This is an optimization exercise on Yosys and OpenROAD, whose aim is small area, a short achievable clock period and few clock cycles per item, not a production implementation.
RTL that was checked went through simulation tests only; none was proved equivalent to the original.
The series may have gaps, and a smaller design here may also do less where the tests do not look.
Only the layout flow was run in runs 2, 3, 5 and 6; the RTL was not checked for function there.

==> design/flow/design.v <==
module radix_4_mul (
  input logic clk,
  input logic rst,
  input logic mul_in_valid,
  input logic [1:0] mul_type,
  input logic [31:0] multiplier,
  input logic [31:0] multiplicand,
  input logic cpu_busy,
  output logic [31:0] mul_out,
  output logic mul_out_valid,
  output logic mul_busy
);
  enum bit [1:0] {MUL_WAIT_VALID, MUL_PRE_COMPUTE, MUL_COMPUTE, MUL_DONE} mul_state;
  logic [34:0] neg_1_multiplicand_w;
  logic [5:0]  cnt;
  logic [34:0] op_vector;
  logic [33:0] real_multiplier;
  logic [33:0] real_multiplicand;
  logic [67:0] neg_1_multiplicand;
  logic [67:0] pos_1_multiplicand;
  logic [67:0] product;
  logic [1:0] mul_type_r;
  assign mul_busy = (mul_state != MUL_WAIT_VALID);
  assign mul_out_valid = (mul_state == MUL_DONE);
  assign mul_out = !mul_type_r ? product[31:0] : product[63:32];
  always_ff @(posedge clk or posedge rst) begin
    if (rst) begin
      mul_type_r <= 2'd0;
    end
    else if (mul_state == MUL_WAIT_VALID && mul_in_valid) begin
      mul_type_r <= mul_type;
    end
  end
  always_ff @(posedge clk or posedge rst) begin
    if (rst) begin
      mul_state <= MUL_WAIT_VALID;
    end
    else begin
      case (mul_state)
        MUL_WAIT_VALID:  mul_state <= mul_in_valid ? MUL_PRE_COMPUTE : MUL_WAIT_VALID;
        MUL_PRE_COMPUTE: mul_state <= MUL_COMPUTE;
        MUL_COMPUTE:     mul_state <= (cnt == 5'd16) ? MUL_DONE : MUL_COMPUTE;
        MUL_DONE:        mul_state <= cpu_busy ? MUL_DONE : MUL_WAIT_VALID;
      endcase
    end
  end
  assign neg_1_multiplicand_w = ~{real_multiplicand[33], real_multiplicand} + 35'd1;
  always_ff @(posedge clk or posedge rst) begin
    if (rst) begin
      neg_1_multiplicand <= 68'd0;
      pos_1_multiplicand <= 68'd0;
      op_vector <= 35'd0;
      product <= 68'd0;
      cnt <= 6'd0;
    end
    else if (mul_state == MUL_PRE_COMPUTE) begin
      neg_1_multiplicand <= {{33{neg_1_multiplicand_w[34]}}, neg_1_multiplicand_w};
      pos_1_multiplicand <= {{34{real_multiplicand[33]}}, real_multiplicand};
      op_vector <= {real_multiplier, 1'b0};
      product <= 68'd0;
      cnt <= 6'd0;
    end
    else if (mul_state == MUL_COMPUTE) begin
      cnt <= cnt + 6'd1;
      op_vector <= op_vector >> 2;
      case (op_vector[2:0])
        3'b010, 3'b001: product <= product + ((pos_1_multiplicand) << (cnt << 1));
        3'b110, 3'b101: product <= product + ((neg_1_multiplicand) << (cnt << 1));
        3'b111, 3'b000: product <= product;
        3'b011:         product <= product + ((pos_1_multiplicand << 1) << (cnt << 1));
        3'b100:         product <= product + ((neg_1_multiplicand << 1) << (cnt << 1));
      endcase
    end
  end
  always_ff @(posedge clk or posedge rst) begin
    if (rst) begin
      real_multiplier <= 34'd0;
    end
    else if(mul_state == MUL_WAIT_VALID && mul_in_valid) begin
      if (mul_type[1]) begin
        real_multiplier <= {2'd0, multiplier};
      end
      else begin
        real_multiplier <= {{2{multiplier[31]}}, multiplier};
      end
    end
  end
  always_ff @(posedge clk or posedge rst) begin
    if (rst) begin
      real_multiplicand <= 34'd0;
    end
    else if (mul_state == MUL_WAIT_VALID && mul_in_valid) begin
      if (mul_type == 2'b11) begin
        real_multiplicand <= {2'd0, multiplicand};
      end
      else begin
        real_multiplicand <= {{2{multiplicand[31]}}, multiplicand};
      end
    end
  end
endmodule
module divider (
  input logic clk,
  input logic rst,
  input logic [31:0] divisor,
  input logic [31:0] dividend,
  input logic div_in_valid,
  input logic [1:0] div_type,
  input logic cpu_busy,
  output logic [31:0] div_out,
  output logic div_out_valid,
  output logic div_busy,
  output logic exception
);
  enum bit [2:0] {DIV_WAIT_VALID, DIV_DETECT_EXCEPTION, DIV_CONVERT_SIGN, DIV_COMPUTE, DIV_ADJUST, DIV_DONE} div_state;
  logic [31:0] divisor_r;
  logic [63:0] div_result;
  logic [4:0] cnt;
  logic divisor_sign;
  logic dividend_sign;
  logic [1:0] div_type_r;
  logic exception_w;
  logic exception_cond_1; 
  logic exception_cond_2;
  logic [31:0] alu_in_1;
  logic [31:0] alu_in_2;
  logic [31:0] alu_out;
  logic        rem_hi;
  logic [32:0] alu_out_33;
  logic [63:0] div_result_1;
  logic [63:0] div_result_2;
  assign div_out_valid = (div_state == DIV_DONE);
  assign div_busy = (div_state != DIV_WAIT_VALID);
  assign div_out = !div_type_r[1] ? div_result[31:0] : div_result[63:32];
  assign exception_cond_1 = (divisor_r == 32'd0);
  assign exception_cond_2 = (!div_type_r[0] && div_result[31:0] == 32'h80000000 && divisor_r == 32'hffffffff);
  assign exception_w = (exception_cond_1 || exception_cond_2);
  assign div_result_1 = div_result << 1;
  assign div_result_2 = {alu_out[30:0], div_result[31:0], 1'b1};
  always_ff @(posedge clk or posedge rst) begin
    if (rst) begin
      rem_hi <= 1'b0;
    end
    else if (div_state == DIV_CONVERT_SIGN) begin
      rem_hi <= 1'b0;
    end
    else if (div_state == DIV_COMPUTE) begin
      rem_hi <= alu_out_33[32] ? div_result[63] : alu_out[31];
    end
  end
  always_ff @(posedge clk or posedge rst) begin
    if (rst) begin
      div_type_r <= 2'd0;
    end
    else if (div_state == DIV_WAIT_VALID && div_in_valid) begin
      div_type_r <= div_type;
    end
  end
  always_ff @(posedge clk or posedge rst) begin 
    if (rst) begin
      div_state <= DIV_WAIT_VALID;
    end
    else begin
      case (div_state)
        DIV_WAIT_VALID:       div_state <= div_in_valid ? DIV_DETECT_EXCEPTION : DIV_WAIT_VALID;
        DIV_DETECT_EXCEPTION: div_state <= exception_w ? DIV_DONE : DIV_CONVERT_SIGN;
        DIV_CONVERT_SIGN:     div_state <= DIV_COMPUTE;
        DIV_COMPUTE:          div_state <= (cnt == 5'd31) ? DIV_ADJUST : DIV_COMPUTE;
        DIV_ADJUST:           div_state <= DIV_DONE;
        DIV_DONE:             div_state <= cpu_busy ? DIV_DONE : DIV_WAIT_VALID;
      endcase
    end
  end
  always_ff @(posedge clk or posedge rst) begin
    if (rst) begin
      divisor_r <= 32'd0;
      divisor_sign <= 1'b0;
    end
    else if (div_state == DIV_WAIT_VALID && div_in_valid) begin
      divisor_r <= divisor;
      divisor_sign <= 1'b0;
    end
    else if (div_state == DIV_CONVERT_SIGN && !div_type_r[0] && divisor_r[31]) begin
      divisor_r <= ~divisor_r + 32'd1;
      divisor_sign <= 1'b1;
    end
  end
  always_ff @(posedge clk or posedge rst) begin
    if (rst) begin
      dividend_sign <= 1'b0;
    end
    else if (div_state == DIV_WAIT_VALID && div_in_valid) begin
      dividend_sign <= 1'b0;
    end
    else if (div_state == DIV_CONVERT_SIGN && !div_type_r[0] && div_result[31]) begin
      dividend_sign <= 1'b1;
    end
  end
  always_ff @(posedge clk or posedge rst) begin
    if (rst) begin
      div_result <= 64'd0;
    end
    else if (div_state == DIV_WAIT_VALID && div_in_valid) begin
      div_result <= {32'd0, dividend};
    end
    else if (div_state == DIV_DETECT_EXCEPTION) begin
      if (exception_cond_1) begin
        div_result <= {div_result[31:0], 32'hffffffff};
      end
      else if (exception_cond_2) begin
        div_result <= {32'd0, div_result[31:0]};
      end
    end
    else if (div_state == DIV_CONVERT_SIGN) begin
      if (!div_type_r[0] && div_result[31]) begin
        div_result <= {31'd0, ~div_result[31:0] + 32'd1, 1'b0};
      end
      else begin
        div_result <= div_result << 1;
      end
    end
    else if (div_state == DIV_COMPUTE) begin
      if (alu_out_33[32]) begin
        div_result <= (cnt == 5'd31) ? {div_result[63:32], div_result_1[31:0]} : div_result_1;
      end
      else begin
        div_result <= (cnt == 5'd31) ? {alu_out, div_result_2[31:0]} : div_result_2;
      end
    end
    else if (div_state == DIV_ADJUST && !div_type_r[0]) begin
        case ({dividend_sign, divisor_sign})
          2'b01: div_result <= {div_result[63:32], ~div_result[31:0] + 32'd1};
          2'b10: div_result <= {~div_result[63:32] + 32'd1, ~div_result[31:0] + 32'd1};
          2'b11: div_result <= {~div_result[63:32] + 32'd1, div_result[31:0]};
        endcase
    end
  end
  always_ff @(posedge clk or posedge rst) begin
    if (rst) begin
      exception <= 1'b0;
    end
    else if (div_state == DIV_DETECT_EXCEPTION) begin
      exception <= exception_w;
    end
    else if (div_state == DIV_DONE && !cpu_busy) begin
      exception <= 1'b0;
    end
  end
  always_ff @(posedge clk or posedge rst) begin
    if (rst) begin
      cnt <= 5'd0;
    end
    else if (div_state == DIV_COMPUTE) begin
      cnt <= cnt + 5'd1;
    end
    else if (div_state == DIV_DONE && !cpu_busy) begin
      cnt <= 5'd0;
    end
  end
  assign alu_in_1 = div_result[63:32];
  assign alu_in_2 = divisor_r;
  assign alu_out_33 = {rem_hi, alu_in_1} - {1'b0, alu_in_2};
  assign alu_out = alu_out_33[31:0];
endmodule
module mdu_top(
  input logic clk,
  input logic rst,
  input logic mdu_in_valid,
  input logic [2:0] funct3,
  input logic [31:0] mdu_in_1,  
  input logic [31:0] mdu_in_2,  
  input logic cpu_busy,
  output logic [31:0] mdu_out,
  output logic mdu_out_valid,
  output logic mdu_busy,
  output logic exception
);
  logic funct3_2_r;
  logic mul_in_valid;
  logic [31:0] mul_out;
  logic mul_out_valid;
  logic mul_busy;
  logic div_in_valid;
  logic [31:0] div_out;
  logic div_out_valid;
  logic div_busy;
  assign mdu_busy = mul_busy || div_busy;
  assign mdu_out_valid = mul_out_valid || div_out_valid;
  assign mdu_out = funct3_2_r ? div_out : mul_out;
  assign mul_in_valid = mdu_in_valid && ~funct3[2];
  assign div_in_valid = mdu_in_valid && funct3[2];
  always_ff @(posedge clk or posedge rst) begin
    if (rst) begin
      funct3_2_r <= 1'b0;
    end
    else if (mdu_in_valid) begin
      funct3_2_r <= funct3[2];
    end
  end
  radix_4_mul radix_4_mul_0 (
    .clk(clk),
    .rst(rst),
    .multiplier(mdu_in_2),
    .multiplicand(mdu_in_1),
    .mul_in_valid(mul_in_valid),
    .mul_type(funct3[1:0]),
    .cpu_busy(cpu_busy),
    .mul_out(mul_out),
    .mul_out_valid(mul_out_valid),
    .mul_busy(mul_busy)
  );
  divider divider_0 (
    .clk(clk),
    .rst(rst),
    .divisor(mdu_in_2),
    .dividend(mdu_in_1),
    .div_in_valid(div_in_valid),
    .div_type(funct3[1:0]),
    .cpu_busy(cpu_busy),
    .div_out(div_out),
    .div_out_valid(div_out_valid),
    .div_busy(div_busy),
    .exception(exception)
  );
endmodule
==> design/flow/run.sh <==
#!/bin/bash
# synth_recipe.tcl (not shown) runs the flow's synth.tcl, then flattens the netlist and writes it again
# the make line also repeats each setting of config.mk as NAME=value (left out here)
make -C /OpenROAD-flow-scripts/flow DESIGN_CONFIG=/design/flow/config.mk WORK_HOME=/design/flow/orfs CLKGATE_MAP_FILE= SYNTH_SCRIPT=/design/flow/synth_recipe.tcl finish
==> design/flow/config.mk <==
export PLATFORM = sky130hd
export DESIGN_NAME = mdu_top
export DESIGN_NICKNAME = mdu_top
export VERILOG_FILES = /design/flow/design.v
export SDC_FILE = /design/flow/constraint.sdc
export NUM_CORES = 4
export LEC_CHECK = 0
export CAP_MARGIN = 20
export CORE_MARGIN = 2
export CORE_UTILIZATION = 40
export SLEW_MARGIN = 20
==> design/flow/constraint.sdc <==
create_clock -name core_clock -period 10.0 [get_ports {clk}]
set_input_delay 2.0000 -clock core_clock [delete_from_list [all_inputs] [get_ports {clk}]]
set_output_delay 2.0000 -clock core_clock [all_outputs]
set_load 0.01 [all_outputs]
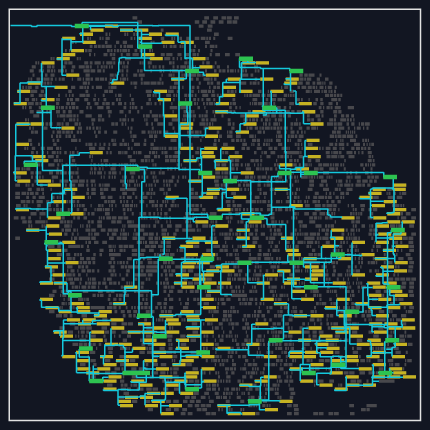
(run_1/clock_map.png)
Scale: 1.5 px per micron.
cyan -> clock wires  # length 5850 microns
yellow -> flip-flops  # count 352
green -> cells driving clock nets  # count 44
routed clock nets = 45
clock latency on the worst-skew pair: 620 ps
setup skew after layout: 43.0 ps

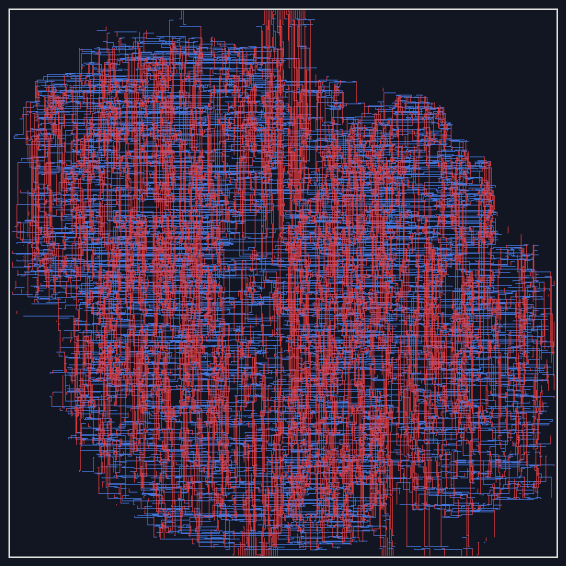
(run_1/metal_stack.png)
Scale: 2 px per micron. Only two layers are drawn.
blue -> met1  # wire length 45.1 mm
red -> met2  # wire length 48.1 mm
total wire length after detailed routing: 104 mm
combined global-route utilization of all metal layers: 0.272
routed len/inst: 23.4 microns

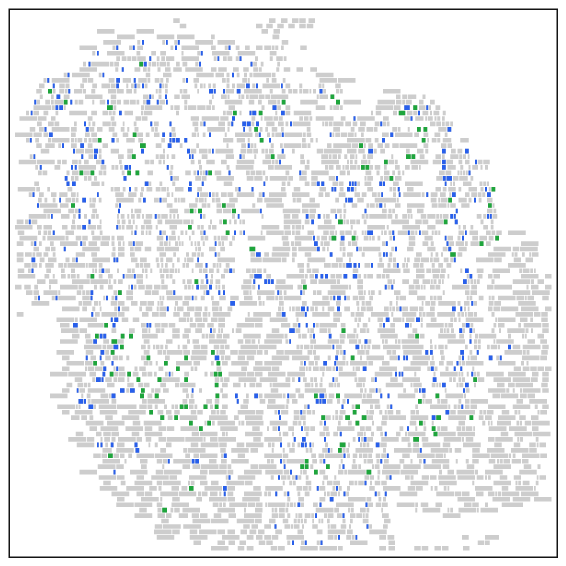
(run_1/gate_families.png)
Scale: 2 px per micron.
blue -> NAND gates  # cells 468, most used nand2_1, where all over the die
green -> AND and OR gates  # cells 123, most used and3_1
fraction of area in multi-input gates: 0.585
most frequent standard cell in the layout excluding fill and tap cells: dfrtp_1
non-filler cells, final: 4439

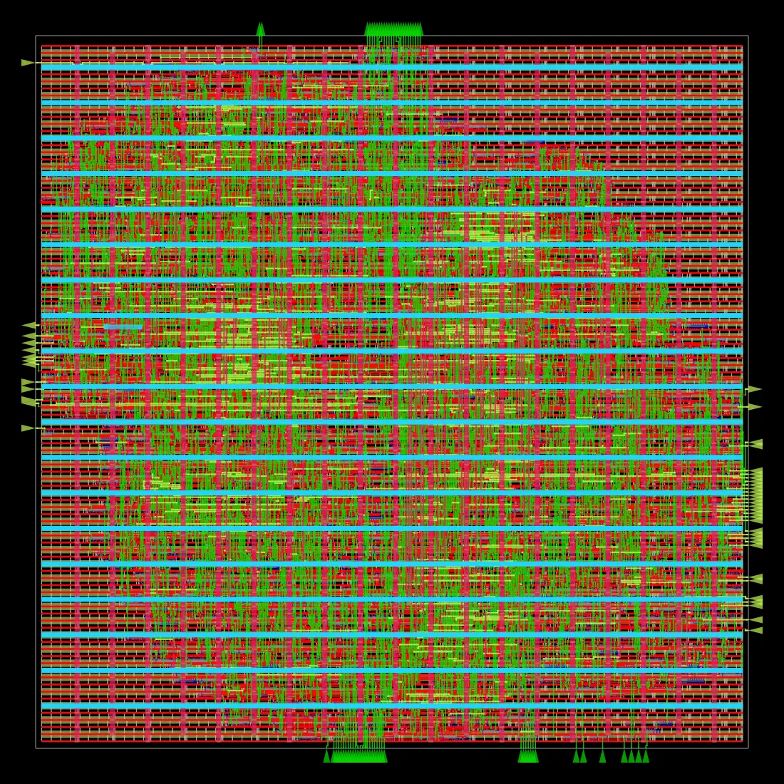
(run_1/final_all.png)
number of top-level pins: 106
x dimension of the die: 273 microns
final standard cell area without fillers: 0.0322 sq mm
die area: 0.0746 sq mm
final cell utilization of the core: 0.449

## run 1: cell families after synthesis
family / synth area share
buffers and inverters: 0.0499
adders and majority gates: 0.0506
muxes: 0.118
AOI/OAI and AO/OA: 0.249
xor gates and xnor gates: 0.0535
DFF: 0.304
and+or+nand+nor: 0.175
## run 1: tightest hold or removal path: stages (launching register included)
cell	delay, ps
dfrtp_1	350
nand2_1	50
o21ai_0	60
## run 1: per-layer routing
metal / GRT usage / part of all wire / vias up
met5: 0 / 0.00012 / -
met1: 0.364 / 0.43 / 13200
met2: 0.445 / 0.46 / 948
met3: 0.0378 / 0.062 / 186
li1: - / - / 12900
met4: 0.106 / 0.040 / 2
## run 1: stage by stage
| stage | cells | hold slack, ps | utilization | instance area (sq um) |
|---|---|---|---|---|
| global placement | 4360 | 476 | 0.428 | 30700 |
| global route | 4438 | 515 | 0.449 | 32100 |
| CTS | 4438 | 499 | 0.449 | 32100 |
| floorplan | 3525 | 451 | - | 29000 |
| detailed placement | 4360 | 484 | 0.428 | 30700 |
| finish | 4439 | 493 | 0.449 | 32200 |
## run 1: cells in the final DEF, fill, tap and decap left out, drive strengths merged, types with 39 or more instances in the layout
cell type	count
ha	114
buf	50
xnor2	95
nand4	39
clkbuf	59
nand2	307
nor3	101
mux2i	157
and3	49
a211oi	78
a21oi	298
mux2	145
a221oi	43
clkdlybuf4s50	105
nor2	277
xor2	80
o21ai	315
dfrtp	352
nand3	75
inv	101
nor2b	58
a21o	51
## run 1: area by class of cell
class	instances	area, sq um	area share
repair buffers	155	1450	0.0451
inverters	102	387	0.0120
multi-input cells	2801	18800	0.585
clock buffers	59	1250	0.0388
flip-flops and latches	352	8810	0.274
well taps	950	1190	0.0370
clock inverters	19	239	0.00743
diodes	1	2.50	0.0000778
==> results.toml, run 1 <==
[status]
outcome = "timing/DRC/antenna clean"

[synth]
ys_top_cells_by_count = "352 x dfrtp_1, 307 x nand2_1, 298 x a21oi_1, 294 x o21ai_0, 276 x nor2_1"
synth.area.top_cells = "dfrtp_1 30%, mux2_2 5.6%, mux2i_1 5.4%"
ys_seq_area_frac = 0.304
ys.flop_type = "dfrtp_1"
synth-edff-count = 0
share_of_async_settable_or_async_resettable_flops_after_synthesis = 1.00
synth_top_area_cell = "dfrtp_1"
ys_seq_elements = 352
count_of_cell_types_in_the_netlist = 88
netlist_instances = 3525
yosysWarningCount = 3
synthMostInstantiatedCell = "dfrtp_1"
area_of_the_mapped_netlist_sq_mm = 0.0290

[layout]
synthToLayoutAreaGrowth_pct = 10.9
layout.filler_cells = 7170
drive_above_1_share = 0.0963
finish.net_count = 3643
largestRegisters = "divider_0.div_result x64, radix_4_mul_0.product x64, radix_4_mul_0.neg_1_multiplicand x35"

[worst_setup_path]
setup.worst_path.end_class = "flip-flop"
crit_required_ps = 10530
critical_path.reg2reg.startpoint = "radix_4_mul_0.op_vector[1]"
path_class = "reg -> reg"
reg_to_reg_slack_setup_ps = 3550
critical_path.top_delay_family = "compound AO/OA/AOI/OAI gates"
worst_path_cell_with_the_longest_stage_delay = "dfrtp_2"
crit_path_end = "radix_4_mul_0.product[63]"
timing.rr.end = "radix_4_mul_0.product[63]"
dominant_cell_type_by_count_on_the_critical_path = "mux2i_1"
arrival_time_of_the_worst_setup_path_ps = 6980
crit_path_start = "radix_4_mul_0.op_vector[1]"
crit_path_max_incr_delay_ps = 1000
r2r.worst_path.cells = 18
critical_path.n_buffers_inverters = 0
worst-path-stages = 18
critical_path.startpoint_type = "flip-flop"
crit_chain = "xor2_4, a2111oi_0, nor2_1, mux4_2, mux2i_1, mux2i_1, and2_1, ha_1, nand4_1, nor4_1, nand2_1, a211oi_1, o21ai_0, a21oi_1, o211a_1, a211oi_2, or3_1, o21ai_2"

[min_path]
min-delay-path-class = "reg -> reg"
min_delay_worst_endpoint = "radix_4_mul_0.real_multiplier[32]"
min_path_cells = 2
hold_path.startpoint = "radix_4_mul_0.real_multiplier[32]"

[timing]
max_clock_freq_ghz = 0.155
fin_crit_ps = 6450
post-route-period-util = 0.645
grt_setup_unrepaired = "false"
worst_pin_slew_ps = 1120
finalHoldViolCount = 0
final_max_slew_viol_count = 0

[placed_design]
dpl_worst_slack_ps = 3810
dp_hpwl_mm = 76.4
buffer_ports.inserted = 105
place.gp.congestion = 0.969

[clock_tree]
numClockSinks = 352
post_cts_buffers = 0
inserted_clock_buffers = 44
cts.reportedPaths.clkPinSlew_ps = 60
clk_root_buffer_cell = "clkbuf_16"
cts_buffer_depth = 3
cts_hold_buffers = 0
cts-resized-gates = 0

[routing]
antenna_left = 0
initial_drt_markers = 2981
routed_via_density = 6.14
drt-pass1-iter-count = 6

[floorplanning]
core-area_sq_mm = 0.0716
initial_utilization = 0.405
rows = 98

[job]
max-cap-violations = 0

[grt]
grt_antenna_before_repair = 2
vias_in_the_first_global_route = 25500
grt_start_max_net_pins = 158
grt_pass1_wl_mm = 159
Testbench counts for the RTL of run 1, summed over its fixed seeds: cycles 67,312, ops 2,400.
--- run 2 (changed files replaced; the others as in run 1) ---
==> design/flow/design.v <==
module mdu_top(
  input  logic        clk,
  input  logic        rst,
  input  logic        mdu_in_valid,
  input  logic [2:0]  funct3,
  input  logic [31:0] mdu_in_1,
  input  logic [31:0] mdu_in_2,
  input  logic        cpu_busy,
  output logic [31:0] mdu_out,
  output logic        mdu_out_valid,
  output logic        mdu_busy,
  output logic        exception
);
  logic s_pend, s_mul, s_mcor, s_dneg, s_div, s_dfix;
  logic vld;
  logic busy;
  logic [32:0] a;       
  logic [32:0] h;       
  logic [31:0] l;       
  logic        bp;      
  logic        hz;      
  logic [5:0]  cnt;     
  logic [2:0]  op;
  logic        nneg;    
  logic        dneg;    
  logic        dzr;     
  logic        exc;
  logic        c_h, c_hs, c_l31, c_l, c_inv, c_b1, c_b2, c_binv, c_ci;
  logic        c_d1, c_d2, c_dinv;    
  assign mdu_out       = h[31:0];
  assign mdu_out_valid = vld;
  assign mdu_busy      = busy;
  assign exception     = exc;
  wire accept = mdu_in_valid & ~busy;
  wire div_signed = ~op[0];
  wire [32:0] he = h & {33{~hz}};
  logic [31:0] sm;                              
  always_comb begin
    sm = a[31:0];
    sm = sm | (sm >> 1);
    sm = sm | (sm >> 2);
    sm = sm | (sm >> 4);
    sm = sm | (sm >> 8);
    sm = sm | (sm >> 16);
  end
  wire [31:0] hi_mask = ~(sm >> 1);             
  wire ovf = dneg & (a[31:0] == 32'd0) & (l == 32'h80000000);
  wire [47:0] r16 = {he[31:0], l[31:16]};
  wire [35:0] r4  = {he[31:0], l[31:28]};
  wire skip16 = (cnt[5] | cnt[4]) & ~|(r16[47:32]) & ~|(r16[31:0] & hi_mask);
  wire skip4  = (|cnt[5:2]) & ~|(r4[35:32]) & ~|(r4[31:0] & hi_mask);
  wire [36:0] a37 = {{4{a[32]}}, a};
  logic [36:0] add_a, add_b, add_c, cs_s, cs_c, sum;
  logic        sum_lsb;
  always_comb begin
    add_a = ({37{c_h}}  & {{4{h[32]}}, h}) |
            ({37{c_hs}} & {3'b0, h[32:0], 1'b0}) |
            {36'd0, c_l31 & l[31]} |
            ({37{c_l}}  & {5'd0, l});
    add_a = add_a ^ {37{c_inv}};
    add_b = (({37{c_b1}} & a37) | ({37{c_b2}} & {a37[35:0], 1'b0})) ^ {37{c_binv}};
    add_c = (({37{c_d1}} & {a37[34:0], 2'b0}) | ({37{c_d2}} & {a37[33:0], 3'b0})) ^ {37{c_dinv}};
    cs_s = add_a ^ add_b ^ add_c;
    cs_c = {(add_a[35:0] & add_b[35:0]) | (add_a[35:0] & add_c[35:0]) | (add_b[35:0] & add_c[35:0]), c_ci};
    {sum, sum_lsb} = {cs_s, 1'b1} + {cs_c, c_dinv};
  end
  wire q = ~sum[36];
  wire last_mul = (cnt[3:0] == 4'd1);
  wire op_mulhu = (op[1:0] == 2'd3);
  wire div_first_special = hz & (dzr | nneg);
  wire div_last = skip16 ? (cnt == 6'd16) : skip4 ? (cnt == 6'd4) : (cnt == 6'd1);
  wire fix_inv = div_signed & (op[1] ? nneg : (nneg ^ dneg));
  function automatic logic [2:0] booth(input logic b2, input logic b1, input logic b0);
    booth[0] = b1 ^ b0;
    booth[1] = (b2 & ~b1 & ~b0) | (~b2 & b1 & b0);
    booth[2] = b2 & ~(b1 & b0);
  endfunction
  wire go = accept & ~(vld & cpu_busy);           
  wire resume = s_pend & ~cpu_busy;
  logic n_mul, n_mcor, n_dneg, n_div, n_dfix, n_pend;
  always_comb begin
    n_pend = (accept & vld & cpu_busy) | (s_pend & cpu_busy);
    n_mul  = (go & ~funct3[2]) | (resume & ~op[2]) | (s_mul & ~last_mul);
    n_mcor = s_mul & last_mul & op_mulhu & nneg;
    n_dneg = s_div & hz & ~dzr & nneg;
    n_div  = (go & funct3[2]) | (resume & op[2]) | s_dneg |
             (s_div & ~div_first_special & ~div_last);
    n_dfix = (s_div & hz & dzr) | (s_div & ~div_first_special & div_last);
  end
  logic [2:0] bn, bn2;
  always_comb begin
    if (!busy) begin
      bn  = booth(mdu_in_1[1], mdu_in_1[0], 1'b0);
      bn2 = booth(mdu_in_1[3], mdu_in_1[2], mdu_in_1[1]);
    end else if (s_pend) begin
      bn  = booth(l[1], l[0], 1'b0);
      bn2 = booth(l[3], l[2], l[1]);
    end else begin
      bn  = booth(l[5], l[4], l[3]);
      bn2 = booth(l[7], l[6], l[5]);
    end
  end
  wire dneg_n = busy ? dneg : (mdu_in_2[31] & ~funct3[0]);
  always_ff @(posedge clk or posedge rst) begin
    if (rst) begin
      s_pend <= 1'b0; s_mul <= 1'b0; s_mcor <= 1'b0;
      s_dneg <= 1'b0; s_div <= 1'b0; s_dfix <= 1'b0;
      vld  <= 1'b0;
      busy <= 1'b0;
    end else begin
      s_pend <= n_pend; s_mul <= n_mul; s_mcor <= n_mcor;
      s_dneg <= n_dneg; s_div <= n_div; s_dfix <= n_dfix;
      busy <= n_pend | n_mul | n_mcor | n_dneg | n_div | n_dfix;
      if ((s_mul & ~n_mul & ~n_mcor) | s_mcor | s_dfix) vld <= 1'b1;
      else if (~cpu_busy & (~busy | s_pend))             vld <= 1'b0;
    end
  end
  always_ff @(posedge clk) begin
    c_h    <= (s_mul & n_mul) | n_mcor | (n_dfix & ~dzr & op[1]);
    c_hs   <= n_div & (s_div | s_dneg);
    c_l31  <= n_div;
    c_l    <= n_dneg | (n_dfix & (dzr ? op[1] : ~op[1]));
    c_inv  <= n_dneg | (n_dfix & (dzr ? ~op[1] : fix_inv));
    c_b1   <= (n_mul & bn[0]) | n_mcor | n_div;
    c_b2   <= n_mul & bn[1];
    c_binv <= (n_mul & bn[2]) | n_div;
    c_d1   <= n_mul & bn2[0];
    c_d2   <= n_mul & bn2[1];
    c_dinv <= n_mul & bn2[2];
    c_ci   <= (n_mul & bn[2]) | (n_div & ~dneg_n) | n_dneg | (n_dfix & ~dzr & fix_inv);
  end
  always_ff @(posedge clk) begin
    if (!busy) begin
      l    <= mdu_in_1;
      if (funct3[2])
        a  <= {1'b0, mdu_in_2 ^ {32{mdu_in_2[31] & ~funct3[0]}}};
      else
        a  <= {mdu_in_2[31] & ~funct3[1], mdu_in_2};
      op   <= funct3;
      nneg <= mdu_in_1[31] & (~funct3[0] | ~funct3[2]);
      dneg <= mdu_in_2[31] & ~funct3[0];
      dzr  <= (mdu_in_2 == 32'd0);
      bp   <= 1'b0;
      hz   <= 1'b1;
      cnt  <= funct3[2] ? 6'd32 : 6'd8;
    end
    if (s_mul) begin
      hz  <= 1'b0;
      exc <= 1'b0;
      bp  <= l[3];
      l   <= {sum[3:0], l[31:4]};
      cnt <= cnt - 6'd1;
      if (last_mul && op[1:0] == 2'b00) h <= {1'b0, sum[3:0], l[31:4]};
      else                              h <= sum[36:4];
    end
    if (s_mcor) h <= sum[32:0];
    if (s_dneg) begin
      l  <= sum[31:0];
      h  <= 33'd0;
      hz <= 1'b0;
    end
    if (s_div) begin
      if (hz) exc <= dzr | ovf;
      if (!div_first_special) begin
        hz <= 1'b0;
        if (skip16) begin
          h <= {1'b0, r16[31:0]};
          l <= {l[15:0], 16'd0};
          cnt <= cnt - 6'd16;
        end else if (skip4) begin
          h <= {1'b0, r4[31:0]};
          l <= {l[27:0], 4'd0};
          cnt <= cnt - 6'd4;
        end else begin
          h <= q ? {1'b0, sum[31:0]} : {he[31:0], l[31]};
          l <= {l[30:0], q};
          cnt <= cnt - 6'd1;
        end
      end
    end
    if (s_dfix) h <= sum[32:0];
  end
endmodule
==> results.toml, run 2 <==
[floorplanning]
initial_utilization = 0.404
core-area_sq_mm = 0.0364

[timing]
worst_pin_slew_ps = 1250
skew_ps = 15.5
grt_setup_unrepaired = "false"
post-route-period-util = 0.568
worst_hold_slack_ps = 604
finalHoldViolCount = 0
final_max_slew_viol_count = 0
max_clock_freq_ghz = 0.176

[clock_tree]
cts.reportedPaths.clkPinSlew_ps = 70
cts-resized-gates = 0
clk_root_buffer_cell = "clkbuf_16"
cts_buffer_depth = 2
inserted_clock_buffers = 17

[synth]
synth_top_area_cell = "dfxtp_1"
synthMostInstantiatedCell = "a21oi_1"
share_of_async_settable_or_async_resettable_flops_after_synthesis = 0.0606
ys_seq_area_frac = 0.211
count_of_cell_types_in_the_netlist = 92
area_of_the_mapped_netlist_sq_mm = 0.0147
ys_seq_elements = 132
ys.flop_type = "dfxtp_1"
netlist_instances = 1892
yosysWarningCount = 1
synth-edff-count = 42

[layout]
drive_above_1_share = 0.0610
largestRegisters = "a x33, h x33, l x32"
final_cell_area_sq_mm = 0.0164
finish.net_count = 2011

[placed_design]
detailed_place.area_sq_mm = 0.0158
buffer_ports.inserted = 105

[job]
max-cap-violations = 0

[worst_setup_path]
arrival_time_of_the_worst_setup_path_ps = 6030
crit_required_ps = 10350
path_class = "reg -> reg"
critical_path.startpoint_type = "flip-flop"

[routing]
routed_via_density = 6.66
initial_drt_markers = 2361
drt-pass1-iter-count = 10

[status]
outcome = "timing/DRC/antenna clean"

[grt]
vias_in_the_first_global_route = 14800
grt_pass1_wl_mm = 96.9
grt_antenna_before_repair = 1

[min_path]
min-delay-path-class = "reg -> reg"
-- run 2: layout make-up --
class	count	area, sq um
clock buffers	21	482
fillers	3696	20100
multi-input cells	1450	10300
flip-flops and latches	132	3120
repair buffers	148	1370
well taps	468	586
inverters	107	402
diodes	3	7.51
clock inverters	11	111
-- run 2: worst paths after layout --
kind / from / end / slack [ps] / depth (start not counted)
hold / removal: vld / vld / 600 / 2
setup / recovery: c_binv / h[22] / 4320 / 14
setup reg to reg: c_binv / h[22] / 4320 / 14
max in group asynchronous: rst / s_mul / 7920 / 2
hold reg to reg: vld / vld / 600 / 2
min in group asynchronous: rst / vld / 1790 / 2
-- run 2: kinds of logic after synthesis --
group	after synthesis	synth area share
AND/OR/NAND/NOR	506	0.169
multiplexers	76	0.0520
flip-flops	132	0.211
adder cells (fa/ha/maj)	84	0.0897
buffers and inverters	310	0.0925
AO/OA/AOI/OAI	611	0.283
XOR/XNOR	173	0.103
-- run 2: routing by layer --
metal | up-vias | global-route usage | part of all wire
li1 | 6804 | - | -
met1 | 7552 | 0.436 | 0.40
met2 | 973 | 0.509 | 0.43
met3 | 262 | 0.0763 | 0.10
met4 | 0 | 0.215 | 0.069
met5 | - | 0 | 0
-- run 2: stage by stage --
step / cells / worst slack [ps]
CTS: 2337 / 4060
finish: 2340 / 4320
global placement: 2305 / 4150
global route: 2338 / 4140
detailed placement: 2305 / 4060
floorplan: 1892 / 5510
-- run 2: critical path: stages (launching register included) --
cell	delay [ps]
dfxtp_2	1070
xor2_1	200
fa_1	550
inv_1	40
ha_1	380
a21oi_1	350
o211ai_1	150
a41oi_1	300
o21ai_0	170
or4_1	540
nand3_2	640
or2_1	330
o21ai_2	160
a32o_1	280
or3_1	340
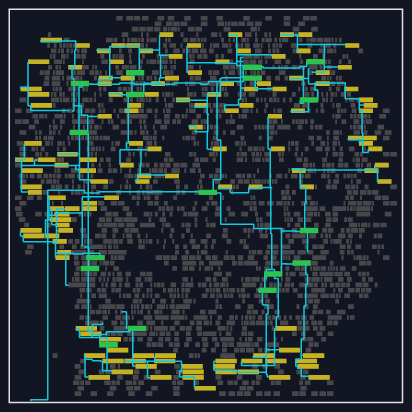
(run_2/clock_map.png)
Scale: 2 px per micron.
cyan -> clock wires  # length 2480 microns
yellow -> flip-flops  # count 132
green -> cells driving clock nets  # count 17
routed clock nets = 18
flops lie = all over the die
clock latency on the worst-skew pair: 470 ps

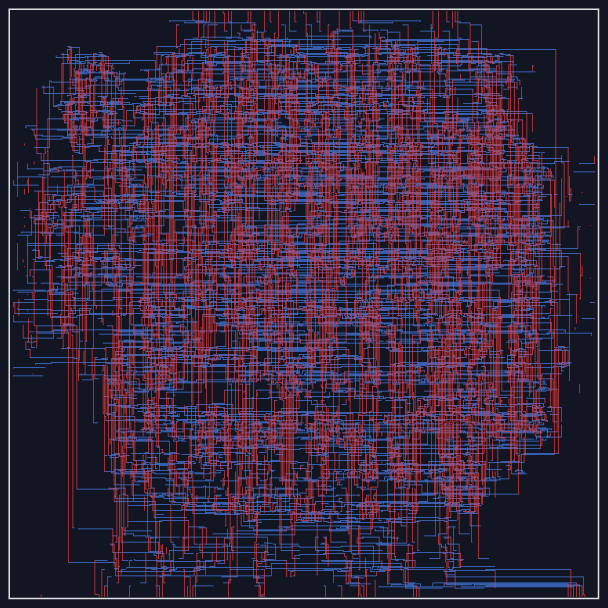
(run_2/metal_stack.png)
Scale: 3 px per micron. Only two layers are drawn.
blue -> met1  # wire length 26.1 mm
red -> met2  # wire length 27.8 mm
combined global-route utilization of all metal layers: 0.338
routed len/inst: 27.9 microns
total wire length after detailed routing: 65.3 mm
vias post-DR: 15.6k

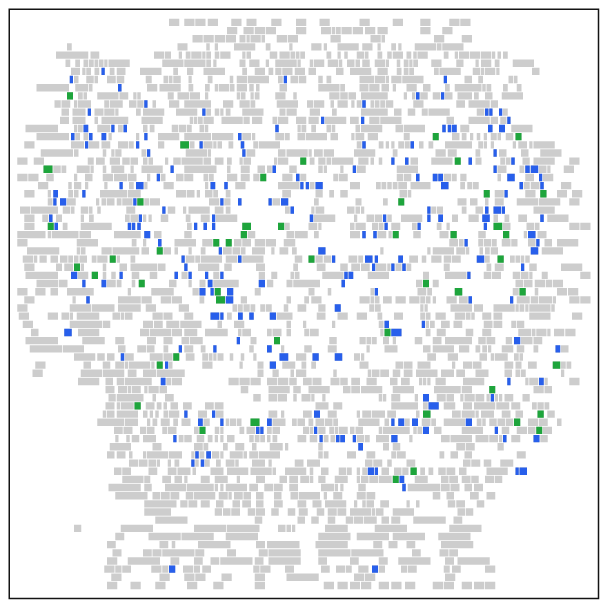
(run_2/gate_families.png)
Scale: 3 px per micron.
blue -> NAND gates  # cells 210, most used nand2_1
green -> AND and OR gates  # cells 49, most used and3_1
most frequent standard cell in the layout excluding fill and tap cells: a21oi_1
non-filler cells, final: 2340
fraction of area in multi-input gates: 0.629

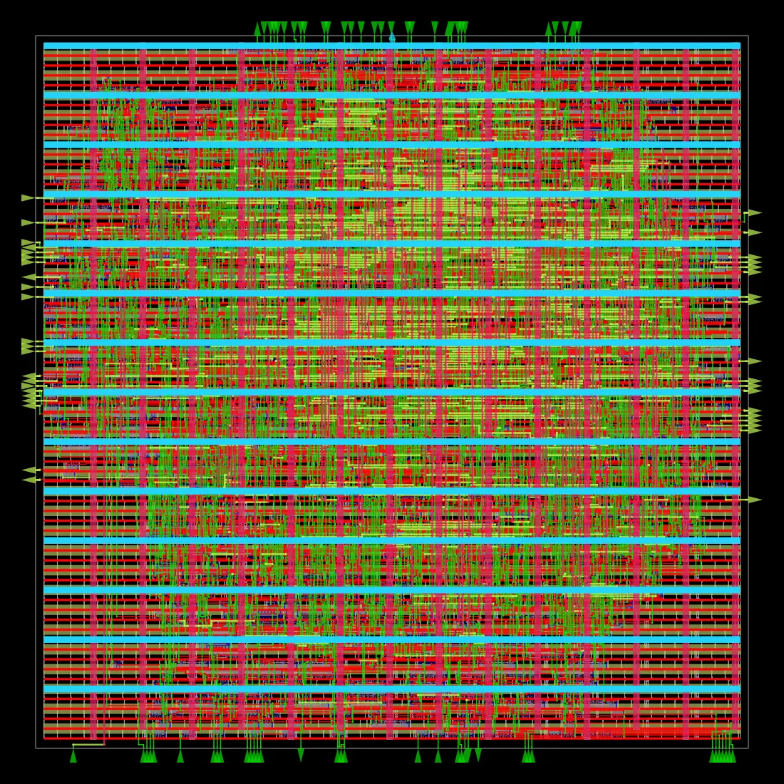
(run_2/final_all.png)
die area: 0.0384 sq mm
final cell utilization of the core: 0.449
x dimension of the die: 196 microns
std cell rows: 70
Die Height: 196 microns

==> run 2 -> run 3 <==
==> design/flow/flow/run.sh (new file) <==
#!/bin/bash
# Standard ORFS layout, with the resizer asked for extra setup margin so that
# it repairs timing below the 10 ns constraint. The SDC is left unchanged.
set -euo pipefail
MARGIN=$(cat flow/margin.txt)
bash standard.sh synth > synth.log 2>&1
bash standard.sh SETUP_SLACK_MARGIN=$MARGIN finish > layout.log 2>&1
==> design/flow/flow/margin.txt (new file) <==
6
==> design/flow/standard.sh (new file) <==
#!/bin/bash
# synth_recipe.tcl (not shown) runs the flow's synth.tcl, then flattens the netlist and writes it again
# the make line also repeats each setting of config.mk as NAME=value (left out here)
make -C /OpenROAD-flow-scripts/flow DESIGN_CONFIG=/design/flow/config.mk WORK_HOME=/design/flow/orfs CLKGATE_MAP_FILE= SYNTH_SCRIPT=/design/flow/synth_recipe.tcl "${@:-finish}"
removed: design/flow/run.sh
==> results.toml, run 3 <==
[status]
outcome = "timing/DRC/antenna clean"

[timing]
worst_pin_slew_ps = 1130
grt_setup_unrepaired = "true"
finalHoldViolCount = 0
final_max_slew_viol_count = 0

[layout]
finish.net_count = 2093
largestRegisters = "a x33, h x33, l x32"
drive_above_1_share = 0.191

[floorplanning]
initial_utilization = 0.404
die_area_sq_mm = 0.0384
dieHeight_microns = 196
rows = 70
die_w_microns = 196

[grt]
vias_in_the_first_global_route = 15500
grt_pass1_wl_mm = 101
grt_antenna_before_repair = 1

[synth]
yosysWarningCount = 1
synth_top_area_cell = "dfxtp_1"
synth-compound-area-share = 0.283
area_of_the_mapped_netlist_sq_mm = 0.0147
post_synth_xor_area_fraction = 0.103
muxShareOfSynthArea = 0.0520
synthMostInstantiatedCell = "a21oi_1"
ys.flop_type = "dfxtp_1"
ys_seq_area_frac = 0.211
synth-simple-area-share = 0.169
ys_seq_elements = 132
netlist_instances = 1892
fraction_of_the_mapped_netlist_area_in_adder_cells = 0.0897

[placed_design]
buffer_ports.inserted = 105
dp_cells = 2306
dpl_worst_slack_ps = 4420

[worst_setup_path]
critical_path.startpoint_type = "flip-flop"
path_class = "reg -> reg"
crit_path_max_incr_delay_ps = 660
reg_to_reg_slack_setup_ps = 5330
dominant_cell_type_by_count_on_the_critical_path = "a21oi_4"
arrival_time_of_the_worst_setup_path_ps = 5020
crit_required_ps = 10350
worst_path_cell_with_the_longest_stage_delay = "a222oi_1"
critical_path.top_delay_family = "compound AO/OA/AOI/OAI gates"
critical_path.reg2reg.startpoint = "c_h"
critical_path.n_buffers_inverters = 3
timing.rr.end = "h[22]"
r2r.worst_path.cells = 17

[job]
max-cap-violations = 0

[min_path]
hold_path.startpoint = "vld"
min_delay_worst_endpoint = "vld"
min_path_cells = 2
min-delay-path-class = "reg -> reg"

[routing]
drt-pass1-iter-count = 11
initial_drt_markers = 2306

[clock_tree]
cts.reportedPaths.clkPinSlew_ps = 70
clk_root_buffer_cell = "clkbuf_16"
inserted_clock_buffers = 17
[run 3: cell counts after synthesis]
Identical to the previous run, type by type.
[run 3: metrics by stage]
stage	instance area, sq um	hold slack (ps)
after floorplan	14800	468
after global placement	15800	587
after detailed placement	15800	585
after global routing	18600	673
final	18600	603
after CTS	17900	607
[run 3: cell type report]
| cell class | count | area [sq um] |
|---|---|---|
| multi-input combinational | 1451 | 11600 |
| clock buffer | 22 | 477 |
| antenna | 1 | 2.50 |
| fill | 3448 | 17900 |
| sequential | 132 | 3130 |
| inverter | 107 | 402 |
| clock inverter | 10 | 95.1 |
| timing repair buffer | 229 | 2230 |
| tap | 468 | 586 |
[run 3: tightest hold or removal path, cell delays in order (launching register included)]
cell	delay (ps)
dfrtp_1	390
o21ai_0	100
nand3_1	80
[run 3: routing by layer]
layer | GRT usage | wire (microns)
met4 | 0.224 | 4960
met1 | 0.454 | 27000
met3 | 0.0799 | 7290
met2 | 0.526 | 29100
met5 | 0.0115 | 55
[run 3: what timing repair did]
action	4_1_cts	5_1_grt
setup endpoints to repair	59	56
setup buffers	50	26
cloned	5	0
resized for setup	197	93
pin swaps	66	77
endpoints found under the hold margin	0	0
[run 3: kinds of logic after synthesis]
| family | after synthesis |
|---|---|
| adders and majority gates | 84 |
| DFF | 132 |
| AOI/OAI and AO/OA | 611 |
| and+or+nand+nor | 506 |
| xor gates and xnor gates | 173 |
| buffers and inverters | 310 |
| muxes | 76 |
[run 3: worst max path at each step]
stage               start     to  slack (ps)  cells past startpoint
floorplan             c_h  h[22]        5810                     17
global placement      c_h  h[22]        4400                     16
detailed placement    c_h  h[22]        4420                     16
CTS                   c_h  h[22]        5520                     17
global route          c_h  h[22]        5250                     21
finish                c_h  h[22]        5330                     17
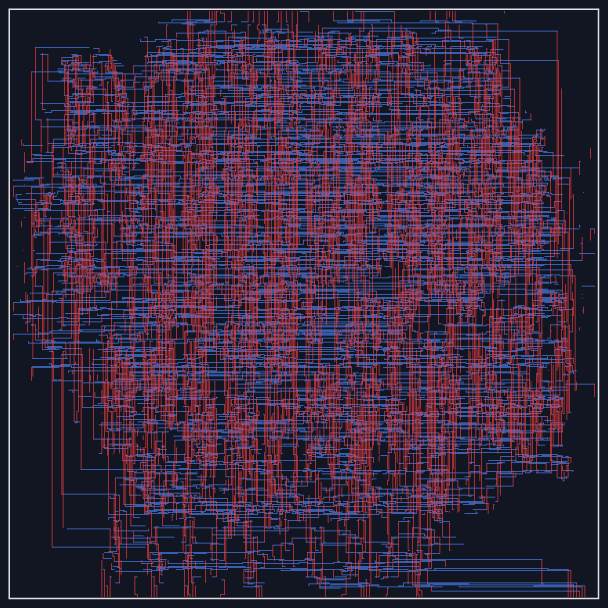
(run_3/metal_stack.png)
Scale: 3 px per micron. Only two layers are drawn.
red -> met2  # wire length 29.1 mm
blue -> met1  # wire length 27.0 mm
routed len/inst: 28.2 microns
vias post-DR: 16.0k

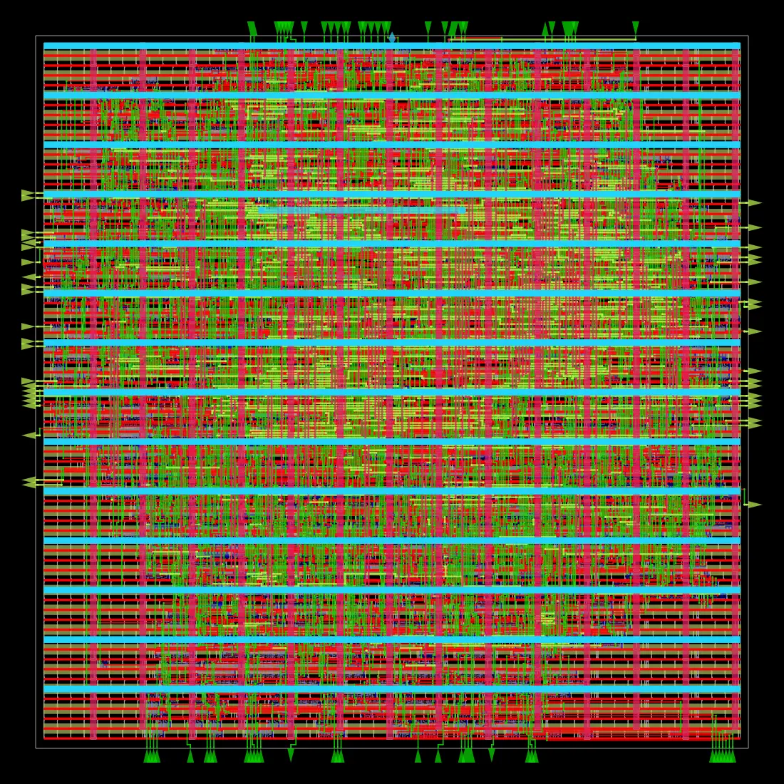
(run_3/final_all.png)
final standard cell area without fillers: 0.0186 sq mm
total wire length after detailed routing: 68.4 mm
final cell utilization of the core: 0.510
non-filler cells, final: 2420

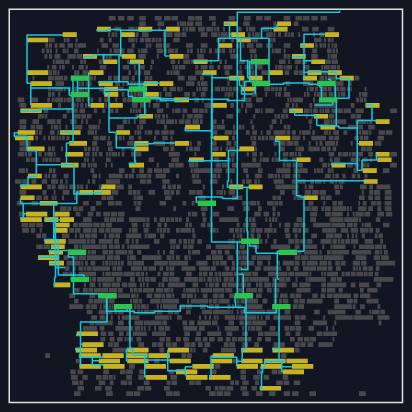
(run_3/clock_map.png)
Scale: 2 px per micron.
green -> cells driving clock nets  # count 17
cyan -> clock wires  # length 2480 microns
yellow -> flip-flops  # count 132
flops lie = all over the die
routed clock nets = 18
clock latency on the worst-skew pair: 460 ps
setup skew after layout: 17.7 ps

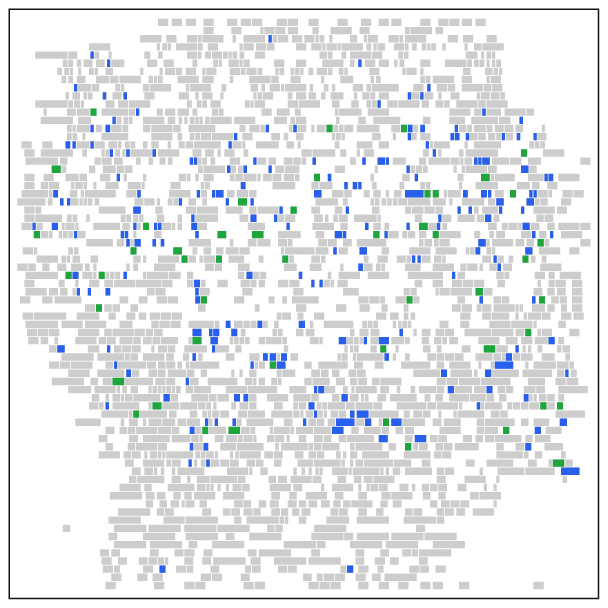
(run_3/gate_families.png)
Scale: 3 px per micron.
blue -> NAND gates  # cells 211, most used nand2_1
green -> AND and OR gates  # cells 49, most used and3_1
fraction of area in multi-input gates: 0.627
most frequent standard cell in the layout excluding fill and tap cells: nor2_1

--- run 4 (changed files replaced; the others as in run 3) ---
removed: design/flow/flow/run.sh
removed: design/flow/flow/margin.txt
removed: design/flow/standard.sh
==> design/flow/design.v <==
module mdu_top(
  input  logic        clk,
  input  logic        rst,
  input  logic        mdu_in_valid,
  input  logic [2:0]  funct3,
  input  logic [31:0] mdu_in_1,
  input  logic [31:0] mdu_in_2,
  input  logic        cpu_busy,
  output logic [31:0] mdu_out,
  output logic        mdu_out_valid,
  output logic        mdu_busy,
  output logic        exception
);
  logic s_pend, s_mul, s_mcor, s_dneg, s_div, s_dfix;
  logic vld;
  logic busy;
  logic [32:0] a;       
  logic [32:0] h;       
  logic [31:0] l;       
  logic        bp;      
  logic        hz;      
  logic [5:0]  cnt;     
  logic [2:0]  op;
  logic        nneg;    
  logic        dneg;    
  logic        dzr;     
  logic        exc;
  logic        c_h, c_hs, c_l31, c_l, c_inv, c_b1, c_b2, c_binv, c_ci;
  assign mdu_out       = h[31:0];
  assign mdu_out_valid = vld;
  assign mdu_busy      = busy;
  assign exception     = exc;
  wire accept = mdu_in_valid & ~busy;
  wire div_signed = ~op[0];
  wire [32:0] he = h & {33{~hz}};
  logic [31:0] sm;                              
  always_comb begin
    sm = a[31:0];
    sm = sm | (sm >> 1);
    sm = sm | (sm >> 2);
    sm = sm | (sm >> 4);
    sm = sm | (sm >> 8);
    sm = sm | (sm >> 16);
  end
  wire [31:0] hi_mask = ~(sm >> 1);             
  wire ovf = dneg & (a[31:0] == 32'd0) & (l == 32'h80000000);
  wire [47:0] r16 = {he[31:0], l[31:16]};
  wire [35:0] r4  = {he[31:0], l[31:28]};
  wire skip16 = (cnt[5] | cnt[4]) & ~|(r16[47:32]) & ~|(r16[31:0] & hi_mask);
  wire skip4  = (|cnt[5:2]) & ~|(r4[35:32]) & ~|(r4[31:0] & hi_mask);
  wire [34:0] a35 = {{2{a[32]}}, a};
  logic [34:0] add_a, add_b, sum;
  logic        sum_lsb;
  always_comb begin
    add_a = ({35{c_h}}  & {{2{h[32]}}, h}) |
            ({35{c_hs}} & {1'b0, h[32:0], 1'b0}) |
            {34'd0, c_l31 & l[31]} |
            ({35{c_l}}  & {3'd0, l});
    add_a = add_a ^ {35{c_inv}};
    add_b = (({35{c_b1}} & a35) | ({35{c_b2}} & {a35[33:0], 1'b0})) ^ {35{c_binv}};
    {sum, sum_lsb} = {add_a, 1'b1} + {add_b, c_ci};
  end
  wire q = ~sum[34];
  wire last_mul = (cnt[4:0] == 5'd1);
  wire op_mulhu = (op[1:0] == 2'd3);
  wire div_first_special = hz & (dzr | nneg);
  wire div_last = skip16 ? (cnt == 6'd16) : skip4 ? (cnt == 6'd4) : (cnt == 6'd1);
  wire fix_inv = div_signed & (op[1] ? nneg : (nneg ^ dneg));
  function automatic logic [2:0] booth(input logic b2, input logic b1, input logic b0);
    booth[0] = b1 ^ b0;
    booth[1] = (b2 & ~b1 & ~b0) | (~b2 & b1 & b0);
    booth[2] = b2 & ~(b1 & b0);
  endfunction
  wire go = accept & ~(vld & cpu_busy);           
  wire resume = s_pend & ~cpu_busy;
  logic n_mul, n_mcor, n_dneg, n_div, n_dfix, n_pend;
  always_comb begin
    n_pend = (accept & vld & cpu_busy) | (s_pend & cpu_busy);
    n_mul  = (go & ~funct3[2]) | (resume & ~op[2]) | (s_mul & ~last_mul);
    n_mcor = s_mul & last_mul & op_mulhu & l[1];
    n_dneg = s_div & hz & ~dzr & nneg;
    n_div  = (go & funct3[2]) | (resume & op[2]) | s_dneg |
             (s_div & ~div_first_special & ~div_last);
    n_dfix = (s_div & hz & dzr) | (s_div & ~div_first_special & div_last);
  end
  logic [2:0] bn;
  always_comb begin
    if (!busy)       bn = booth(mdu_in_1[1], mdu_in_1[0], 1'b0);
    else if (s_pend) bn = booth(l[1], l[0], 1'b0);
    else             bn = booth(l[3], l[2], l[1]);
  end
  wire dneg_n = busy ? dneg : (mdu_in_2[31] & ~funct3[0]);
  always_ff @(posedge clk or posedge rst) begin
    if (rst) begin
      s_pend <= 1'b0; s_mul <= 1'b0; s_mcor <= 1'b0;
      s_dneg <= 1'b0; s_div <= 1'b0; s_dfix <= 1'b0;
      vld  <= 1'b0;
      busy <= 1'b0;
    end else begin
      s_pend <= n_pend; s_mul <= n_mul; s_mcor <= n_mcor;
      s_dneg <= n_dneg; s_div <= n_div; s_dfix <= n_dfix;
      busy <= n_pend | n_mul | n_mcor | n_dneg | n_div | n_dfix;
      if ((s_mul & ~n_mul & ~n_mcor) | s_mcor | s_dfix) vld <= 1'b1;
      else if (~cpu_busy & (~busy | s_pend))             vld <= 1'b0;
    end
  end
  always_ff @(posedge clk) begin
    c_h    <= (s_mul & n_mul) | n_mcor | (n_dfix & ~dzr & op[1]);
    c_hs   <= n_div & (s_div | s_dneg);
    c_l31  <= n_div;
    c_l    <= n_dneg | (n_dfix & (dzr ? op[1] : ~op[1]));
    c_inv  <= n_dneg | (n_dfix & (dzr ? ~op[1] : fix_inv));
    c_b1   <= (n_mul & bn[0]) | n_mcor | n_div;
    c_b2   <= n_mul & bn[1];
    c_binv <= (n_mul & bn[2]) | n_div;
    c_ci   <= (n_mul & bn[2]) | (n_div & ~dneg_n) | n_dneg | (n_dfix & ~dzr & fix_inv);
  end
  always_ff @(posedge clk) begin
    if (!busy) begin
      l    <= mdu_in_1;
      if (funct3[2])
        a  <= {1'b0, mdu_in_2 ^ {32{mdu_in_2[31] & ~funct3[0]}}};
      else
        a  <= {mdu_in_2[31] & ~funct3[1], mdu_in_2};
      op   <= funct3;
      nneg <= mdu_in_1[31] & ~funct3[0];
      dneg <= mdu_in_2[31] & ~funct3[0];
      dzr  <= (mdu_in_2 == 32'd0);
      bp   <= 1'b0;
      hz   <= 1'b1;
      cnt  <= funct3[2] ? 6'd32 : 6'd16;
    end
    if (s_mul) begin
      hz  <= 1'b0;
      exc <= 1'b0;
      bp  <= l[1];
      l   <= {sum[1:0], l[31:2]};
      cnt <= cnt - 6'd1;
      if (last_mul && op[1:0] == 2'b00) h <= {1'b0, sum[1:0], l[31:2]};
      else                              h <= sum[34:2];
    end
    if (s_mcor) h <= sum[32:0];
    if (s_dneg) begin
      l  <= sum[31:0];
      h  <= 33'd0;
      hz <= 1'b0;
    end
    if (s_div) begin
      if (hz) exc <= dzr | ovf;
      if (!div_first_special) begin
        hz <= 1'b0;
        if (skip16) begin
          h <= {1'b0, r16[31:0]};
          l <= {l[15:0], 16'd0};
          cnt <= cnt - 6'd16;
        end else if (skip4) begin
          h <= {1'b0, r4[31:0]};
          l <= {l[27:0], 4'd0};
          cnt <= cnt - 6'd4;
        end else begin
          h <= q ? {1'b0, sum[31:0]} : {he[31:0], l[31]};
          l <= {l[30:0], q};
          cnt <= cnt - 6'd1;
        end
      end
    end
    if (s_dfix) h <= sum[32:0];
  end
endmodule
==> design/flow/run.sh <==
#!/bin/bash
# synth_recipe.tcl (not shown) runs the flow's synth.tcl, then flattens the netlist and writes it again
# the make line also repeats each setting of config.mk as NAME=value (left out here)
make -C /OpenROAD-flow-scripts/flow DESIGN_CONFIG=/design/flow/config.mk WORK_HOME=/design/flow/orfs CLKGATE_MAP_FILE= SYNTH_SCRIPT=/design/flow/synth_recipe.tcl finish
==> results.toml, run 4 <==
[synth]
synth-simple-area-share = 0.188
ys_seq_area_frac = 0.241
synth_top_area_cell = "dfxtp_1"
synth-compound-area-share = 0.296
netlist_instances = 1668
muxShareOfSynthArea = 0.0520
synthMostInstantiatedCell = "a21oi_1"
post_synth_xor_area_fraction = 0.0971
ys_seq_elements = 129
fraction_of_the_mapped_netlist_area_in_adder_cells = 0.0432
area_of_the_mapped_netlist_sq_mm = 0.0126

[placed_design]
dpl_worst_slack_ps = 5020
buffer_ports.inserted = 105
dp_cells = 2015

[routing]
initial_drt_markers = 2121
routed_via_density = 6.62

[min_path]
min-delay-path-class = "reg -> reg"

[worst_setup_path]
worst_path_cell_with_the_longest_stage_delay = "dfxtp_2"
reg_to_reg_slack_setup_ps = 5200
path_class = "reg -> reg"
crit_path_max_incr_delay_ps = 1010
crit_required_ps = 10350

[timing]
worst_pin_slew_ps = 1100
grt_setup_unrepaired = "false"
final_max_slew_viol_count = 0
timing.final.ws_setup_ps = 5200
finalHoldViolCount = 0

[layout]
largestRegisters = "a x33, h x33, l x32"
final_cell_count_no_fill = 2048
finish.net_count = 1746
drive_above_1_share = 0.0578
layout_commonest_cell = "a21oi_1"

[floorplanning]
die_w_microns = 182
dieHeight_microns = 182
initial_utilization = 0.403

[job]
max-cap-violations = 0

[grt]
grt_antenna_before_repair = 2
grt_pass1_wl_mm = 80.2
vias_in_the_first_global_route = 12700

[clock_tree]
cts-resized-gates = 0
clk_root_buffer_cell = "clkbuf_16"
post_cts_buffers = 0
inserted_clock_buffers = 17
cts.reportedPaths.clkPinSlew_ps = 70

[status]
outcome = "timing/DRC/antenna clean"
Testbench counts for the RTL of run 4, summed over its fixed seeds: cycles 32,869, ops 2,400.
run 4: cell types whose count changed after synthesis, sizes merged, moves of 17 or more:
cell    change
xnor2      +56
inv        -68
nor2       -19
xor2       -90
clkbuf     -17
a22oi      -33
fa         -35
nand3      +20
run 4: metal layers:
layer / GRT usage / up-vias / share of wire
met1: 0.417 / 6413 / 0.40
met5: 0 / - / 0.00024
met2: 0.489 / 871 / 0.43
met3: 0.0718 / 175 / 0.11
li1: - / 6102 / -
met4: 0.174 / 2 / 0.058
run 4: area by class of cell:
class                           instances  area, sq um
Antenna cell                            1         2.50
Clock buffer                           19          433
Clock inverter                         13          161
Sequential cell                       129         3060
Inverter                               41          154
Multi-Input combinational cell       1305         8550
Tap cell                              402          503
Fill cell                            3170        17200
Timing Repair Buffer                  138         1300
run 4: cells by family (layout without fill, tap and decap cells):
logic type,count (synthesis),after routing
AO/OA/AOI/OAI,559,559
multiplexers,65,65
buffers and inverters,234,211
XOR/XNOR,139,139
flip-flops,129,129
other,0,1
AND/OR/NAND/NOR,499,499
adder cells (fa/ha/maj),43,43
run 4: metrics by stage:
stage / instance area (sq um) / hold slack [ps] / util
after floorplan: 12600 / 492 / -
after global placement: 13600 / 520 / 0.433
after detailed placement: 13600 / 506 / 0.433
after CTS: 14200 / 527 / 0.452
after global routing: 14200 / 557 / 0.452
final: 14200 / 523 / 0.452
run 4: worst max-delay path: cells and delay by family, from the launching register on:
family | cells | cell delay, ps
XOR/XNOR | 2 | 360
buffers and inverters | 1 | 290
adder cells (fa/ha/maj) | 1 | 430
flip-flops | 1 | 1010
AO/OA/AOI/OAI | 6 | 1630
AND/OR/NAND/NOR | 3 | 930
run 4: final timing paths:
path / start / to / cells after the start
worst min register to register: exc / exc / 2
max in group asynchronous: rst / s_mul / 2
worst min-delay path: exc / exc / 2
worst max-delay path: c_binv / h[27] / 13
worst max register to register: c_binv / h[27] / 13
min in group asynchronous: rst / vld / 2
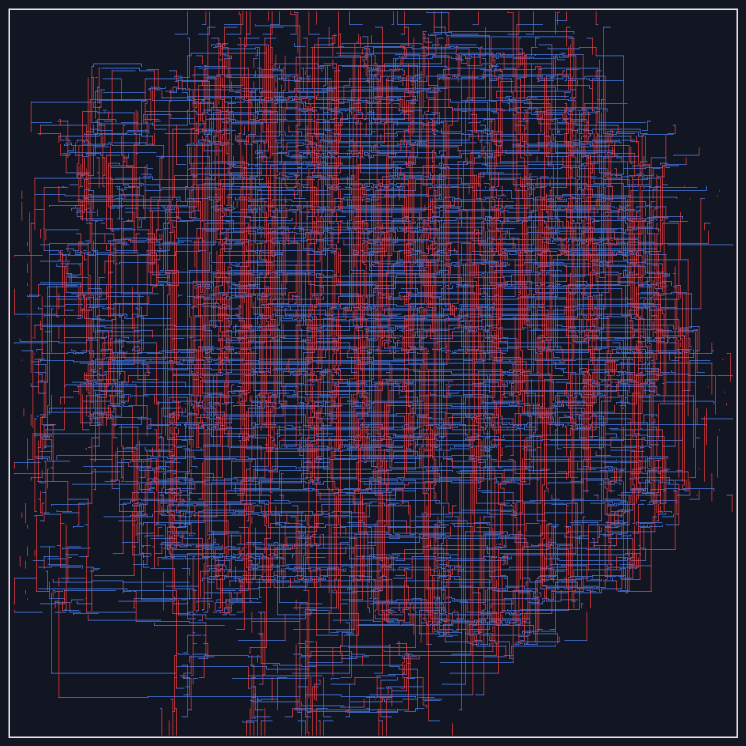
(run_4/metal_stack.png)
Scale: 4 px per micron. Only two layers are drawn.
blue -> met1  # wire length 21.3 mm
red -> met2  # wire length 23.1 mm
combined global-route utilization of all metal layers: 0.319
routed len/inst: 25.9 microns

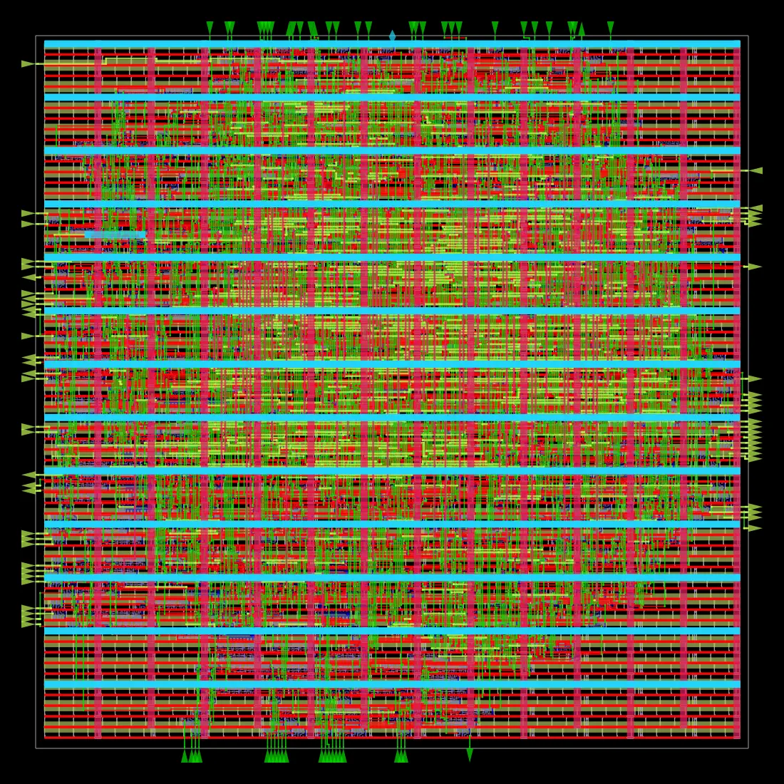
(run_4/final_all.png)
total wire length after detailed routing: 53.1 mm
die area: 0.0330 sq mm
final standard cell area without fillers: 0.0142 sq mm

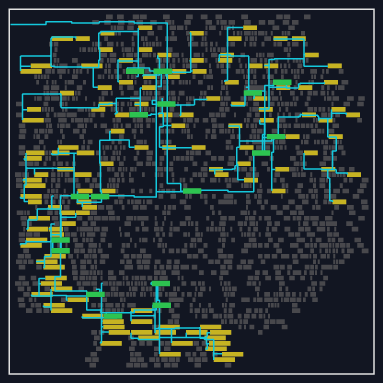
(run_4/clock_map.png)
Scale: 2 px per micron.
green -> cells driving clock nets  # count 17
cyan -> clock wires  # length 2160 microns
yellow -> flip-flops  # count 129
routed clock nets = 18
flops lie = all over the die
setup skew after layout: 18.2 ps
clock latency on the worst-skew pair: 450 ps

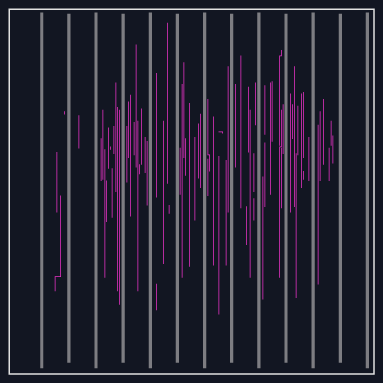
(run_4/met4.png)
Scale: 2 px per micron. Supply wires on this layer in gray.
longest straight run = 97.2 microns
main direction = vertical
nets with wire on the layer = 62
vias post-DR: 13.6k

## Run 5: files that changed since run 4, shown whole
==> design/flow/design.v <==
module mdu_top(
  input  logic        clk,
  input  logic        rst,
  input  logic        mdu_in_valid,
  input  logic [2:0]  funct3,
  input  logic [31:0] mdu_in_1,
  input  logic [31:0] mdu_in_2,
  input  logic        cpu_busy,
  output logic [31:0] mdu_out,
  output logic        mdu_out_valid,
  output logic        mdu_busy,
  output logic        exception
);
  logic s_pend, s_mul, s_mcor, s_norm, s_div, s_dfix;
  logic vld;
  logic busy;
  logic [33:0] a;       
  logic [32:0] h;       
  logic [31:0] l;       
  logic        bp;      
  logic [5:0]  cnt;     
  logic [2:0]  op;
  logic        nneg;    
  logic        dneg;    
  logic        dzr;     
  logic        exc;
  logic        c_h, c_l, c_inv, c_b1, c_b2, c_binv, c_ci;
  logic        c_d1, c_d2, c_dinv;    
  assign mdu_out       = h[31:0];
  assign mdu_out_valid = vld;
  assign mdu_busy      = busy;
  assign exception     = exc;
  wire accept = mdu_in_valid & ~busy;
  wire div_signed = ~op[0];
  wire [36:0] a37 = {{3{a[33]}}, a};
  logic [36:0] add_a, add_b, add_c, cs_s, cs_c, sum;
  logic        sum_lsb;
  always_comb begin
    add_a = ({37{c_h}} & {{4{h[32]}}, h}) |
            ({37{c_l}} & {5'd0, l});
    add_a = add_a ^ {37{c_inv}};
    add_b = (({37{c_b1}} & a37) | ({37{c_b2}} & {a37[35:0], 1'b0})) ^ {37{c_binv}};
    add_c = (({37{c_d1}} & {a37[34:0], 2'b0}) | ({37{c_d2}} & {a37[33:0], 3'b0})) ^ {37{c_dinv}};
    cs_s = add_a ^ add_b ^ add_c;
    cs_c = {(add_a[35:0] & add_b[35:0]) | (add_a[35:0] & add_c[35:0]) | (add_b[35:0] & add_c[35:0]), c_ci};
    {sum, sum_lsb} = {cs_s, 1'b1} + {cs_c, c_dinv};
  end
  function automatic logic [5:0] clz32(input logic [31:0] x);
    logic [15:0] z1; logic [15:0] c1;
    logic [7:0]  z2; logic [1:0] c2 [8];
    logic [3:0]  z3; logic [2:0] c3 [4];
    logic [1:0]  z4; logic [3:0] c4 [2];
    logic        z5; logic [4:0] c5;
    for (int i = 0; i < 16; i++) begin
      z1[i] = ~(x[2*i+1] | x[2*i]);
      c1[i] = ~x[2*i+1];
    end
    for (int i = 0; i < 8; i++) begin
      z2[i] = z1[2*i+1] & z1[2*i];
      c2[i] = z1[2*i+1] ? {1'b1, c1[2*i]} : {1'b0, c1[2*i+1]};
    end
    for (int i = 0; i < 4; i++) begin
      z3[i] = z2[2*i+1] & z2[2*i];
      c3[i] = z2[2*i+1] ? {1'b1, c2[2*i]} : {1'b0, c2[2*i+1]};
    end
    for (int i = 0; i < 2; i++) begin
      z4[i] = z3[2*i+1] & z3[2*i];
      c4[i] = z3[2*i+1] ? {1'b1, c3[2*i]} : {1'b0, c3[2*i+1]};
    end
    z5 = z4[1] & z4[0];
    c5 = z4[1] ? {1'b1, c4[0]} : {1'b0, c4[1]};
    clz32 = z5 ? 6'd32 : {1'b0, c5};
  endfunction
  wire [5:0] nclz = clz32(l ^ {32{nneg}});
  wire [5:0] dclz0 = clz32(a[31:0] ^ {32{dneg}});
  wire [5:0] dclz = dclz0[5] ? 6'd31 : dclz0;
  wire [6:0] kdiff = {1'b0, dclz} - {1'b0, nclz} + {6'd0, nneg};    
  wire [4:0] k = kdiff[4:0];
  wire [33:0] a_sh = a << k;
  wire ovf = dneg & (&a) & (l == 32'h80000000);
  wire q = ~sum[36];
  wire last_mul = (cnt[3:0] == 4'd1);
  wire last_div = (cnt == 6'd1);
  wire op_mulhu = (op[1:0] == 2'd3);
  wire fix_inv = div_signed & (op[1] ? nneg : (nneg ^ dneg));
  function automatic logic [2:0] booth(input logic b2, input logic b1, input logic b0);
    booth[0] = b1 ^ b0;
    booth[1] = (b2 & ~b1 & ~b0) | (~b2 & b1 & b0);
    booth[2] = b2 & ~(b1 & b0);
  endfunction
  wire go = accept & ~(vld & cpu_busy);           
  wire resume = s_pend & ~cpu_busy;
  wire norm_fix = dzr | kdiff[6];                 
  wire need_fix = dzr | fix_inv;                  
  logic n_mul, n_mcor, n_norm, n_div, n_dfix, n_pend;
  always_comb begin
    n_pend = (accept & vld & cpu_busy) | (s_pend & cpu_busy);
    n_mul  = (go & ~funct3[2]) | (resume & ~op[2]) | (s_mul & ~last_mul);
    n_mcor = s_mul & last_mul & op_mulhu & nneg;
    n_norm = (go & funct3[2]) | (resume & op[2]);
    n_div  = (s_norm & ~norm_fix) | (s_div & ~last_div);
    n_dfix = ((s_norm & norm_fix) | (s_div & last_div)) & need_fix;
  end
  logic [2:0] bn, bn2;
  always_comb begin
    if (!busy) begin
      bn  = booth(mdu_in_1[1], mdu_in_1[0], 1'b0);
      bn2 = booth(mdu_in_1[3], mdu_in_1[2], mdu_in_1[1]);
    end else if (s_pend) begin
      bn  = booth(l[1], l[0], 1'b0);
      bn2 = booth(l[3], l[2], l[1]);
    end else begin
      bn  = booth(l[5], l[4], l[3]);
      bn2 = booth(l[7], l[6], l[5]);
    end
  end
  wire nneg_n = busy ? nneg : (mdu_in_1[31] & ~funct3[0]);
  always_ff @(posedge clk or posedge rst) begin
    if (rst) begin
      s_pend <= 1'b0; s_mul <= 1'b0; s_mcor <= 1'b0;
      s_norm <= 1'b0; s_div <= 1'b0; s_dfix <= 1'b0;
      vld  <= 1'b0;
      busy <= 1'b0;
    end else begin
      s_pend <= n_pend; s_mul <= n_mul; s_mcor <= n_mcor;
      s_norm <= n_norm; s_div <= n_div; s_dfix <= n_dfix;
      busy <= n_pend | n_mul | n_mcor | n_norm | n_div | n_dfix;
      if ((s_mul & ~n_mul & ~n_mcor) | s_mcor | s_dfix |
          (((s_norm & norm_fix) | (s_div & last_div)) & ~need_fix)) vld <= 1'b1;
      else if (~cpu_busy & (~busy | s_pend))             vld <= 1'b0;
    end
  end
  always_ff @(posedge clk) begin
    c_h    <= (s_mul & n_mul) | n_mcor | n_div | (n_dfix & ~dzr & op[1]);
    c_l    <= n_norm | (n_dfix & (dzr ? op[1] : ~op[1]));
    c_inv  <= (n_norm & nneg_n) | (n_dfix & (dzr ? ~op[1] : fix_inv));
    c_b1   <= (n_mul & bn[0]) | n_mcor | n_div;
    c_b2   <= n_mul & bn[1];
    c_binv <= (n_mul & bn[2]) | (n_div & ~dneg);
    c_d1   <= n_mul & bn2[0];
    c_d2   <= n_mul & bn2[1];
    c_dinv <= n_mul & bn2[2];
    c_ci   <= (n_mul & bn[2]) | (n_div & ~dneg) | (n_norm & nneg_n) |
              (n_dfix & ~dzr & fix_inv);
  end
  always_ff @(posedge clk) begin
    if (!busy) begin
      l    <= mdu_in_1;
      a    <= {{2{mdu_in_2[31] & (funct3[2] ? ~funct3[0] : ~funct3[1])}}, mdu_in_2};
      op   <= funct3;
      nneg <= mdu_in_1[31] & (~funct3[0] | ~funct3[2]);
      dneg <= mdu_in_2[31] & ~funct3[0];
      dzr  <= (mdu_in_2 == 32'd0);
      bp   <= 1'b0;
      cnt  <= 6'd8;
    end
    if (s_mul) begin
      exc <= 1'b0;
      bp  <= l[3];
      l   <= {sum[3:0], l[31:4]};
      cnt <= cnt - 6'd1;
      if (last_mul && op[1:0] == 2'b00) h <= {1'b0, sum[3:0], l[31:4]};
      else                              h <= sum[36:4];
    end
    if (s_mcor) h <= sum[32:0];
    if (s_norm) begin
      exc <= dzr | ovf;
      h   <= {1'b0, sum[31:0]} & {33{~(kdiff[6] & ~op[1] & ~need_fix)}};
      if (!dzr) l <= 32'd0;
      a   <= a_sh;
      cnt <= {1'b0, k} + 6'd1;
    end
    if (s_div) begin
      if (last_div && !op[1] && !need_fix) h <= {1'b0, l[30:0], q};
      else if (q) h <= sum[32:0];
      l   <= {l[30:0], q};
      a   <= {a[33], a[33:1]};
      cnt <= cnt - 6'd1;
    end
    if (s_dfix) h <= sum[32:0];
  end
endmodule
==> results.toml, run 5 <==
[clock_tree]
cts-resized-gates = 0
inserted_clock_buffers = 17
clock_latency_on_the_worst_skew_pair_ps = 460
post_cts_buffers = 0

[synth]
fraction_of_the_mapped_netlist_area_in_adder_cells = 0.0908
ys_seq_area_frac = 0.196
post_synth_xor_area_fraction = 0.0853
netlist_instances = 2109
synth-simple-area-share = 0.179
area_of_the_mapped_netlist_sq_mm = 0.0159
muxShareOfSynthArea = 0.0714
synth-compound-area-share = 0.283
synthMostInstantiatedCell = "nand2_1"
synth_top_area_cell = "dfxtp_1"

[worst_setup_path]
path_class = "reg -> reg"
timing.rr.end = "a[31]"
r2r.worst_path.cells = 19
crit_required_ps = 10160
critical_path.reg2reg.startpoint = "l[13]"
reg_to_reg_slack_setup_ps = 4000

[placed_design]
buffer_ports.inserted = 105
dp_cells = 2526
detailed_place.area_sq_mm = 0.0168

[min_path]
min_path_cells = 1
min_delay_worst_endpoint = "c_binv"
min-delay-path-class = "reg -> reg"
hold_path.startpoint = "dneg"

[timing]
finalHoldViolCount = 0
grt_setup_unrepaired = "false"
final_max_slew_viol_count = 0
worst_pin_slew_ps = 1210

[grt]
vias_in_the_first_global_route = 15300
grt_antenna_before_repair = 0
met2_usage = 0.442
global_route.usage.met3 = 0.0551
global_route.usage.met1 = 0.414

[layout]
drive_above_1_share = 0.0715
antenna_cells_inserted = 0
largestRegisters = "a x34, h x33, l x32"

[floorplanning]
dieHeight_microns = 203
initial_utilization = 0.408

[job]
max-cap-violations = 0

[routing]
routed_via_density = 6.35
initial_drt_markers = 1983

[status]
outcome = "timing/DRC/antenna clean"
## run 5: final cells by class
class / instances / area [sq um]
fill: 3957 / 21500
multi-input combinational: 1628 / 11300
sequential: 130 / 3130
timing repair buffer: 132 / 1250
tap: 518 / 648
inverter: 119 / 447
clock buffer: 17 / 425
clock inverter: 15 / 165
## run 5: worst max-delay path, stage by stage (launching register included)
cell and delay, ps:
dfxtp_1 500, or4_1 740, o22ai_1 390, nand2_1 160, nor2_1 190, nor2_1 60, inv_1 170, o31ai_1 160
ha_1 310, inv_1 60, ha_4 160, fa_2 1290, mux2i_1 340, a21oi_1 120, mux2_2 340, mux2_2 310
nand2_1 80, o31ai_1 60, a21oi_1 150, o21ai_0 100
## run 5: worst max path at each step
stage	from	endpoint	slack [ps]	cells after the start
2_1_floorplan	dneg	a[29]	5140	22
3_5_place_dp	l[13]	a[31]	4070	20
5_1_grt	l[31]	a[31]	3690	20
4_1_cts	l[13]	a[31]	4040	20
6_report	l[13]	a[31]	4000	19
3_3_place_gp	l[31]	a[31]	4040	19
## run 5: per-stage QoR
step                setup WS (ps)  hold slack (ps)  utilization
floorplan                    5140              502            -
global placement             4040              504        0.431
detailed placement           4070              510        0.431
CTS                          4040              520        0.446
global route                 3690              539        0.447
finish                       4000              515        0.447
## run 5: cells by family (layout without fill, tap and decap cells)
group	after synthesis	in the layout
muxes	90	90
xor gates and xnor gates	153	153
buffers and inverters	351	283
AOI/OAI and AO/OA	658	658
and+or+nand+nor	634	634
DFF	130	130
adders and majority gates	93	93
## run 5: per-layer routing
metal	wire (microns)	share of wire
met1	26500	0.43
met3	5820	0.095
met2	26400	0.43
met4	2600	0.042
met5	0	0
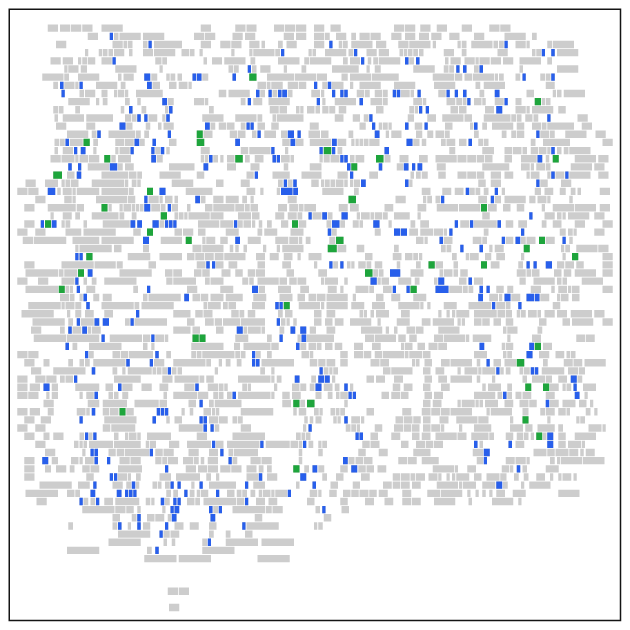
(run_5/gate_families.png)
Scale: 3 px per micron.
blue -> NAND gates  # cells 326, most used nand2_1, where all over the die
green -> AND and OR gates  # cells 46, most used or3_1
non-filler cells, final: 2559
fraction of area in multi-input gates: 0.651
most frequent standard cell in the layout excluding fill and tap cells: nand2_1

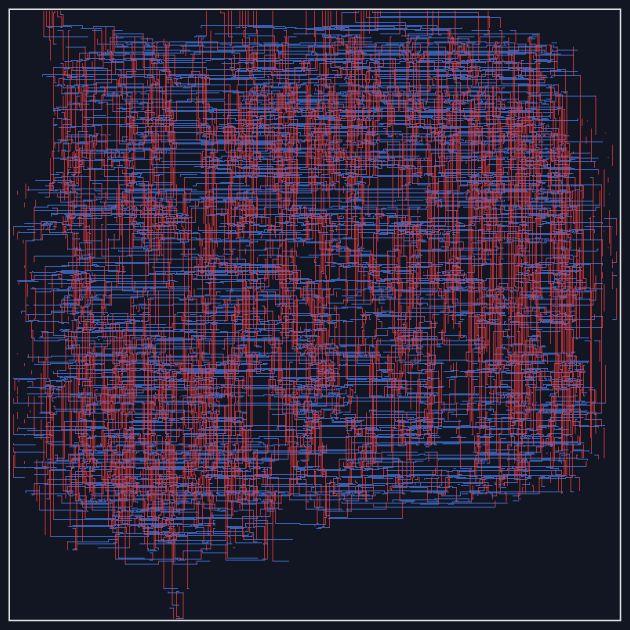
(run_5/metal_stack.png)
Scale: 3 px per micron. Only two layers are drawn.
red -> met2  # wire length 26.4 mm
blue -> met1  # wire length 26.5 mm
routed len/inst: 24.0 microns
vias post-DR: 16.2k
total wire length after detailed routing: 61.3 mm
combined global-route utilization of all metal layers: 0.295

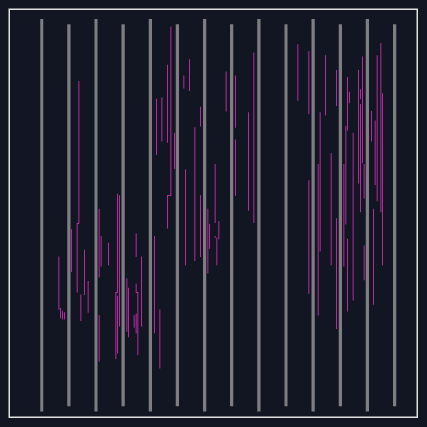
(run_5/met4.png)
Scale: 2 px per micron. Supply wires on this layer in gray.
main direction = vertical
share of all routed wire = 4.2%
wire length on this layer = 2600 microns
nets with wire on the layer = 67

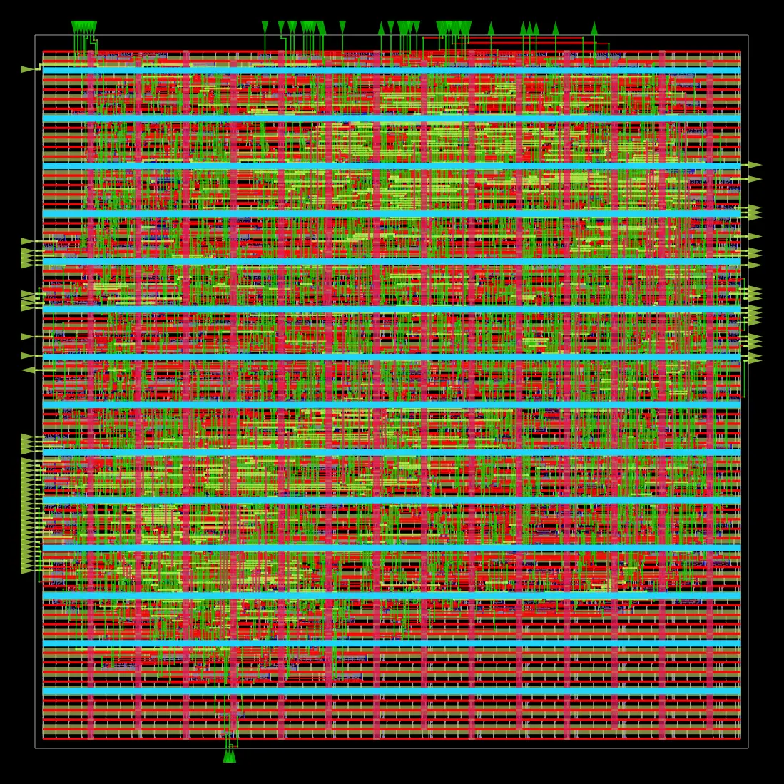
(run_5/final_all.png)
final cell utilization of the core: 0.447
std cell rows: 72

==> run 5 -> run 6 <==
==> design/flow/flow/run.sh (new file) <==
#!/bin/bash
# Standard ORFS layout, with the resizer asked for extra setup margin so that
# it repairs timing below the 10 ns constraint. The SDC is left unchanged.
set -euo pipefail
MARGIN=$(cat flow/margin.txt)
bash standard.sh synth > synth.log 2>&1
bash standard.sh SETUP_SLACK_MARGIN=$MARGIN finish > layout.log 2>&1
==> design/flow/flow/margin.txt (new file) <==
6
==> design/flow/standard.sh (new file) <==
#!/bin/bash
# synth_recipe.tcl (not shown) runs the flow's synth.tcl, then flattens the netlist and writes it again
# the make line also repeats each setting of config.mk as NAME=value (left out here)
make -C /OpenROAD-flow-scripts/flow DESIGN_CONFIG=/design/flow/config.mk WORK_HOME=/design/flow/orfs CLKGATE_MAP_FILE= SYNTH_SCRIPT=/design/flow/synth_recipe.tcl "${@:-finish}"
removed: design/flow/run.sh
==> results.toml, run 6 <==
[timing]
finalHoldViolCount = 0
final_max_slew_viol_count = 0
grt_setup_unrepaired = "true"
worst_pin_slew_ps = 1020

[synth]
yosysWarningCount = 7
area_of_the_mapped_netlist_sq_mm = 0.0159
netlist_instances = 2109
ys_seq_area_frac = 0.196
synthMostInstantiatedCell = "nand2_1"
synth_top_area_cell = "dfxtp_1"

[worst_setup_path]
crit_required_ps = 10190
path_max_fanout = 7
path_class = "reg -> reg"

[grt]
grt_antenna_before_repair = 0
vias_in_the_first_global_route = 16300
combined_global_route_utilization_of_all_metal_layers = 0.326
global_route.usage.met1 = 0.451
met2_usage = 0.488
global_route.usage.met3 = 0.0606

[layout]
antenna_cells_inserted = 0
layout_commonest_cell = "nand2_1"
drive_above_1_share = 0.219
largestRegisters = "a x34, h x33, l x32"

[job]
max-cap-violations = 0

[floorplanning]
ios = 106
rows = 72
core-area_sq_mm = 0.0389
initial_utilization = 0.408

[placed_design]
dp_cells = 2526
dp_hpwl_mm = 47.4
place.gp.congestion = 0.957
buffer_ports.inserted = 105

[min_path]
min-delay-path-class = "reg -> reg"

[clock_tree]
cts_buffer_depth = 2
cts.reportedPaths.clkPinSlew_ps = 70
inserted_clock_buffers = 17

[routing]
routed_via_density = 6.46
initial_drt_markers = 2322
wire_per_inst_microns = 25.6

[status]
outcome = "timing/DRC/antenna clean"
==> run 6: cell counts after synthesis <==
Identical to the previous run, type by type.
==> run 6: metrics by stage <==
stage | cell area, sq um | worst slack (ps) | hold slack (ps) | util
floorplan | 16200 | 5730 | 502 | -
global placement | 16900 | 3990 | 568 | 0.435
detailed placement | 16900 | 4010 | 575 | 0.435
CTS | 18700 | 5030 | 557 | 0.481
global route | 20000 | 4730 | 593 | 0.513
finish | 20000 | 4900 | 564 | 0.513
==> run 6: path summary, 6_finish.rpt <==
kind | from | end | slack [ps] | cells after the start
min in group asynchronous | rst | busy | 1810 | 2
worst min register to register | l[8] | l[9] | 560 | 2
worst max register to register | a[11] | a[23] | 4900 | 22
worst min-delay path | l[8] | l[9] | 560 | 2
worst max-delay path | a[11] | a[23] | 4900 | 22
max in group asynchronous | rst | s_mul | 7910 | 2
==> run 6: what timing repair did <==
| item | in CTS | in global routing |
|---|---|---|
| buffers inserted | 66 | 60 |
| pin swaps | 53 | 65 |
| endpoints found under the hold margin | 0 | 0 |
| resized for setup | 135 | 156 |
| gates cloned | 8 | 0 |
| setup endpoints to repair | 86 | 85 |
==> run 6: worst max-delay path: stages, from the launching register on <==
cell and delay [ps]:
edfxtp_1 500, or4_4 550, o22ai_2 120, nand2b_1 120
buf_4 140, buf_4 120, buf_6 110, o211ai_1 150
o21ai_1 100, ha_1 310, inv_2 40, ha_4 150
fa_4 870, buf_12 140, buf_12 120, buf_4 110
mux4_2 310, nand2_1 100, nand2_1 70, nor2_1 160
nor3_1 100, a21oi_1 280, o21ai_0 140
==> run 6: kinds of logic after synthesis <==
group / synth area share
multiplexers: 0.0714
AND/OR/NAND/NOR: 0.179
flip-flops: 0.196
AO/OA/AOI/OAI: 0.283
adder cells (fa/ha/maj): 0.0908
buffers and inverters: 0.0941
XOR/XNOR: 0.0853
==> run 6: per-layer routing <==
metal,routed length (microns),up-vias
li1,-,7674
met2,29500,1083
met3,7120,209
met4,3710,0
met1,28600,8426
met5,0,-
==> run 6: area by class of cell <==
type | count | area, sq um
timing repair buffer | 263 | 2640
fill | 3737 | 19000
sequential | 130 | 3170
clock inverter | 15 | 184
clock buffer | 17 | 425
multi-input combinational | 1631 | 12400
tap | 518 | 648
inverter | 119 | 449
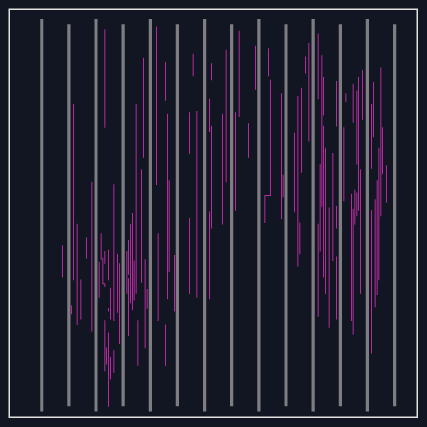
(run_6/met4.png)
Scale: 2 px per micron. Supply wires on this layer in gray.
nets with wire on the layer = 85
longest straight run = 94.5 microns
share of all routed wire = 5.4%
total wire length after detailed routing: 69.0 mm
vias post-DR: 17.4k

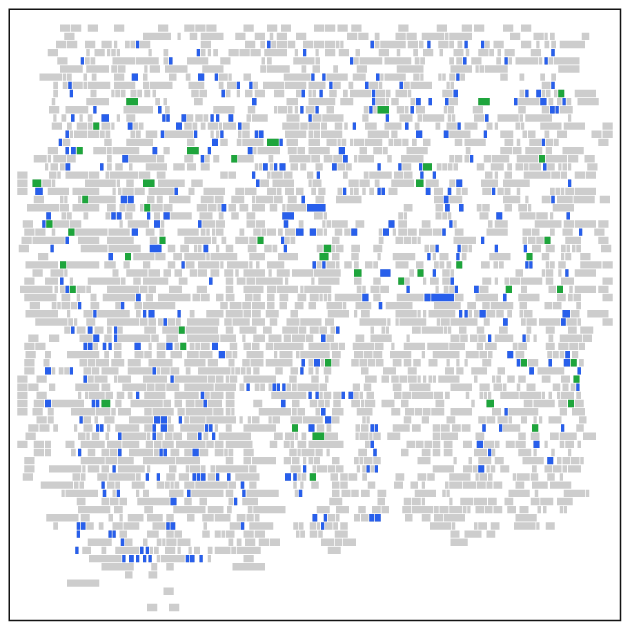
(run_6/gate_families.png)
Scale: 3 px per micron.
green -> AND and OR gates  # cells 46, most used or3_1
blue -> NAND gates  # cells 326, most used nand2_1, where all over the die
non-filler cells, final: 2693
fraction of area in multi-input gates: 0.623

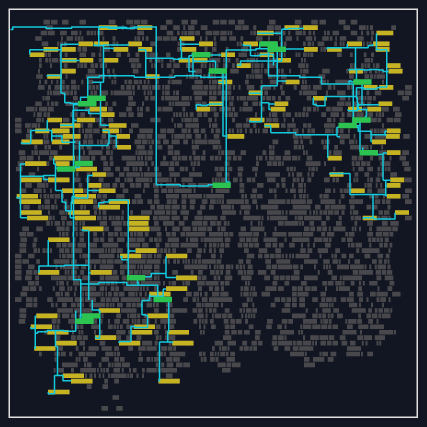
(run_6/clock_map.png)
Scale: 2 px per micron.
setup skew after layout: 13.2 ps
clock latency on the worst-skew pair: 470 ps

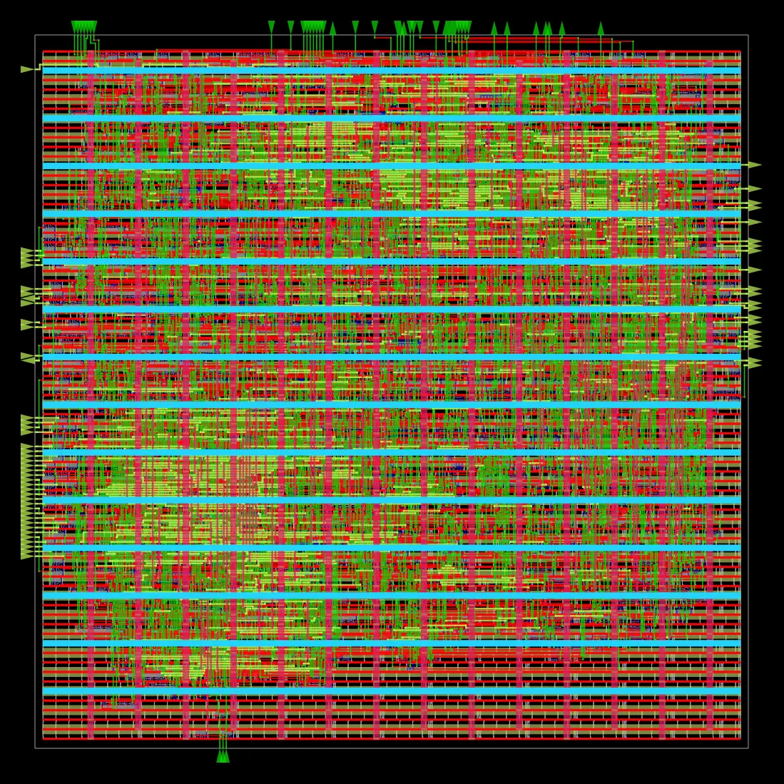
(run_6/final_all.png)
final standard cell area without fillers: 0.0200 sq mm
die area: 0.0413 sq mm
x dimension of the die: 203 microns

==> run 6 -> run 7 <==
--- a/design/flow/design.v
+++ b/design/flow/design.v
@@ -24,6 +24,8 @@
   logic        dneg;    
   logic        dzr;     
   logic        exc;
+  logic [5:0]  nclz;    
+  logic [5:0]  dclz;    
   logic        c_h, c_l, c_inv, c_b1, c_b2, c_binv, c_ci;
   logic        c_d1, c_d2, c_dinv;    
   assign mdu_out       = h[31:0];
@@ -71,9 +73,7 @@
     c5 = z4[1] ? {1'b1, c4[0]} : {1'b0, c4[1]};
     clz32 = z5 ? 6'd32 : {1'b0, c5};
   endfunction
-  wire [5:0] nclz = clz32(l ^ {32{nneg}});
-  wire [5:0] dclz0 = clz32(a[31:0] ^ {32{dneg}});
-  wire [5:0] dclz = dclz0[5] ? 6'd31 : dclz0;
+  wire [5:0] dclz_in = clz32(mdu_in_2 ^ {32{mdu_in_2[31] & ~funct3[0]}});
   wire [6:0] kdiff = {1'b0, dclz} - {1'b0, nclz} + {6'd0, nneg};    
   wire [4:0] k = kdiff[4:0];
   wire [33:0] a_sh = a << k;
@@ -151,6 +151,8 @@
       nneg <= mdu_in_1[31] & (~funct3[0] | ~funct3[2]);
       dneg <= mdu_in_2[31] & ~funct3[0];
       dzr  <= (mdu_in_2 == 32'd0);
+      nclz <= clz32(mdu_in_1 ^ {32{mdu_in_1[31] & ~funct3[0]}});
+      dclz <= dclz_in[5] ? 6'd31 : dclz_in;
       bp   <= 1'b0;
       cnt  <= 6'd8;
     end
==> design/flow/run.sh (new file) <==
#!/bin/bash
# synth_recipe.tcl (not shown) runs the flow's synth.tcl, then flattens the netlist and writes it again
# the make line also repeats each setting of config.mk as NAME=value (left out here)
make -C /OpenROAD-flow-scripts/flow DESIGN_CONFIG=/design/flow/config.mk WORK_HOME=/design/flow/orfs CLKGATE_MAP_FILE= SYNTH_SCRIPT=/design/flow/synth_recipe.tcl finish
--- a/design/flow/config.mk
+++ b/design/flow/config.mk
@@ -5,7 +5,7 @@
 export SDC_FILE = /design/flow/constraint.sdc
 export NUM_CORES = 4
 export LEC_CHECK = 0
-export CAP_MARGIN = 20
+export CAP_MARGIN = 50
 export CORE_MARGIN = 2
 export CORE_UTILIZATION = 40
-export SLEW_MARGIN = 20
+export SLEW_MARGIN = 80
removed: design/flow/flow/run.sh
removed: design/flow/flow/margin.txt
removed: design/flow/standard.sh
==> results.toml, run 7 <==
[status]
outcome = "timing/DRC/antenna clean"

[timing]
skew_ps = 13.4
timing.final.ws_setup_ps = 3730
finalHoldViolCount = 0
post-route-period-util = 0.627
worst_pin_slew_ps = 339
final_max_slew_viol_count = 0
grt_setup_unrepaired = "false"
worst_hold_slack_ps = 550
finish_stage_setup_viols = 0

[layout]
antenna_cells_inserted = 0
drive_above_1_share = 0.216
largestRegisters = "a x34, h x33, l x32"
layout.cells.most_common_list = "221 x nand2_1, 130 x nor2_1, 130 x a21oi_1"
layout.filler_cells = 3848
layout_commonest_cell = "nand2_1"
multi_input_area_sq_mm = 0.0125
sequential_cell_area_sq_mm = 0.00350
largest_reg_flops = 34

[synth]
combinational_family_with_the_most_area_after_synthesis = "compound AO/OA/AOI/OAI gates"
netlist_instances = 2091
post_synth_xor_area_fraction = 0.0812
area_of_the_mapped_netlist_sq_mm = 0.0162
muxShareOfSynthArea = 0.0798
yosysWarningCount = 7
ys_seq_area_frac = 0.213
synth-compound-area-share = 0.266
share_of_async_settable_or_async_resettable_flops_after_synthesis = 0.0567
synth-simple-area-share = 0.178
synthMostInstantiatedCell = "nand2_1"
synth_top_area_cell = "edfxtp_1"
fraction_of_the_mapped_netlist_area_in_adder_cells = 0.0891

[worst_setup_path]
critical_path.reg2reg.startpoint = "a[11]"
arrival_time_of_the_worst_setup_path_ps = 6680
crit_path_start = "a[11]"
path_class = "reg -> reg"
path_max_fanout = 7
crit_required_ps = 10410

[clock_tree]
cts-resized-gates = 0
cts.reportedPaths.clkPinSlew_ps = 70
inserted_clock_buffers = 17
htreeDepth = 4
cts_buffer_depth = 2
post_cts_buffers = 0

[grt]
grt_antenna_before_repair = 1
overflow = 0
vias_in_the_first_global_route = 16000
grt_start_max_net_pins = 39

[placed_design]
detailed_place.area_sq_mm = 0.0194
dp_hpwl_mm = 49.9
dp_cells = 2693
place.gp.congestion = 0.952
dpl_worst_slack_ps = 4070
buffer_ports.inserted = 105

[floorplanning]
ios = 106
initial_utilization = 0.406
die_area_sq_mm = 0.0420
core-area_sq_mm = 0.0398
die_w_microns = 205

[min_path]
hold_path.startpoint = "l[22]"
min-delay-path-class = "reg -> reg"

[routing]
routed_via_density = 6.32
initial_drt_markers = 1991

[job]
max-cap-violations = 0
Testbench counts for the RTL of run 7, summed over its fixed seeds: cycles 18,533, ops 2,400.
-- run 7: cell count changes in the layout (fill, tap and decap cells not counted), moves of 18 or more --
cell | previous run | this run
buf_4 | 113 | 9
nor2_1 | 178 | 130
a22oi_1 | 102 | 120
clkdlybuf4s18_2 | 0 | 22
o21ai_0 | 88 | 117
buf_1 | 0 | 35
a22oi_2 | 29 | 10
buf_2 | 0 | 81
-- run 7: worst paths after layout --
check / end / slack (ps) / depth (start not counted)
max in group asynchronous: s_dfix / 8060 / 2
hold reg to reg: l[23] / 550 / 2
setup reg to reg: h[16] / 3730 / 24
min in group asynchronous: busy / 1760 / 2
hold / removal: l[23] / 550 / 2
setup / recovery: h[16] / 3730 / 24
-- run 7: per-layer routing --
layer / wire length [microns] / part of all wire / track usage / vias up
li1: - / - / - / 7781
met1: 26100 / 0.40 / 0.406 / 8291
met2: 29800 / 0.46 / 0.494 / 1033
met3: 5920 / 0.092 / 0.0466 / 170
met4: 2700 / 0.042 / 0.116 / 2
met5: 9 / 0.00014 / 0 / -
-- run 7: cells by family (layout without fill, tap and decap cells) --
family | count (synthesis) | in the layout
buf+inv | 338 | 457
fa+ha+maj | 93 | 93
flops | 141 | 141
xor+xnor | 150 | 150
simple gates | 611 | 611
mux | 107 | 107
compound gates | 651 | 651
-- run 7: worst max-delay path, stage by stage (launching register included) --
cell	delay, ps
edfxtp_1	450
clkdlybuf4s18_2	310
clkdlybuf4s18_2	290
a22oi_1	230
xor2_1	140
fa_1	560
inv_1	50
ha_2	440
a21oi_2	110
o211ai_1	170
clkdlybuf4s25_1	330
a22oi_1	90
clkdlybuf4s25_1	320
clkdlybuf4s25_1	290
a211o_1	330
a2111oi_4	380
buf_1	190
clkdlybuf4s50_1	540
o31ai_4	70
clkbuf_2	160
buf_1	160
buf_1	140
buf_2	170
a211oi_1	170
a221o_1	130
-- run 7: final cells by class --
class | count | share of cell area
clock buffers | 18 | 0.0221
flip-flops and latches | 141 | 0.172
repair buffers | 298 | 0.129
clock inverters | 14 | 0.00597
multi-input cells | 1612 | 0.615
inverters | 127 | 0.0236
well taps | 525 | 0.0323
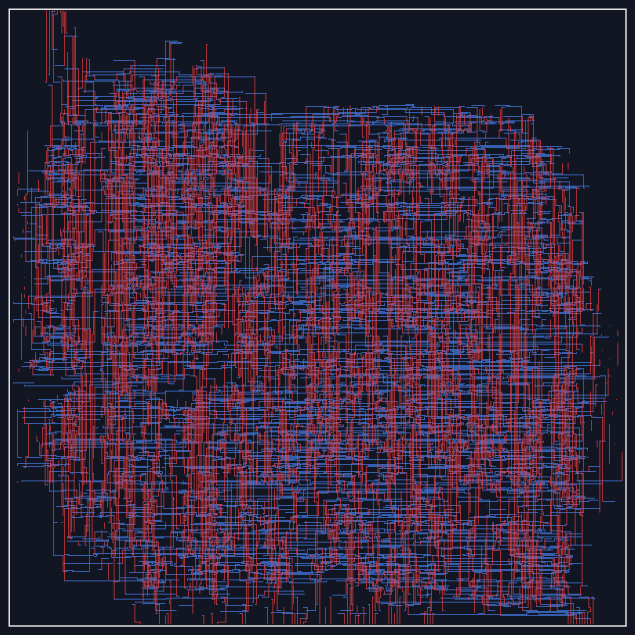
(run_7/metal_stack.png)
Scale: 3 px per micron. Only two layers are drawn.
red -> met2  # wire length 29.8 mm
blue -> met1  # wire length 26.1 mm
total wire length after detailed routing: 64.6 mm
routed len/inst: 23.6 microns
combined global-route utilization of all metal layers: 0.304
vias post-DR: 17.3k

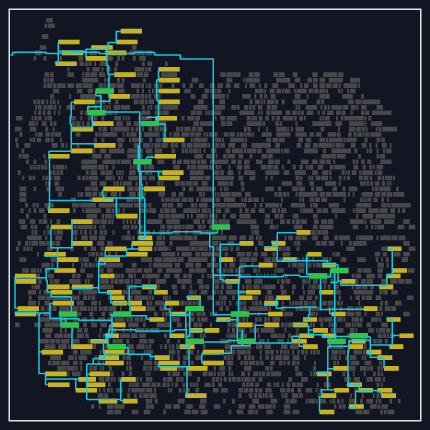
(run_7/clock_map.png)
Scale: 2 px per micron.
cyan -> clock wires  # length 2330 microns
green -> cells driving clock nets  # count 17
yellow -> flip-flops  # count 141
flops lie = all over the die
routed clock nets = 18
clock latency on the worst-skew pair: 460 ps

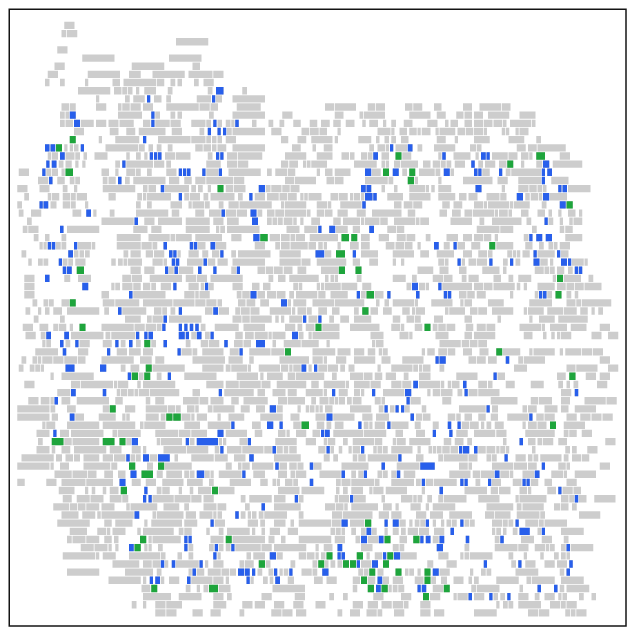
(run_7/gate_families.png)
Scale: 3 px per micron.
green -> AND and OR gates  # cells 72, where all over the die
blue -> NAND gates  # cells 323, most used nand2_1, where all over the die
non-filler cells, final: 2735
fraction of area in multi-input gates: 0.615

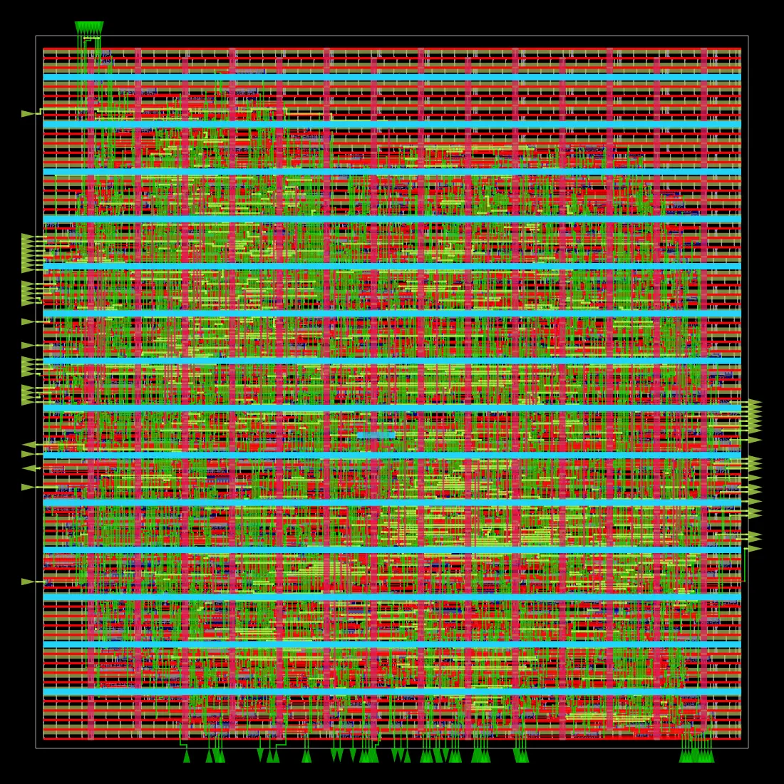
(run_7/final_all.png)
final cell utilization of the core: 0.511
final standard cell area without fillers: 0.0203 sq mm
std cell rows: 73

==> run 7 -> run 8 <==
--- a/design/flow/config.mk
+++ b/design/flow/config.mk
@@ -5,7 +5,7 @@
 export SDC_FILE = /design/flow/constraint.sdc
 export NUM_CORES = 4
 export LEC_CHECK = 0
-export CAP_MARGIN = 50
+export CAP_MARGIN = 20
 export CORE_MARGIN = 2
 export CORE_UTILIZATION = 40
-export SLEW_MARGIN = 80
+export SLEW_MARGIN = 20
==> results.toml, run 8 <==
[layout]
synthToLayoutAreaGrowth_pct = 9.19
largestRegisters = "a x34, h x33, l x32"
largest_reg_flops = 34
layout_commonest_cell = "nand2_1"
drive_above_1_share = 0.0606
top_register = "a"
layout.cells.most_common_list = "224 x nand2_1, 152 x a21oi_1, 139 x nor2_1"
finish.net_count = 2196

[timing]
grt_setup_unrepaired = "false"
finalHoldViolCount = 0
tns_ps = 0
worst_hold_slack_ps = 608
final_max_slew_viol_count = 0
max_clock_freq_ghz = 0.180
timing.final.ws_setup_ps = 4440
fin_crit_ps = 5560
post-route-period-util = 0.556
finish_stage_setup_viols = 0
worst_pin_slew_ps = 1120

[routing]
initial_drt_markers = 2002
antenna_left = 0
post-route-drc-count = 0
drt-pass1-iter-count = 6
routed_via_density = 6.40

[synth]
synth.area.top_cells = "edfxtp_1 11%, dfxtp_1 9.3%, xor2_1 6.2%"
synthMostInstantiatedCell = "nand2_1"
ys.flop_type = "dfxtp_1"
postSynthNetCount = 2255
share_of_async_settable_or_async_resettable_flops_after_synthesis = 0.0567
yosysWarningCount = 7
netlist_instances = 2091
ys_seq_elements = 141
count_of_cell_types_in_the_netlist = 88
ys_top_cells_by_count = "225 x nand2_1, 152 x a21oi_1, 139 x nor2_1, 139 x o21ai_0, 130 x a22oi_1"
area_of_the_mapped_netlist_sq_mm = 0.0162
ys_seq_area_frac = 0.213
synth_area_per_cell_sq_um = 7.73
synth.top_cell.area_share = 0.108
synth-edff-count = 58
synth_top_area_cell = "edfxtp_1"

[placed_design]
buffer_ports.inserted = 105
place.gp.congestion = 0.952
detailed_place.area_sq_mm = 0.0171
dpl_worst_slack_ps = 4580
dp_hpwl_mm = 46.5

[grt]
combined_global_route_utilization_of_all_metal_layers = 0.298
grt_pass1_wl_mm = 95.2
met2_usage = 0.467
global_route.usage.met3 = 0.0437
grt_start_max_net_pins = 66
overflow = 0
grt_antenna_before_repair = 0
global_route.usage.met1 = 0.401
grt_most_used_layer = "met2"
vias_in_the_first_global_route = 15400

[floorplanning]
ios = 106
rows = 73
core-area_sq_mm = 0.0398
die_area_sq_mm = 0.0420
initial_utilization = 0.406

[worst_setup_path]
reg_to_reg_slack_setup_ps = 4440
critical_path.reg2reg.startpoint = "c_h"
path_max_fanout = 33
crit_path_end = "h[12]"
timing.rr.end = "h[12]"
crit_path_start = "c_h"
r2r.worst_path.cells = 15
arrival_time_of_the_worst_setup_path_ps = 5950
critical_path.startpoint_type = "flip-flop"
path_class = "reg -> reg"
setup.worst_path.end_class = "flip-flop"
crit_required_ps = 10380

[clock_tree]
cts-resized-gates = 0
inserted_clock_buffers = 17
numClockSinks = 141
cts_buffer_depth = 2
clock_latency_on_the_worst_skew_pair_ps = 460
htreeDepth = 4
cts.reportedPaths.clkPinSlew_ps = 70
tritoncts = "done"
clk_root_buffer_cell = "clkbuf_16"
post_cts_buffers = 0
cts_hold_buffers = 0

[min_path]
min-delay-path-class = "reg -> reg"

[status]
outcome = "timing/DRC/antenna clean"

[job]
max-cap-violations = 0
-- run 8: worst min-delay path by stage --
stage           from  endpoint  slack, ps  depth (start not counted)
2_1_floorplan  l[19]     h[20]        500                          2
3_3_place_gp     vld       vld        580                          2
3_5_place_dp   l[22]     l[23]        590                          2
4_1_cts        l[22]     l[23]        600                          2
5_1_grt        l[30]     l[31]        640                          2
6_report       l[22]     l[23]        610                          2
-- run 8: area by class of cell --
cell class              count  area, sq um
well taps                 525          657
diodes                      1         2.50
flip-flops and latches    141         3450
multi-input cells        1612        11300
clock inverters            14          110
clock buffers              18          429
repair buffers            133         1260
fillers                  4143        22200
inverters                 127          477
-- run 8: routing by layer --
metal | routed length (microns) | vias up | share of wire
met5 | 0 | - | 0
met4 | 3000 | 0 | 0.048
met3 | 5360 | 152 | 0.085
met2 | 28400 | 868 | 0.45
met1 | 26100 | 7988 | 0.41
li1 | - | 7454 | -
-- run 8: critical path, stage by stage, from the launching register on --
cell and delay (ps):
dfxtp_1 300, buf_4 250, a22oi_1 520, xor2_1 150, fa_1 500, inv_1 40
ha_1 410, nand2_1 180, nor4_1 390, a22oi_1 190, a211o_1 370, a2111oi_4 470
o31a_1 920, nand2_2 330, a211o_1 320, o211ai_1 90
-- run 8: logic make-up (layout without fill, tap and decap cells) --
logic type | Yosys count | count (layout) | synth area share
compound gates | 651 | 651 | 0.266
simple gates | 611 | 611 | 0.178
other cells | 0 | 1 | 0
mux | 107 | 107 | 0.0798
buf+inv | 338 | 292 | 0.0927
xor+xnor | 150 | 150 | 0.0812
fa+ha+maj | 93 | 93 | 0.0891
flops | 141 | 141 | 0.213
-- run 8: stage by stage --
step                cells   util
detailed placement   2538  0.430
global route         2570  0.443
global placement     2538  0.430
finish               2571  0.443
floorplan            2091      -
CTS                  2570  0.443
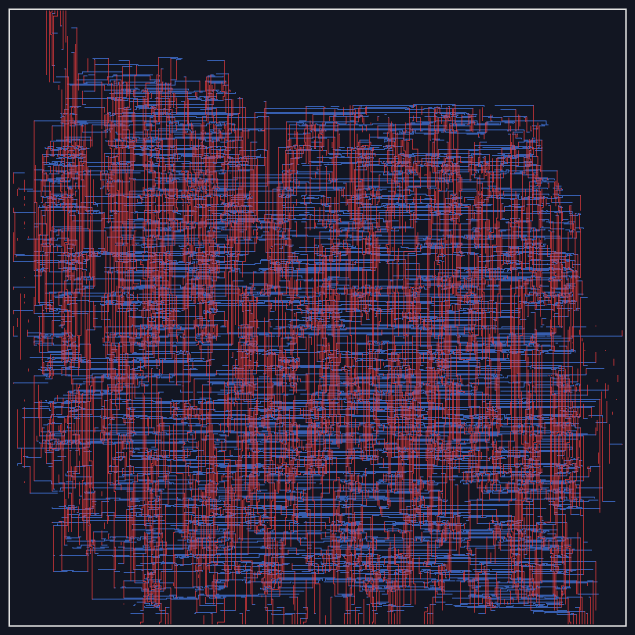
(run_8/metal_stack.png)
Scale: 3 px per micron. Only two layers are drawn.
total wire length after detailed routing: 62.8 mm
routed len/inst: 24.4 microns
vias post-DR: 16.5k

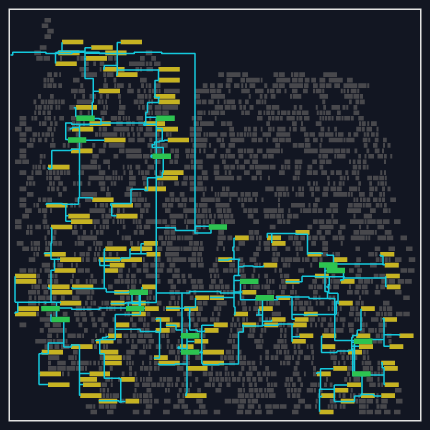
(run_8/clock_map.png)
Scale: 2 px per micron.
setup skew after layout: 13.7 ps

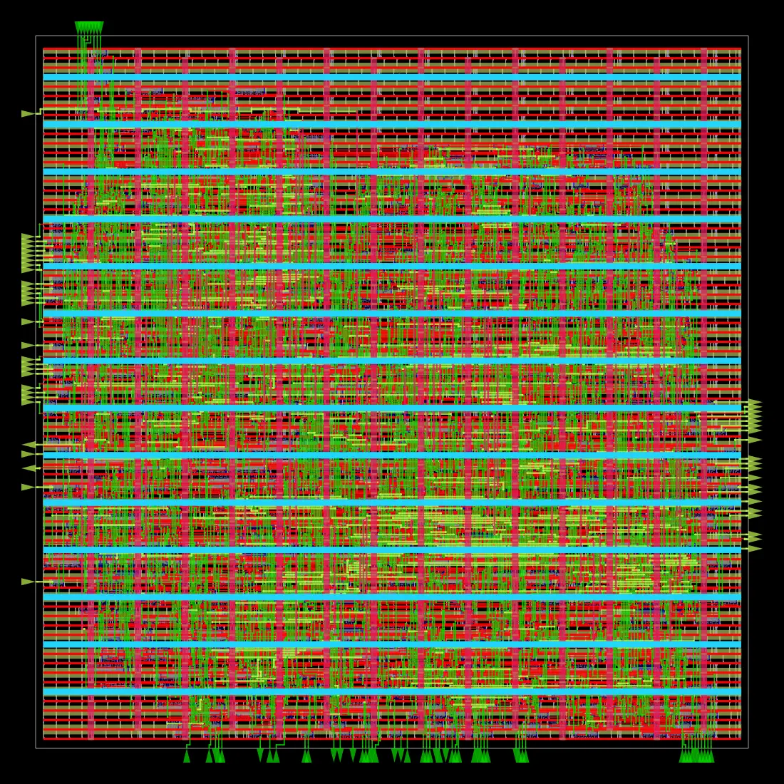
(run_8/final_all.png)
final cell utilization of the core: 0.443
x dimension of the die: 205 microns
final standard cell area without fillers: 0.0177 sq mm
Die Height: 205 microns

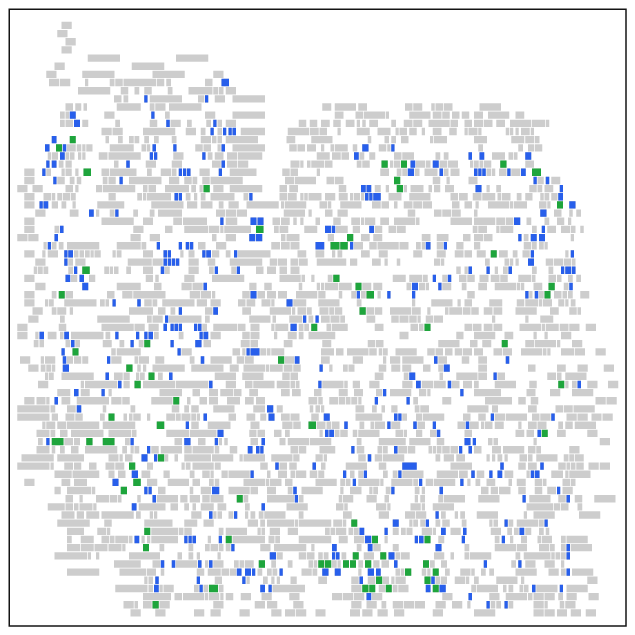
(run_8/gate_families.png)
Scale: 3 px per micron.
blue -> NAND gates  # cells 323, most used nand2_1, where all over the die
green -> AND and OR gates  # cells 72, where all over the die
non-filler cells, final: 2571
fraction of area in multi-input gates: 0.638

==> run 8 -> run 9 <==
--- a/design/flow/config.mk
+++ b/design/flow/config.mk
@@ -5,6 +5,7 @@
 export SDC_FILE = /design/flow/constraint.sdc
 export NUM_CORES = 4
 export LEC_CHECK = 0
+export ABC_AREA = 1
 export CAP_MARGIN = 20
 export CORE_MARGIN = 2
 export CORE_UTILIZATION = 40
==> results.toml, run 9 <==
[status]
outcome = "timing/DRC/antenna clean"

[worst_setup_path]
crit_required_ps = 10410
worst_path_cell_with_the_longest_stage_delay = "inv_1"
crit_path_max_incr_delay_ps = 760
critical_path.reg2reg.startpoint = "c_l"
setup.worst_path.end_class = "flip-flop"
r2r.worst_path.cells = 20
arrival_time_of_the_worst_setup_path_ps = 5630
dominant_cell_type_by_count_on_the_critical_path = "nand2_1"
crit_chain = "inv_1, o21ai_0, xor2_1, fa_1, inv_1, ha_1, nand2_1, nor2_1, nand2_1, a21oi_1, nor2_1, nand2_1, nand2_1, nand3_2, nand3_2, inv_2, nand2_1, nand2_1, nor2_1, nor2_1"
critical_path.n_buffers_inverters = 3

[layout]
finish.net_count = 2864
layout_commonest_cell = "nand2_1"
layout.cells.most_common_list = "652 x nand2_1, 370 x inv_1, 232 x o21ai_0"
post-route-util = 0.448
synthToLayoutAreaGrowth_pct = 10.3

[synth]
postSynthNetCount = 2876
synth.area.top_cells = "nand2_1 14%, edfxtp_1 10%, dfxtp_1 8.8%"
ys_seq_area_frac = 0.202
synth_area_per_cell_sq_um = 6.29
synth-edff-count = 58
area_of_the_mapped_netlist_sq_mm = 0.0171
ys_seq_elements = 141
synth_top_area_cell = "nand2_1"

[timing]
post-route-period-util = 0.522
finalHoldViolCount = 0
tns_ps = 0
skew_ps = 17.5
final_max_slew_viol_count = 0

[placed_design]
buffer_ports.inserted = 105

[min_path]
min_delay_worst_endpoint = "l[10]"

[grt]
grt_pass1_wl_mm = 103
global_route.usage.met3 = 0.0672

[clock_tree]
post_cts_buffers = 0
cts.reportedPaths.clkPinSlew_ps = 70
clock_latency_on_the_worst_skew_pair_ps = 470

[floorplanning]
initial_utilization = 0.406

[routing]
post-route-drc-count = 0
-- run 9: cell types whose count changed in the layout (fill, tap and decap cells not counted), moves of 23 or more --
cell / before / now
o21ai_1: 5 / 28
inv_2: 0 / 27
a22oi_1: 130 / 39
inv_1: 125 / 370
mux2i_1: 85 / 20
nand3_1: 46 / 138
xnor2_1: 35 / 5
nand2_1: 224 / 652
o22ai_1: 15 / 112
o21ai_0: 138 / 232
nor2_1: 139 / 186
-- run 9: through the flow --
step	area, sq um	hold WS (ps)	instances	setup WS (ps)
floorplan	17100	503	2712	6410
global placement	18200	533	3220	4940
detailed placement	18200	539	3220	4910
CTS	18800	550	3252	4930
global route	18800	571	3252	4350
finish	18800	549	3252	4780
-- run 9: per-layer routing --
layer | wire length [microns] | vias to the layer above
met4 | 2630 | 2
met1 | 29200 | 8816
li1 | - | 8946
met2 | 29700 | 978
met5 | 13 | -
met3 | 6610 | 149
-- run 9: cell families after synthesis --
logic type	synth area share
AOI/OAI and AO/OA	0.226
muxes	0.0117
DFF	0.202
xor gates and xnor gates	0.0676
and+or+nand+nor	0.274
adders and majority gates	0.0845
buffers and inverters	0.135
-- run 9: layout make-up --
| type | instances | area, sq um |
|---|---|---|
| timing repair buffer | 127 | 1220 |
| inverter | 406 | 1530 |
| sequential | 141 | 3440 |
| fill | 4431 | 23200 |
| tap | 539 | 674 |
| multi-input combinational | 2007 | 11300 |
| clock inverter | 8 | 98.8 |
| clock buffer | 24 | 526 |
-- run 9: worst max-delay path by stage --
stage / to / startpoint
after floorplan: dclz[0] / mdu_in_2[31]
final: h[7] / c_l
after CTS: h[7] / c_l
after global routing: h[10] / c_b1
after global placement: nclz[3] / funct3[0]
after detailed placement: nclz[3] / funct3[0]
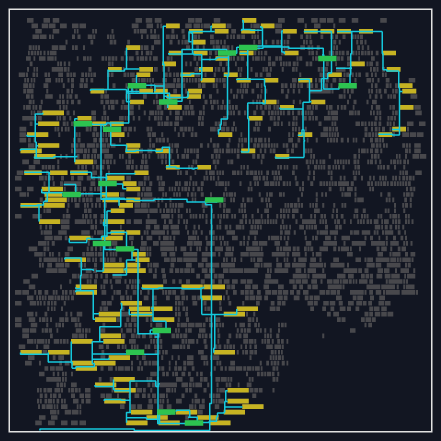
(run_9/clock_map.png)
Scale: 2 px per micron.

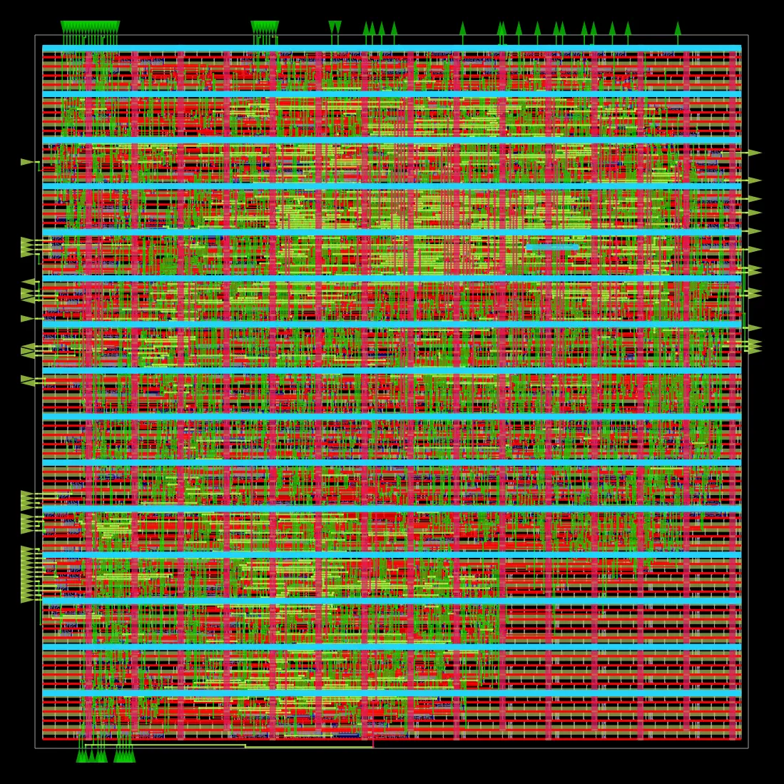
(run_9/final_all.png)
die area: 0.0443 sq mm
std cell rows: 75
non-filler cells, final: 3252
total wire length after detailed routing: 68.2 mm
Die Height: 211 microns

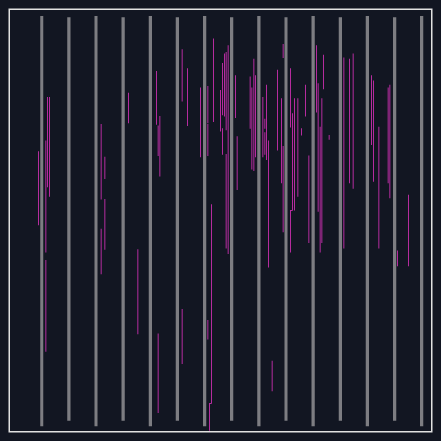
(run_9/met4.png)
Scale: 2 px per micron. Supply wires on this layer in gray.
main direction = vertical
longest straight run = 104 microns
vias post-DR: 18.9k

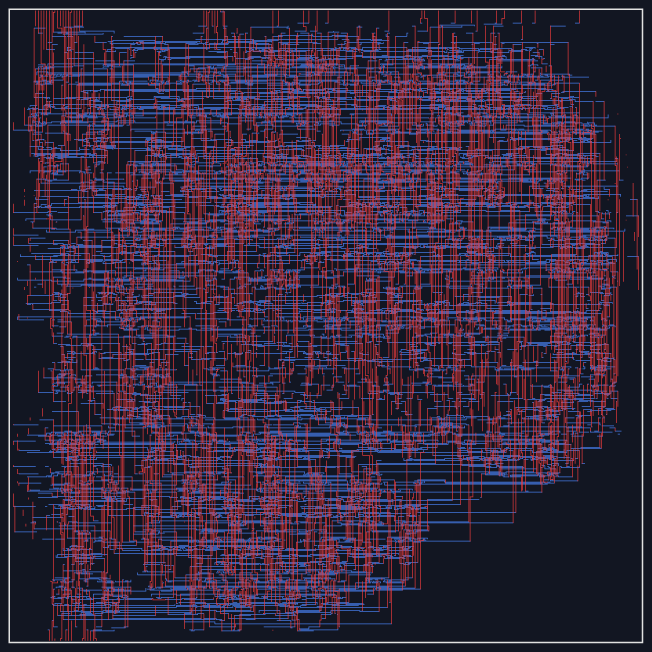
(run_9/metal_stack.png)
Scale: 3 px per micron. Only two layers are drawn.
combined global-route utilization of all metal layers: 0.302
routed len/inst: 21.0 microns


## Gallery

Signal wires on met4.
(a)
Scale: 2 px per micron. Supply wires on this layer in gray.
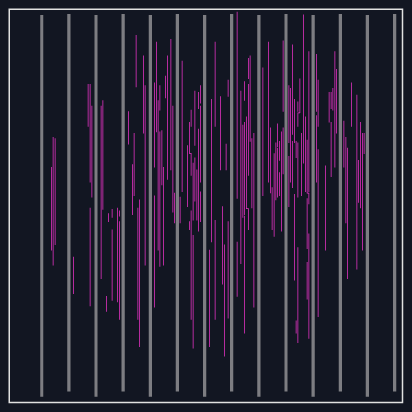
(b)
Scale: 1.5 px per micron. Supply wires on this layer in gray.
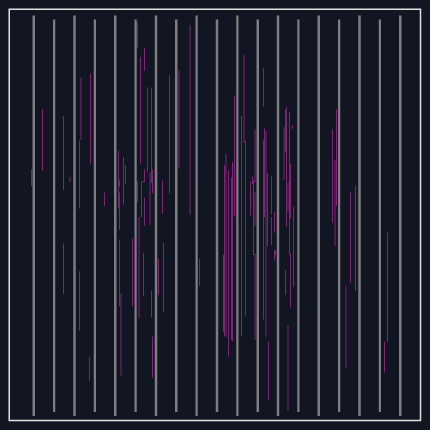
(c)
Scale: 2 px per micron. Supply wires on this layer in gray.
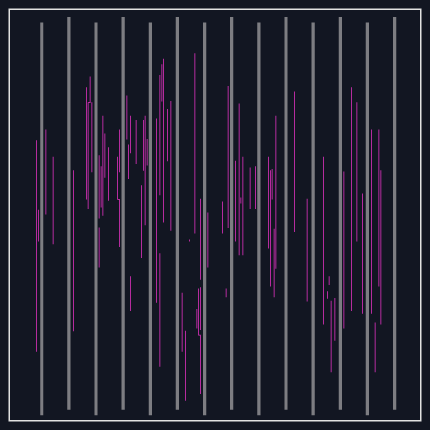
(d)
Scale: 2 px per micron. Supply wires on this layer in gray.
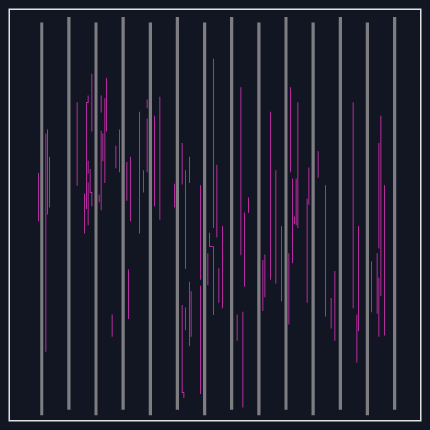
| from | picture |
|---|---|
| run 3 | (a) |
| run 1 | (b) |
| run 7 | (d) |
| run 8 | (c) |
The one with the largest die is (b).

Key to (d):
nets with wire on the layer = 67
wire length on this layer = 2700 microns
longest straight run = 109 microns
share of all routed wire = 4.2%

port drivers added, routing unchanged:
The flow's constraints put no driver on any port. The routed layouts listed below were extracted and timed again, unchanged, in two steps. Step 1 sets driving cells, clkbuf_16 on the clock port and buf_2 on the other inputs (assumed; they add their load-dependent delay and slew). Step 2 moves the port delays by t, midway between the first and last clock arrival at a register: inputs arrive t later, outputs are due t later. That takes back most of the time a late clock gives input paths. a / b / c = ideal ports / drivers / drivers and shift; a / b = the first two.
run | t, ns | setup WS [ns] | latest minus earliest clock arrival (ns) | worst data-port slew with drivers (ns) | cell pins on the clock port's net
run 1 | 0.661 | 3.547 / 3.547 / 3.547 | 0.043 / 0.043 | 0.07 | 1
run 2 | 0.518 | 4.324 / 4.324 / 4.324 | 0.016 / 0.015 | 0.08 | 1
run 3 | 0.506 | 5.329 / 5.329 / 5.329 | 0.018 / 0.017 | 0.08 | 1
run 4 | 0.492 | 5.204 / 5.204 / 5.204 | 0.018 / 0.018 | 0.05 | 1
run 5 | 0.517 | 3.999 / 3.999 / 3.999 | 0.014 / 0.014 | 0.06 | 1
run 6 | 0.516 | 4.896 / 4.896 / 4.896 | 0.014 / 0.013 | 0.07 | 1
run 7 | 0.508 | 3.732 / 3.732 / 3.732 | 0.014 / 0.013 | 0.04 | 1
run 8 | 0.508 | 4.439 / 4.439 / 4.439 | 0.014 / 0.013 | 0.04 | 1
run 9 | 0.511 | 4.780 / 4.780 / 4.780 | 0.018 / 0.018 | 0.04 | 1
After both steps setup and hold are still met in every run listed.
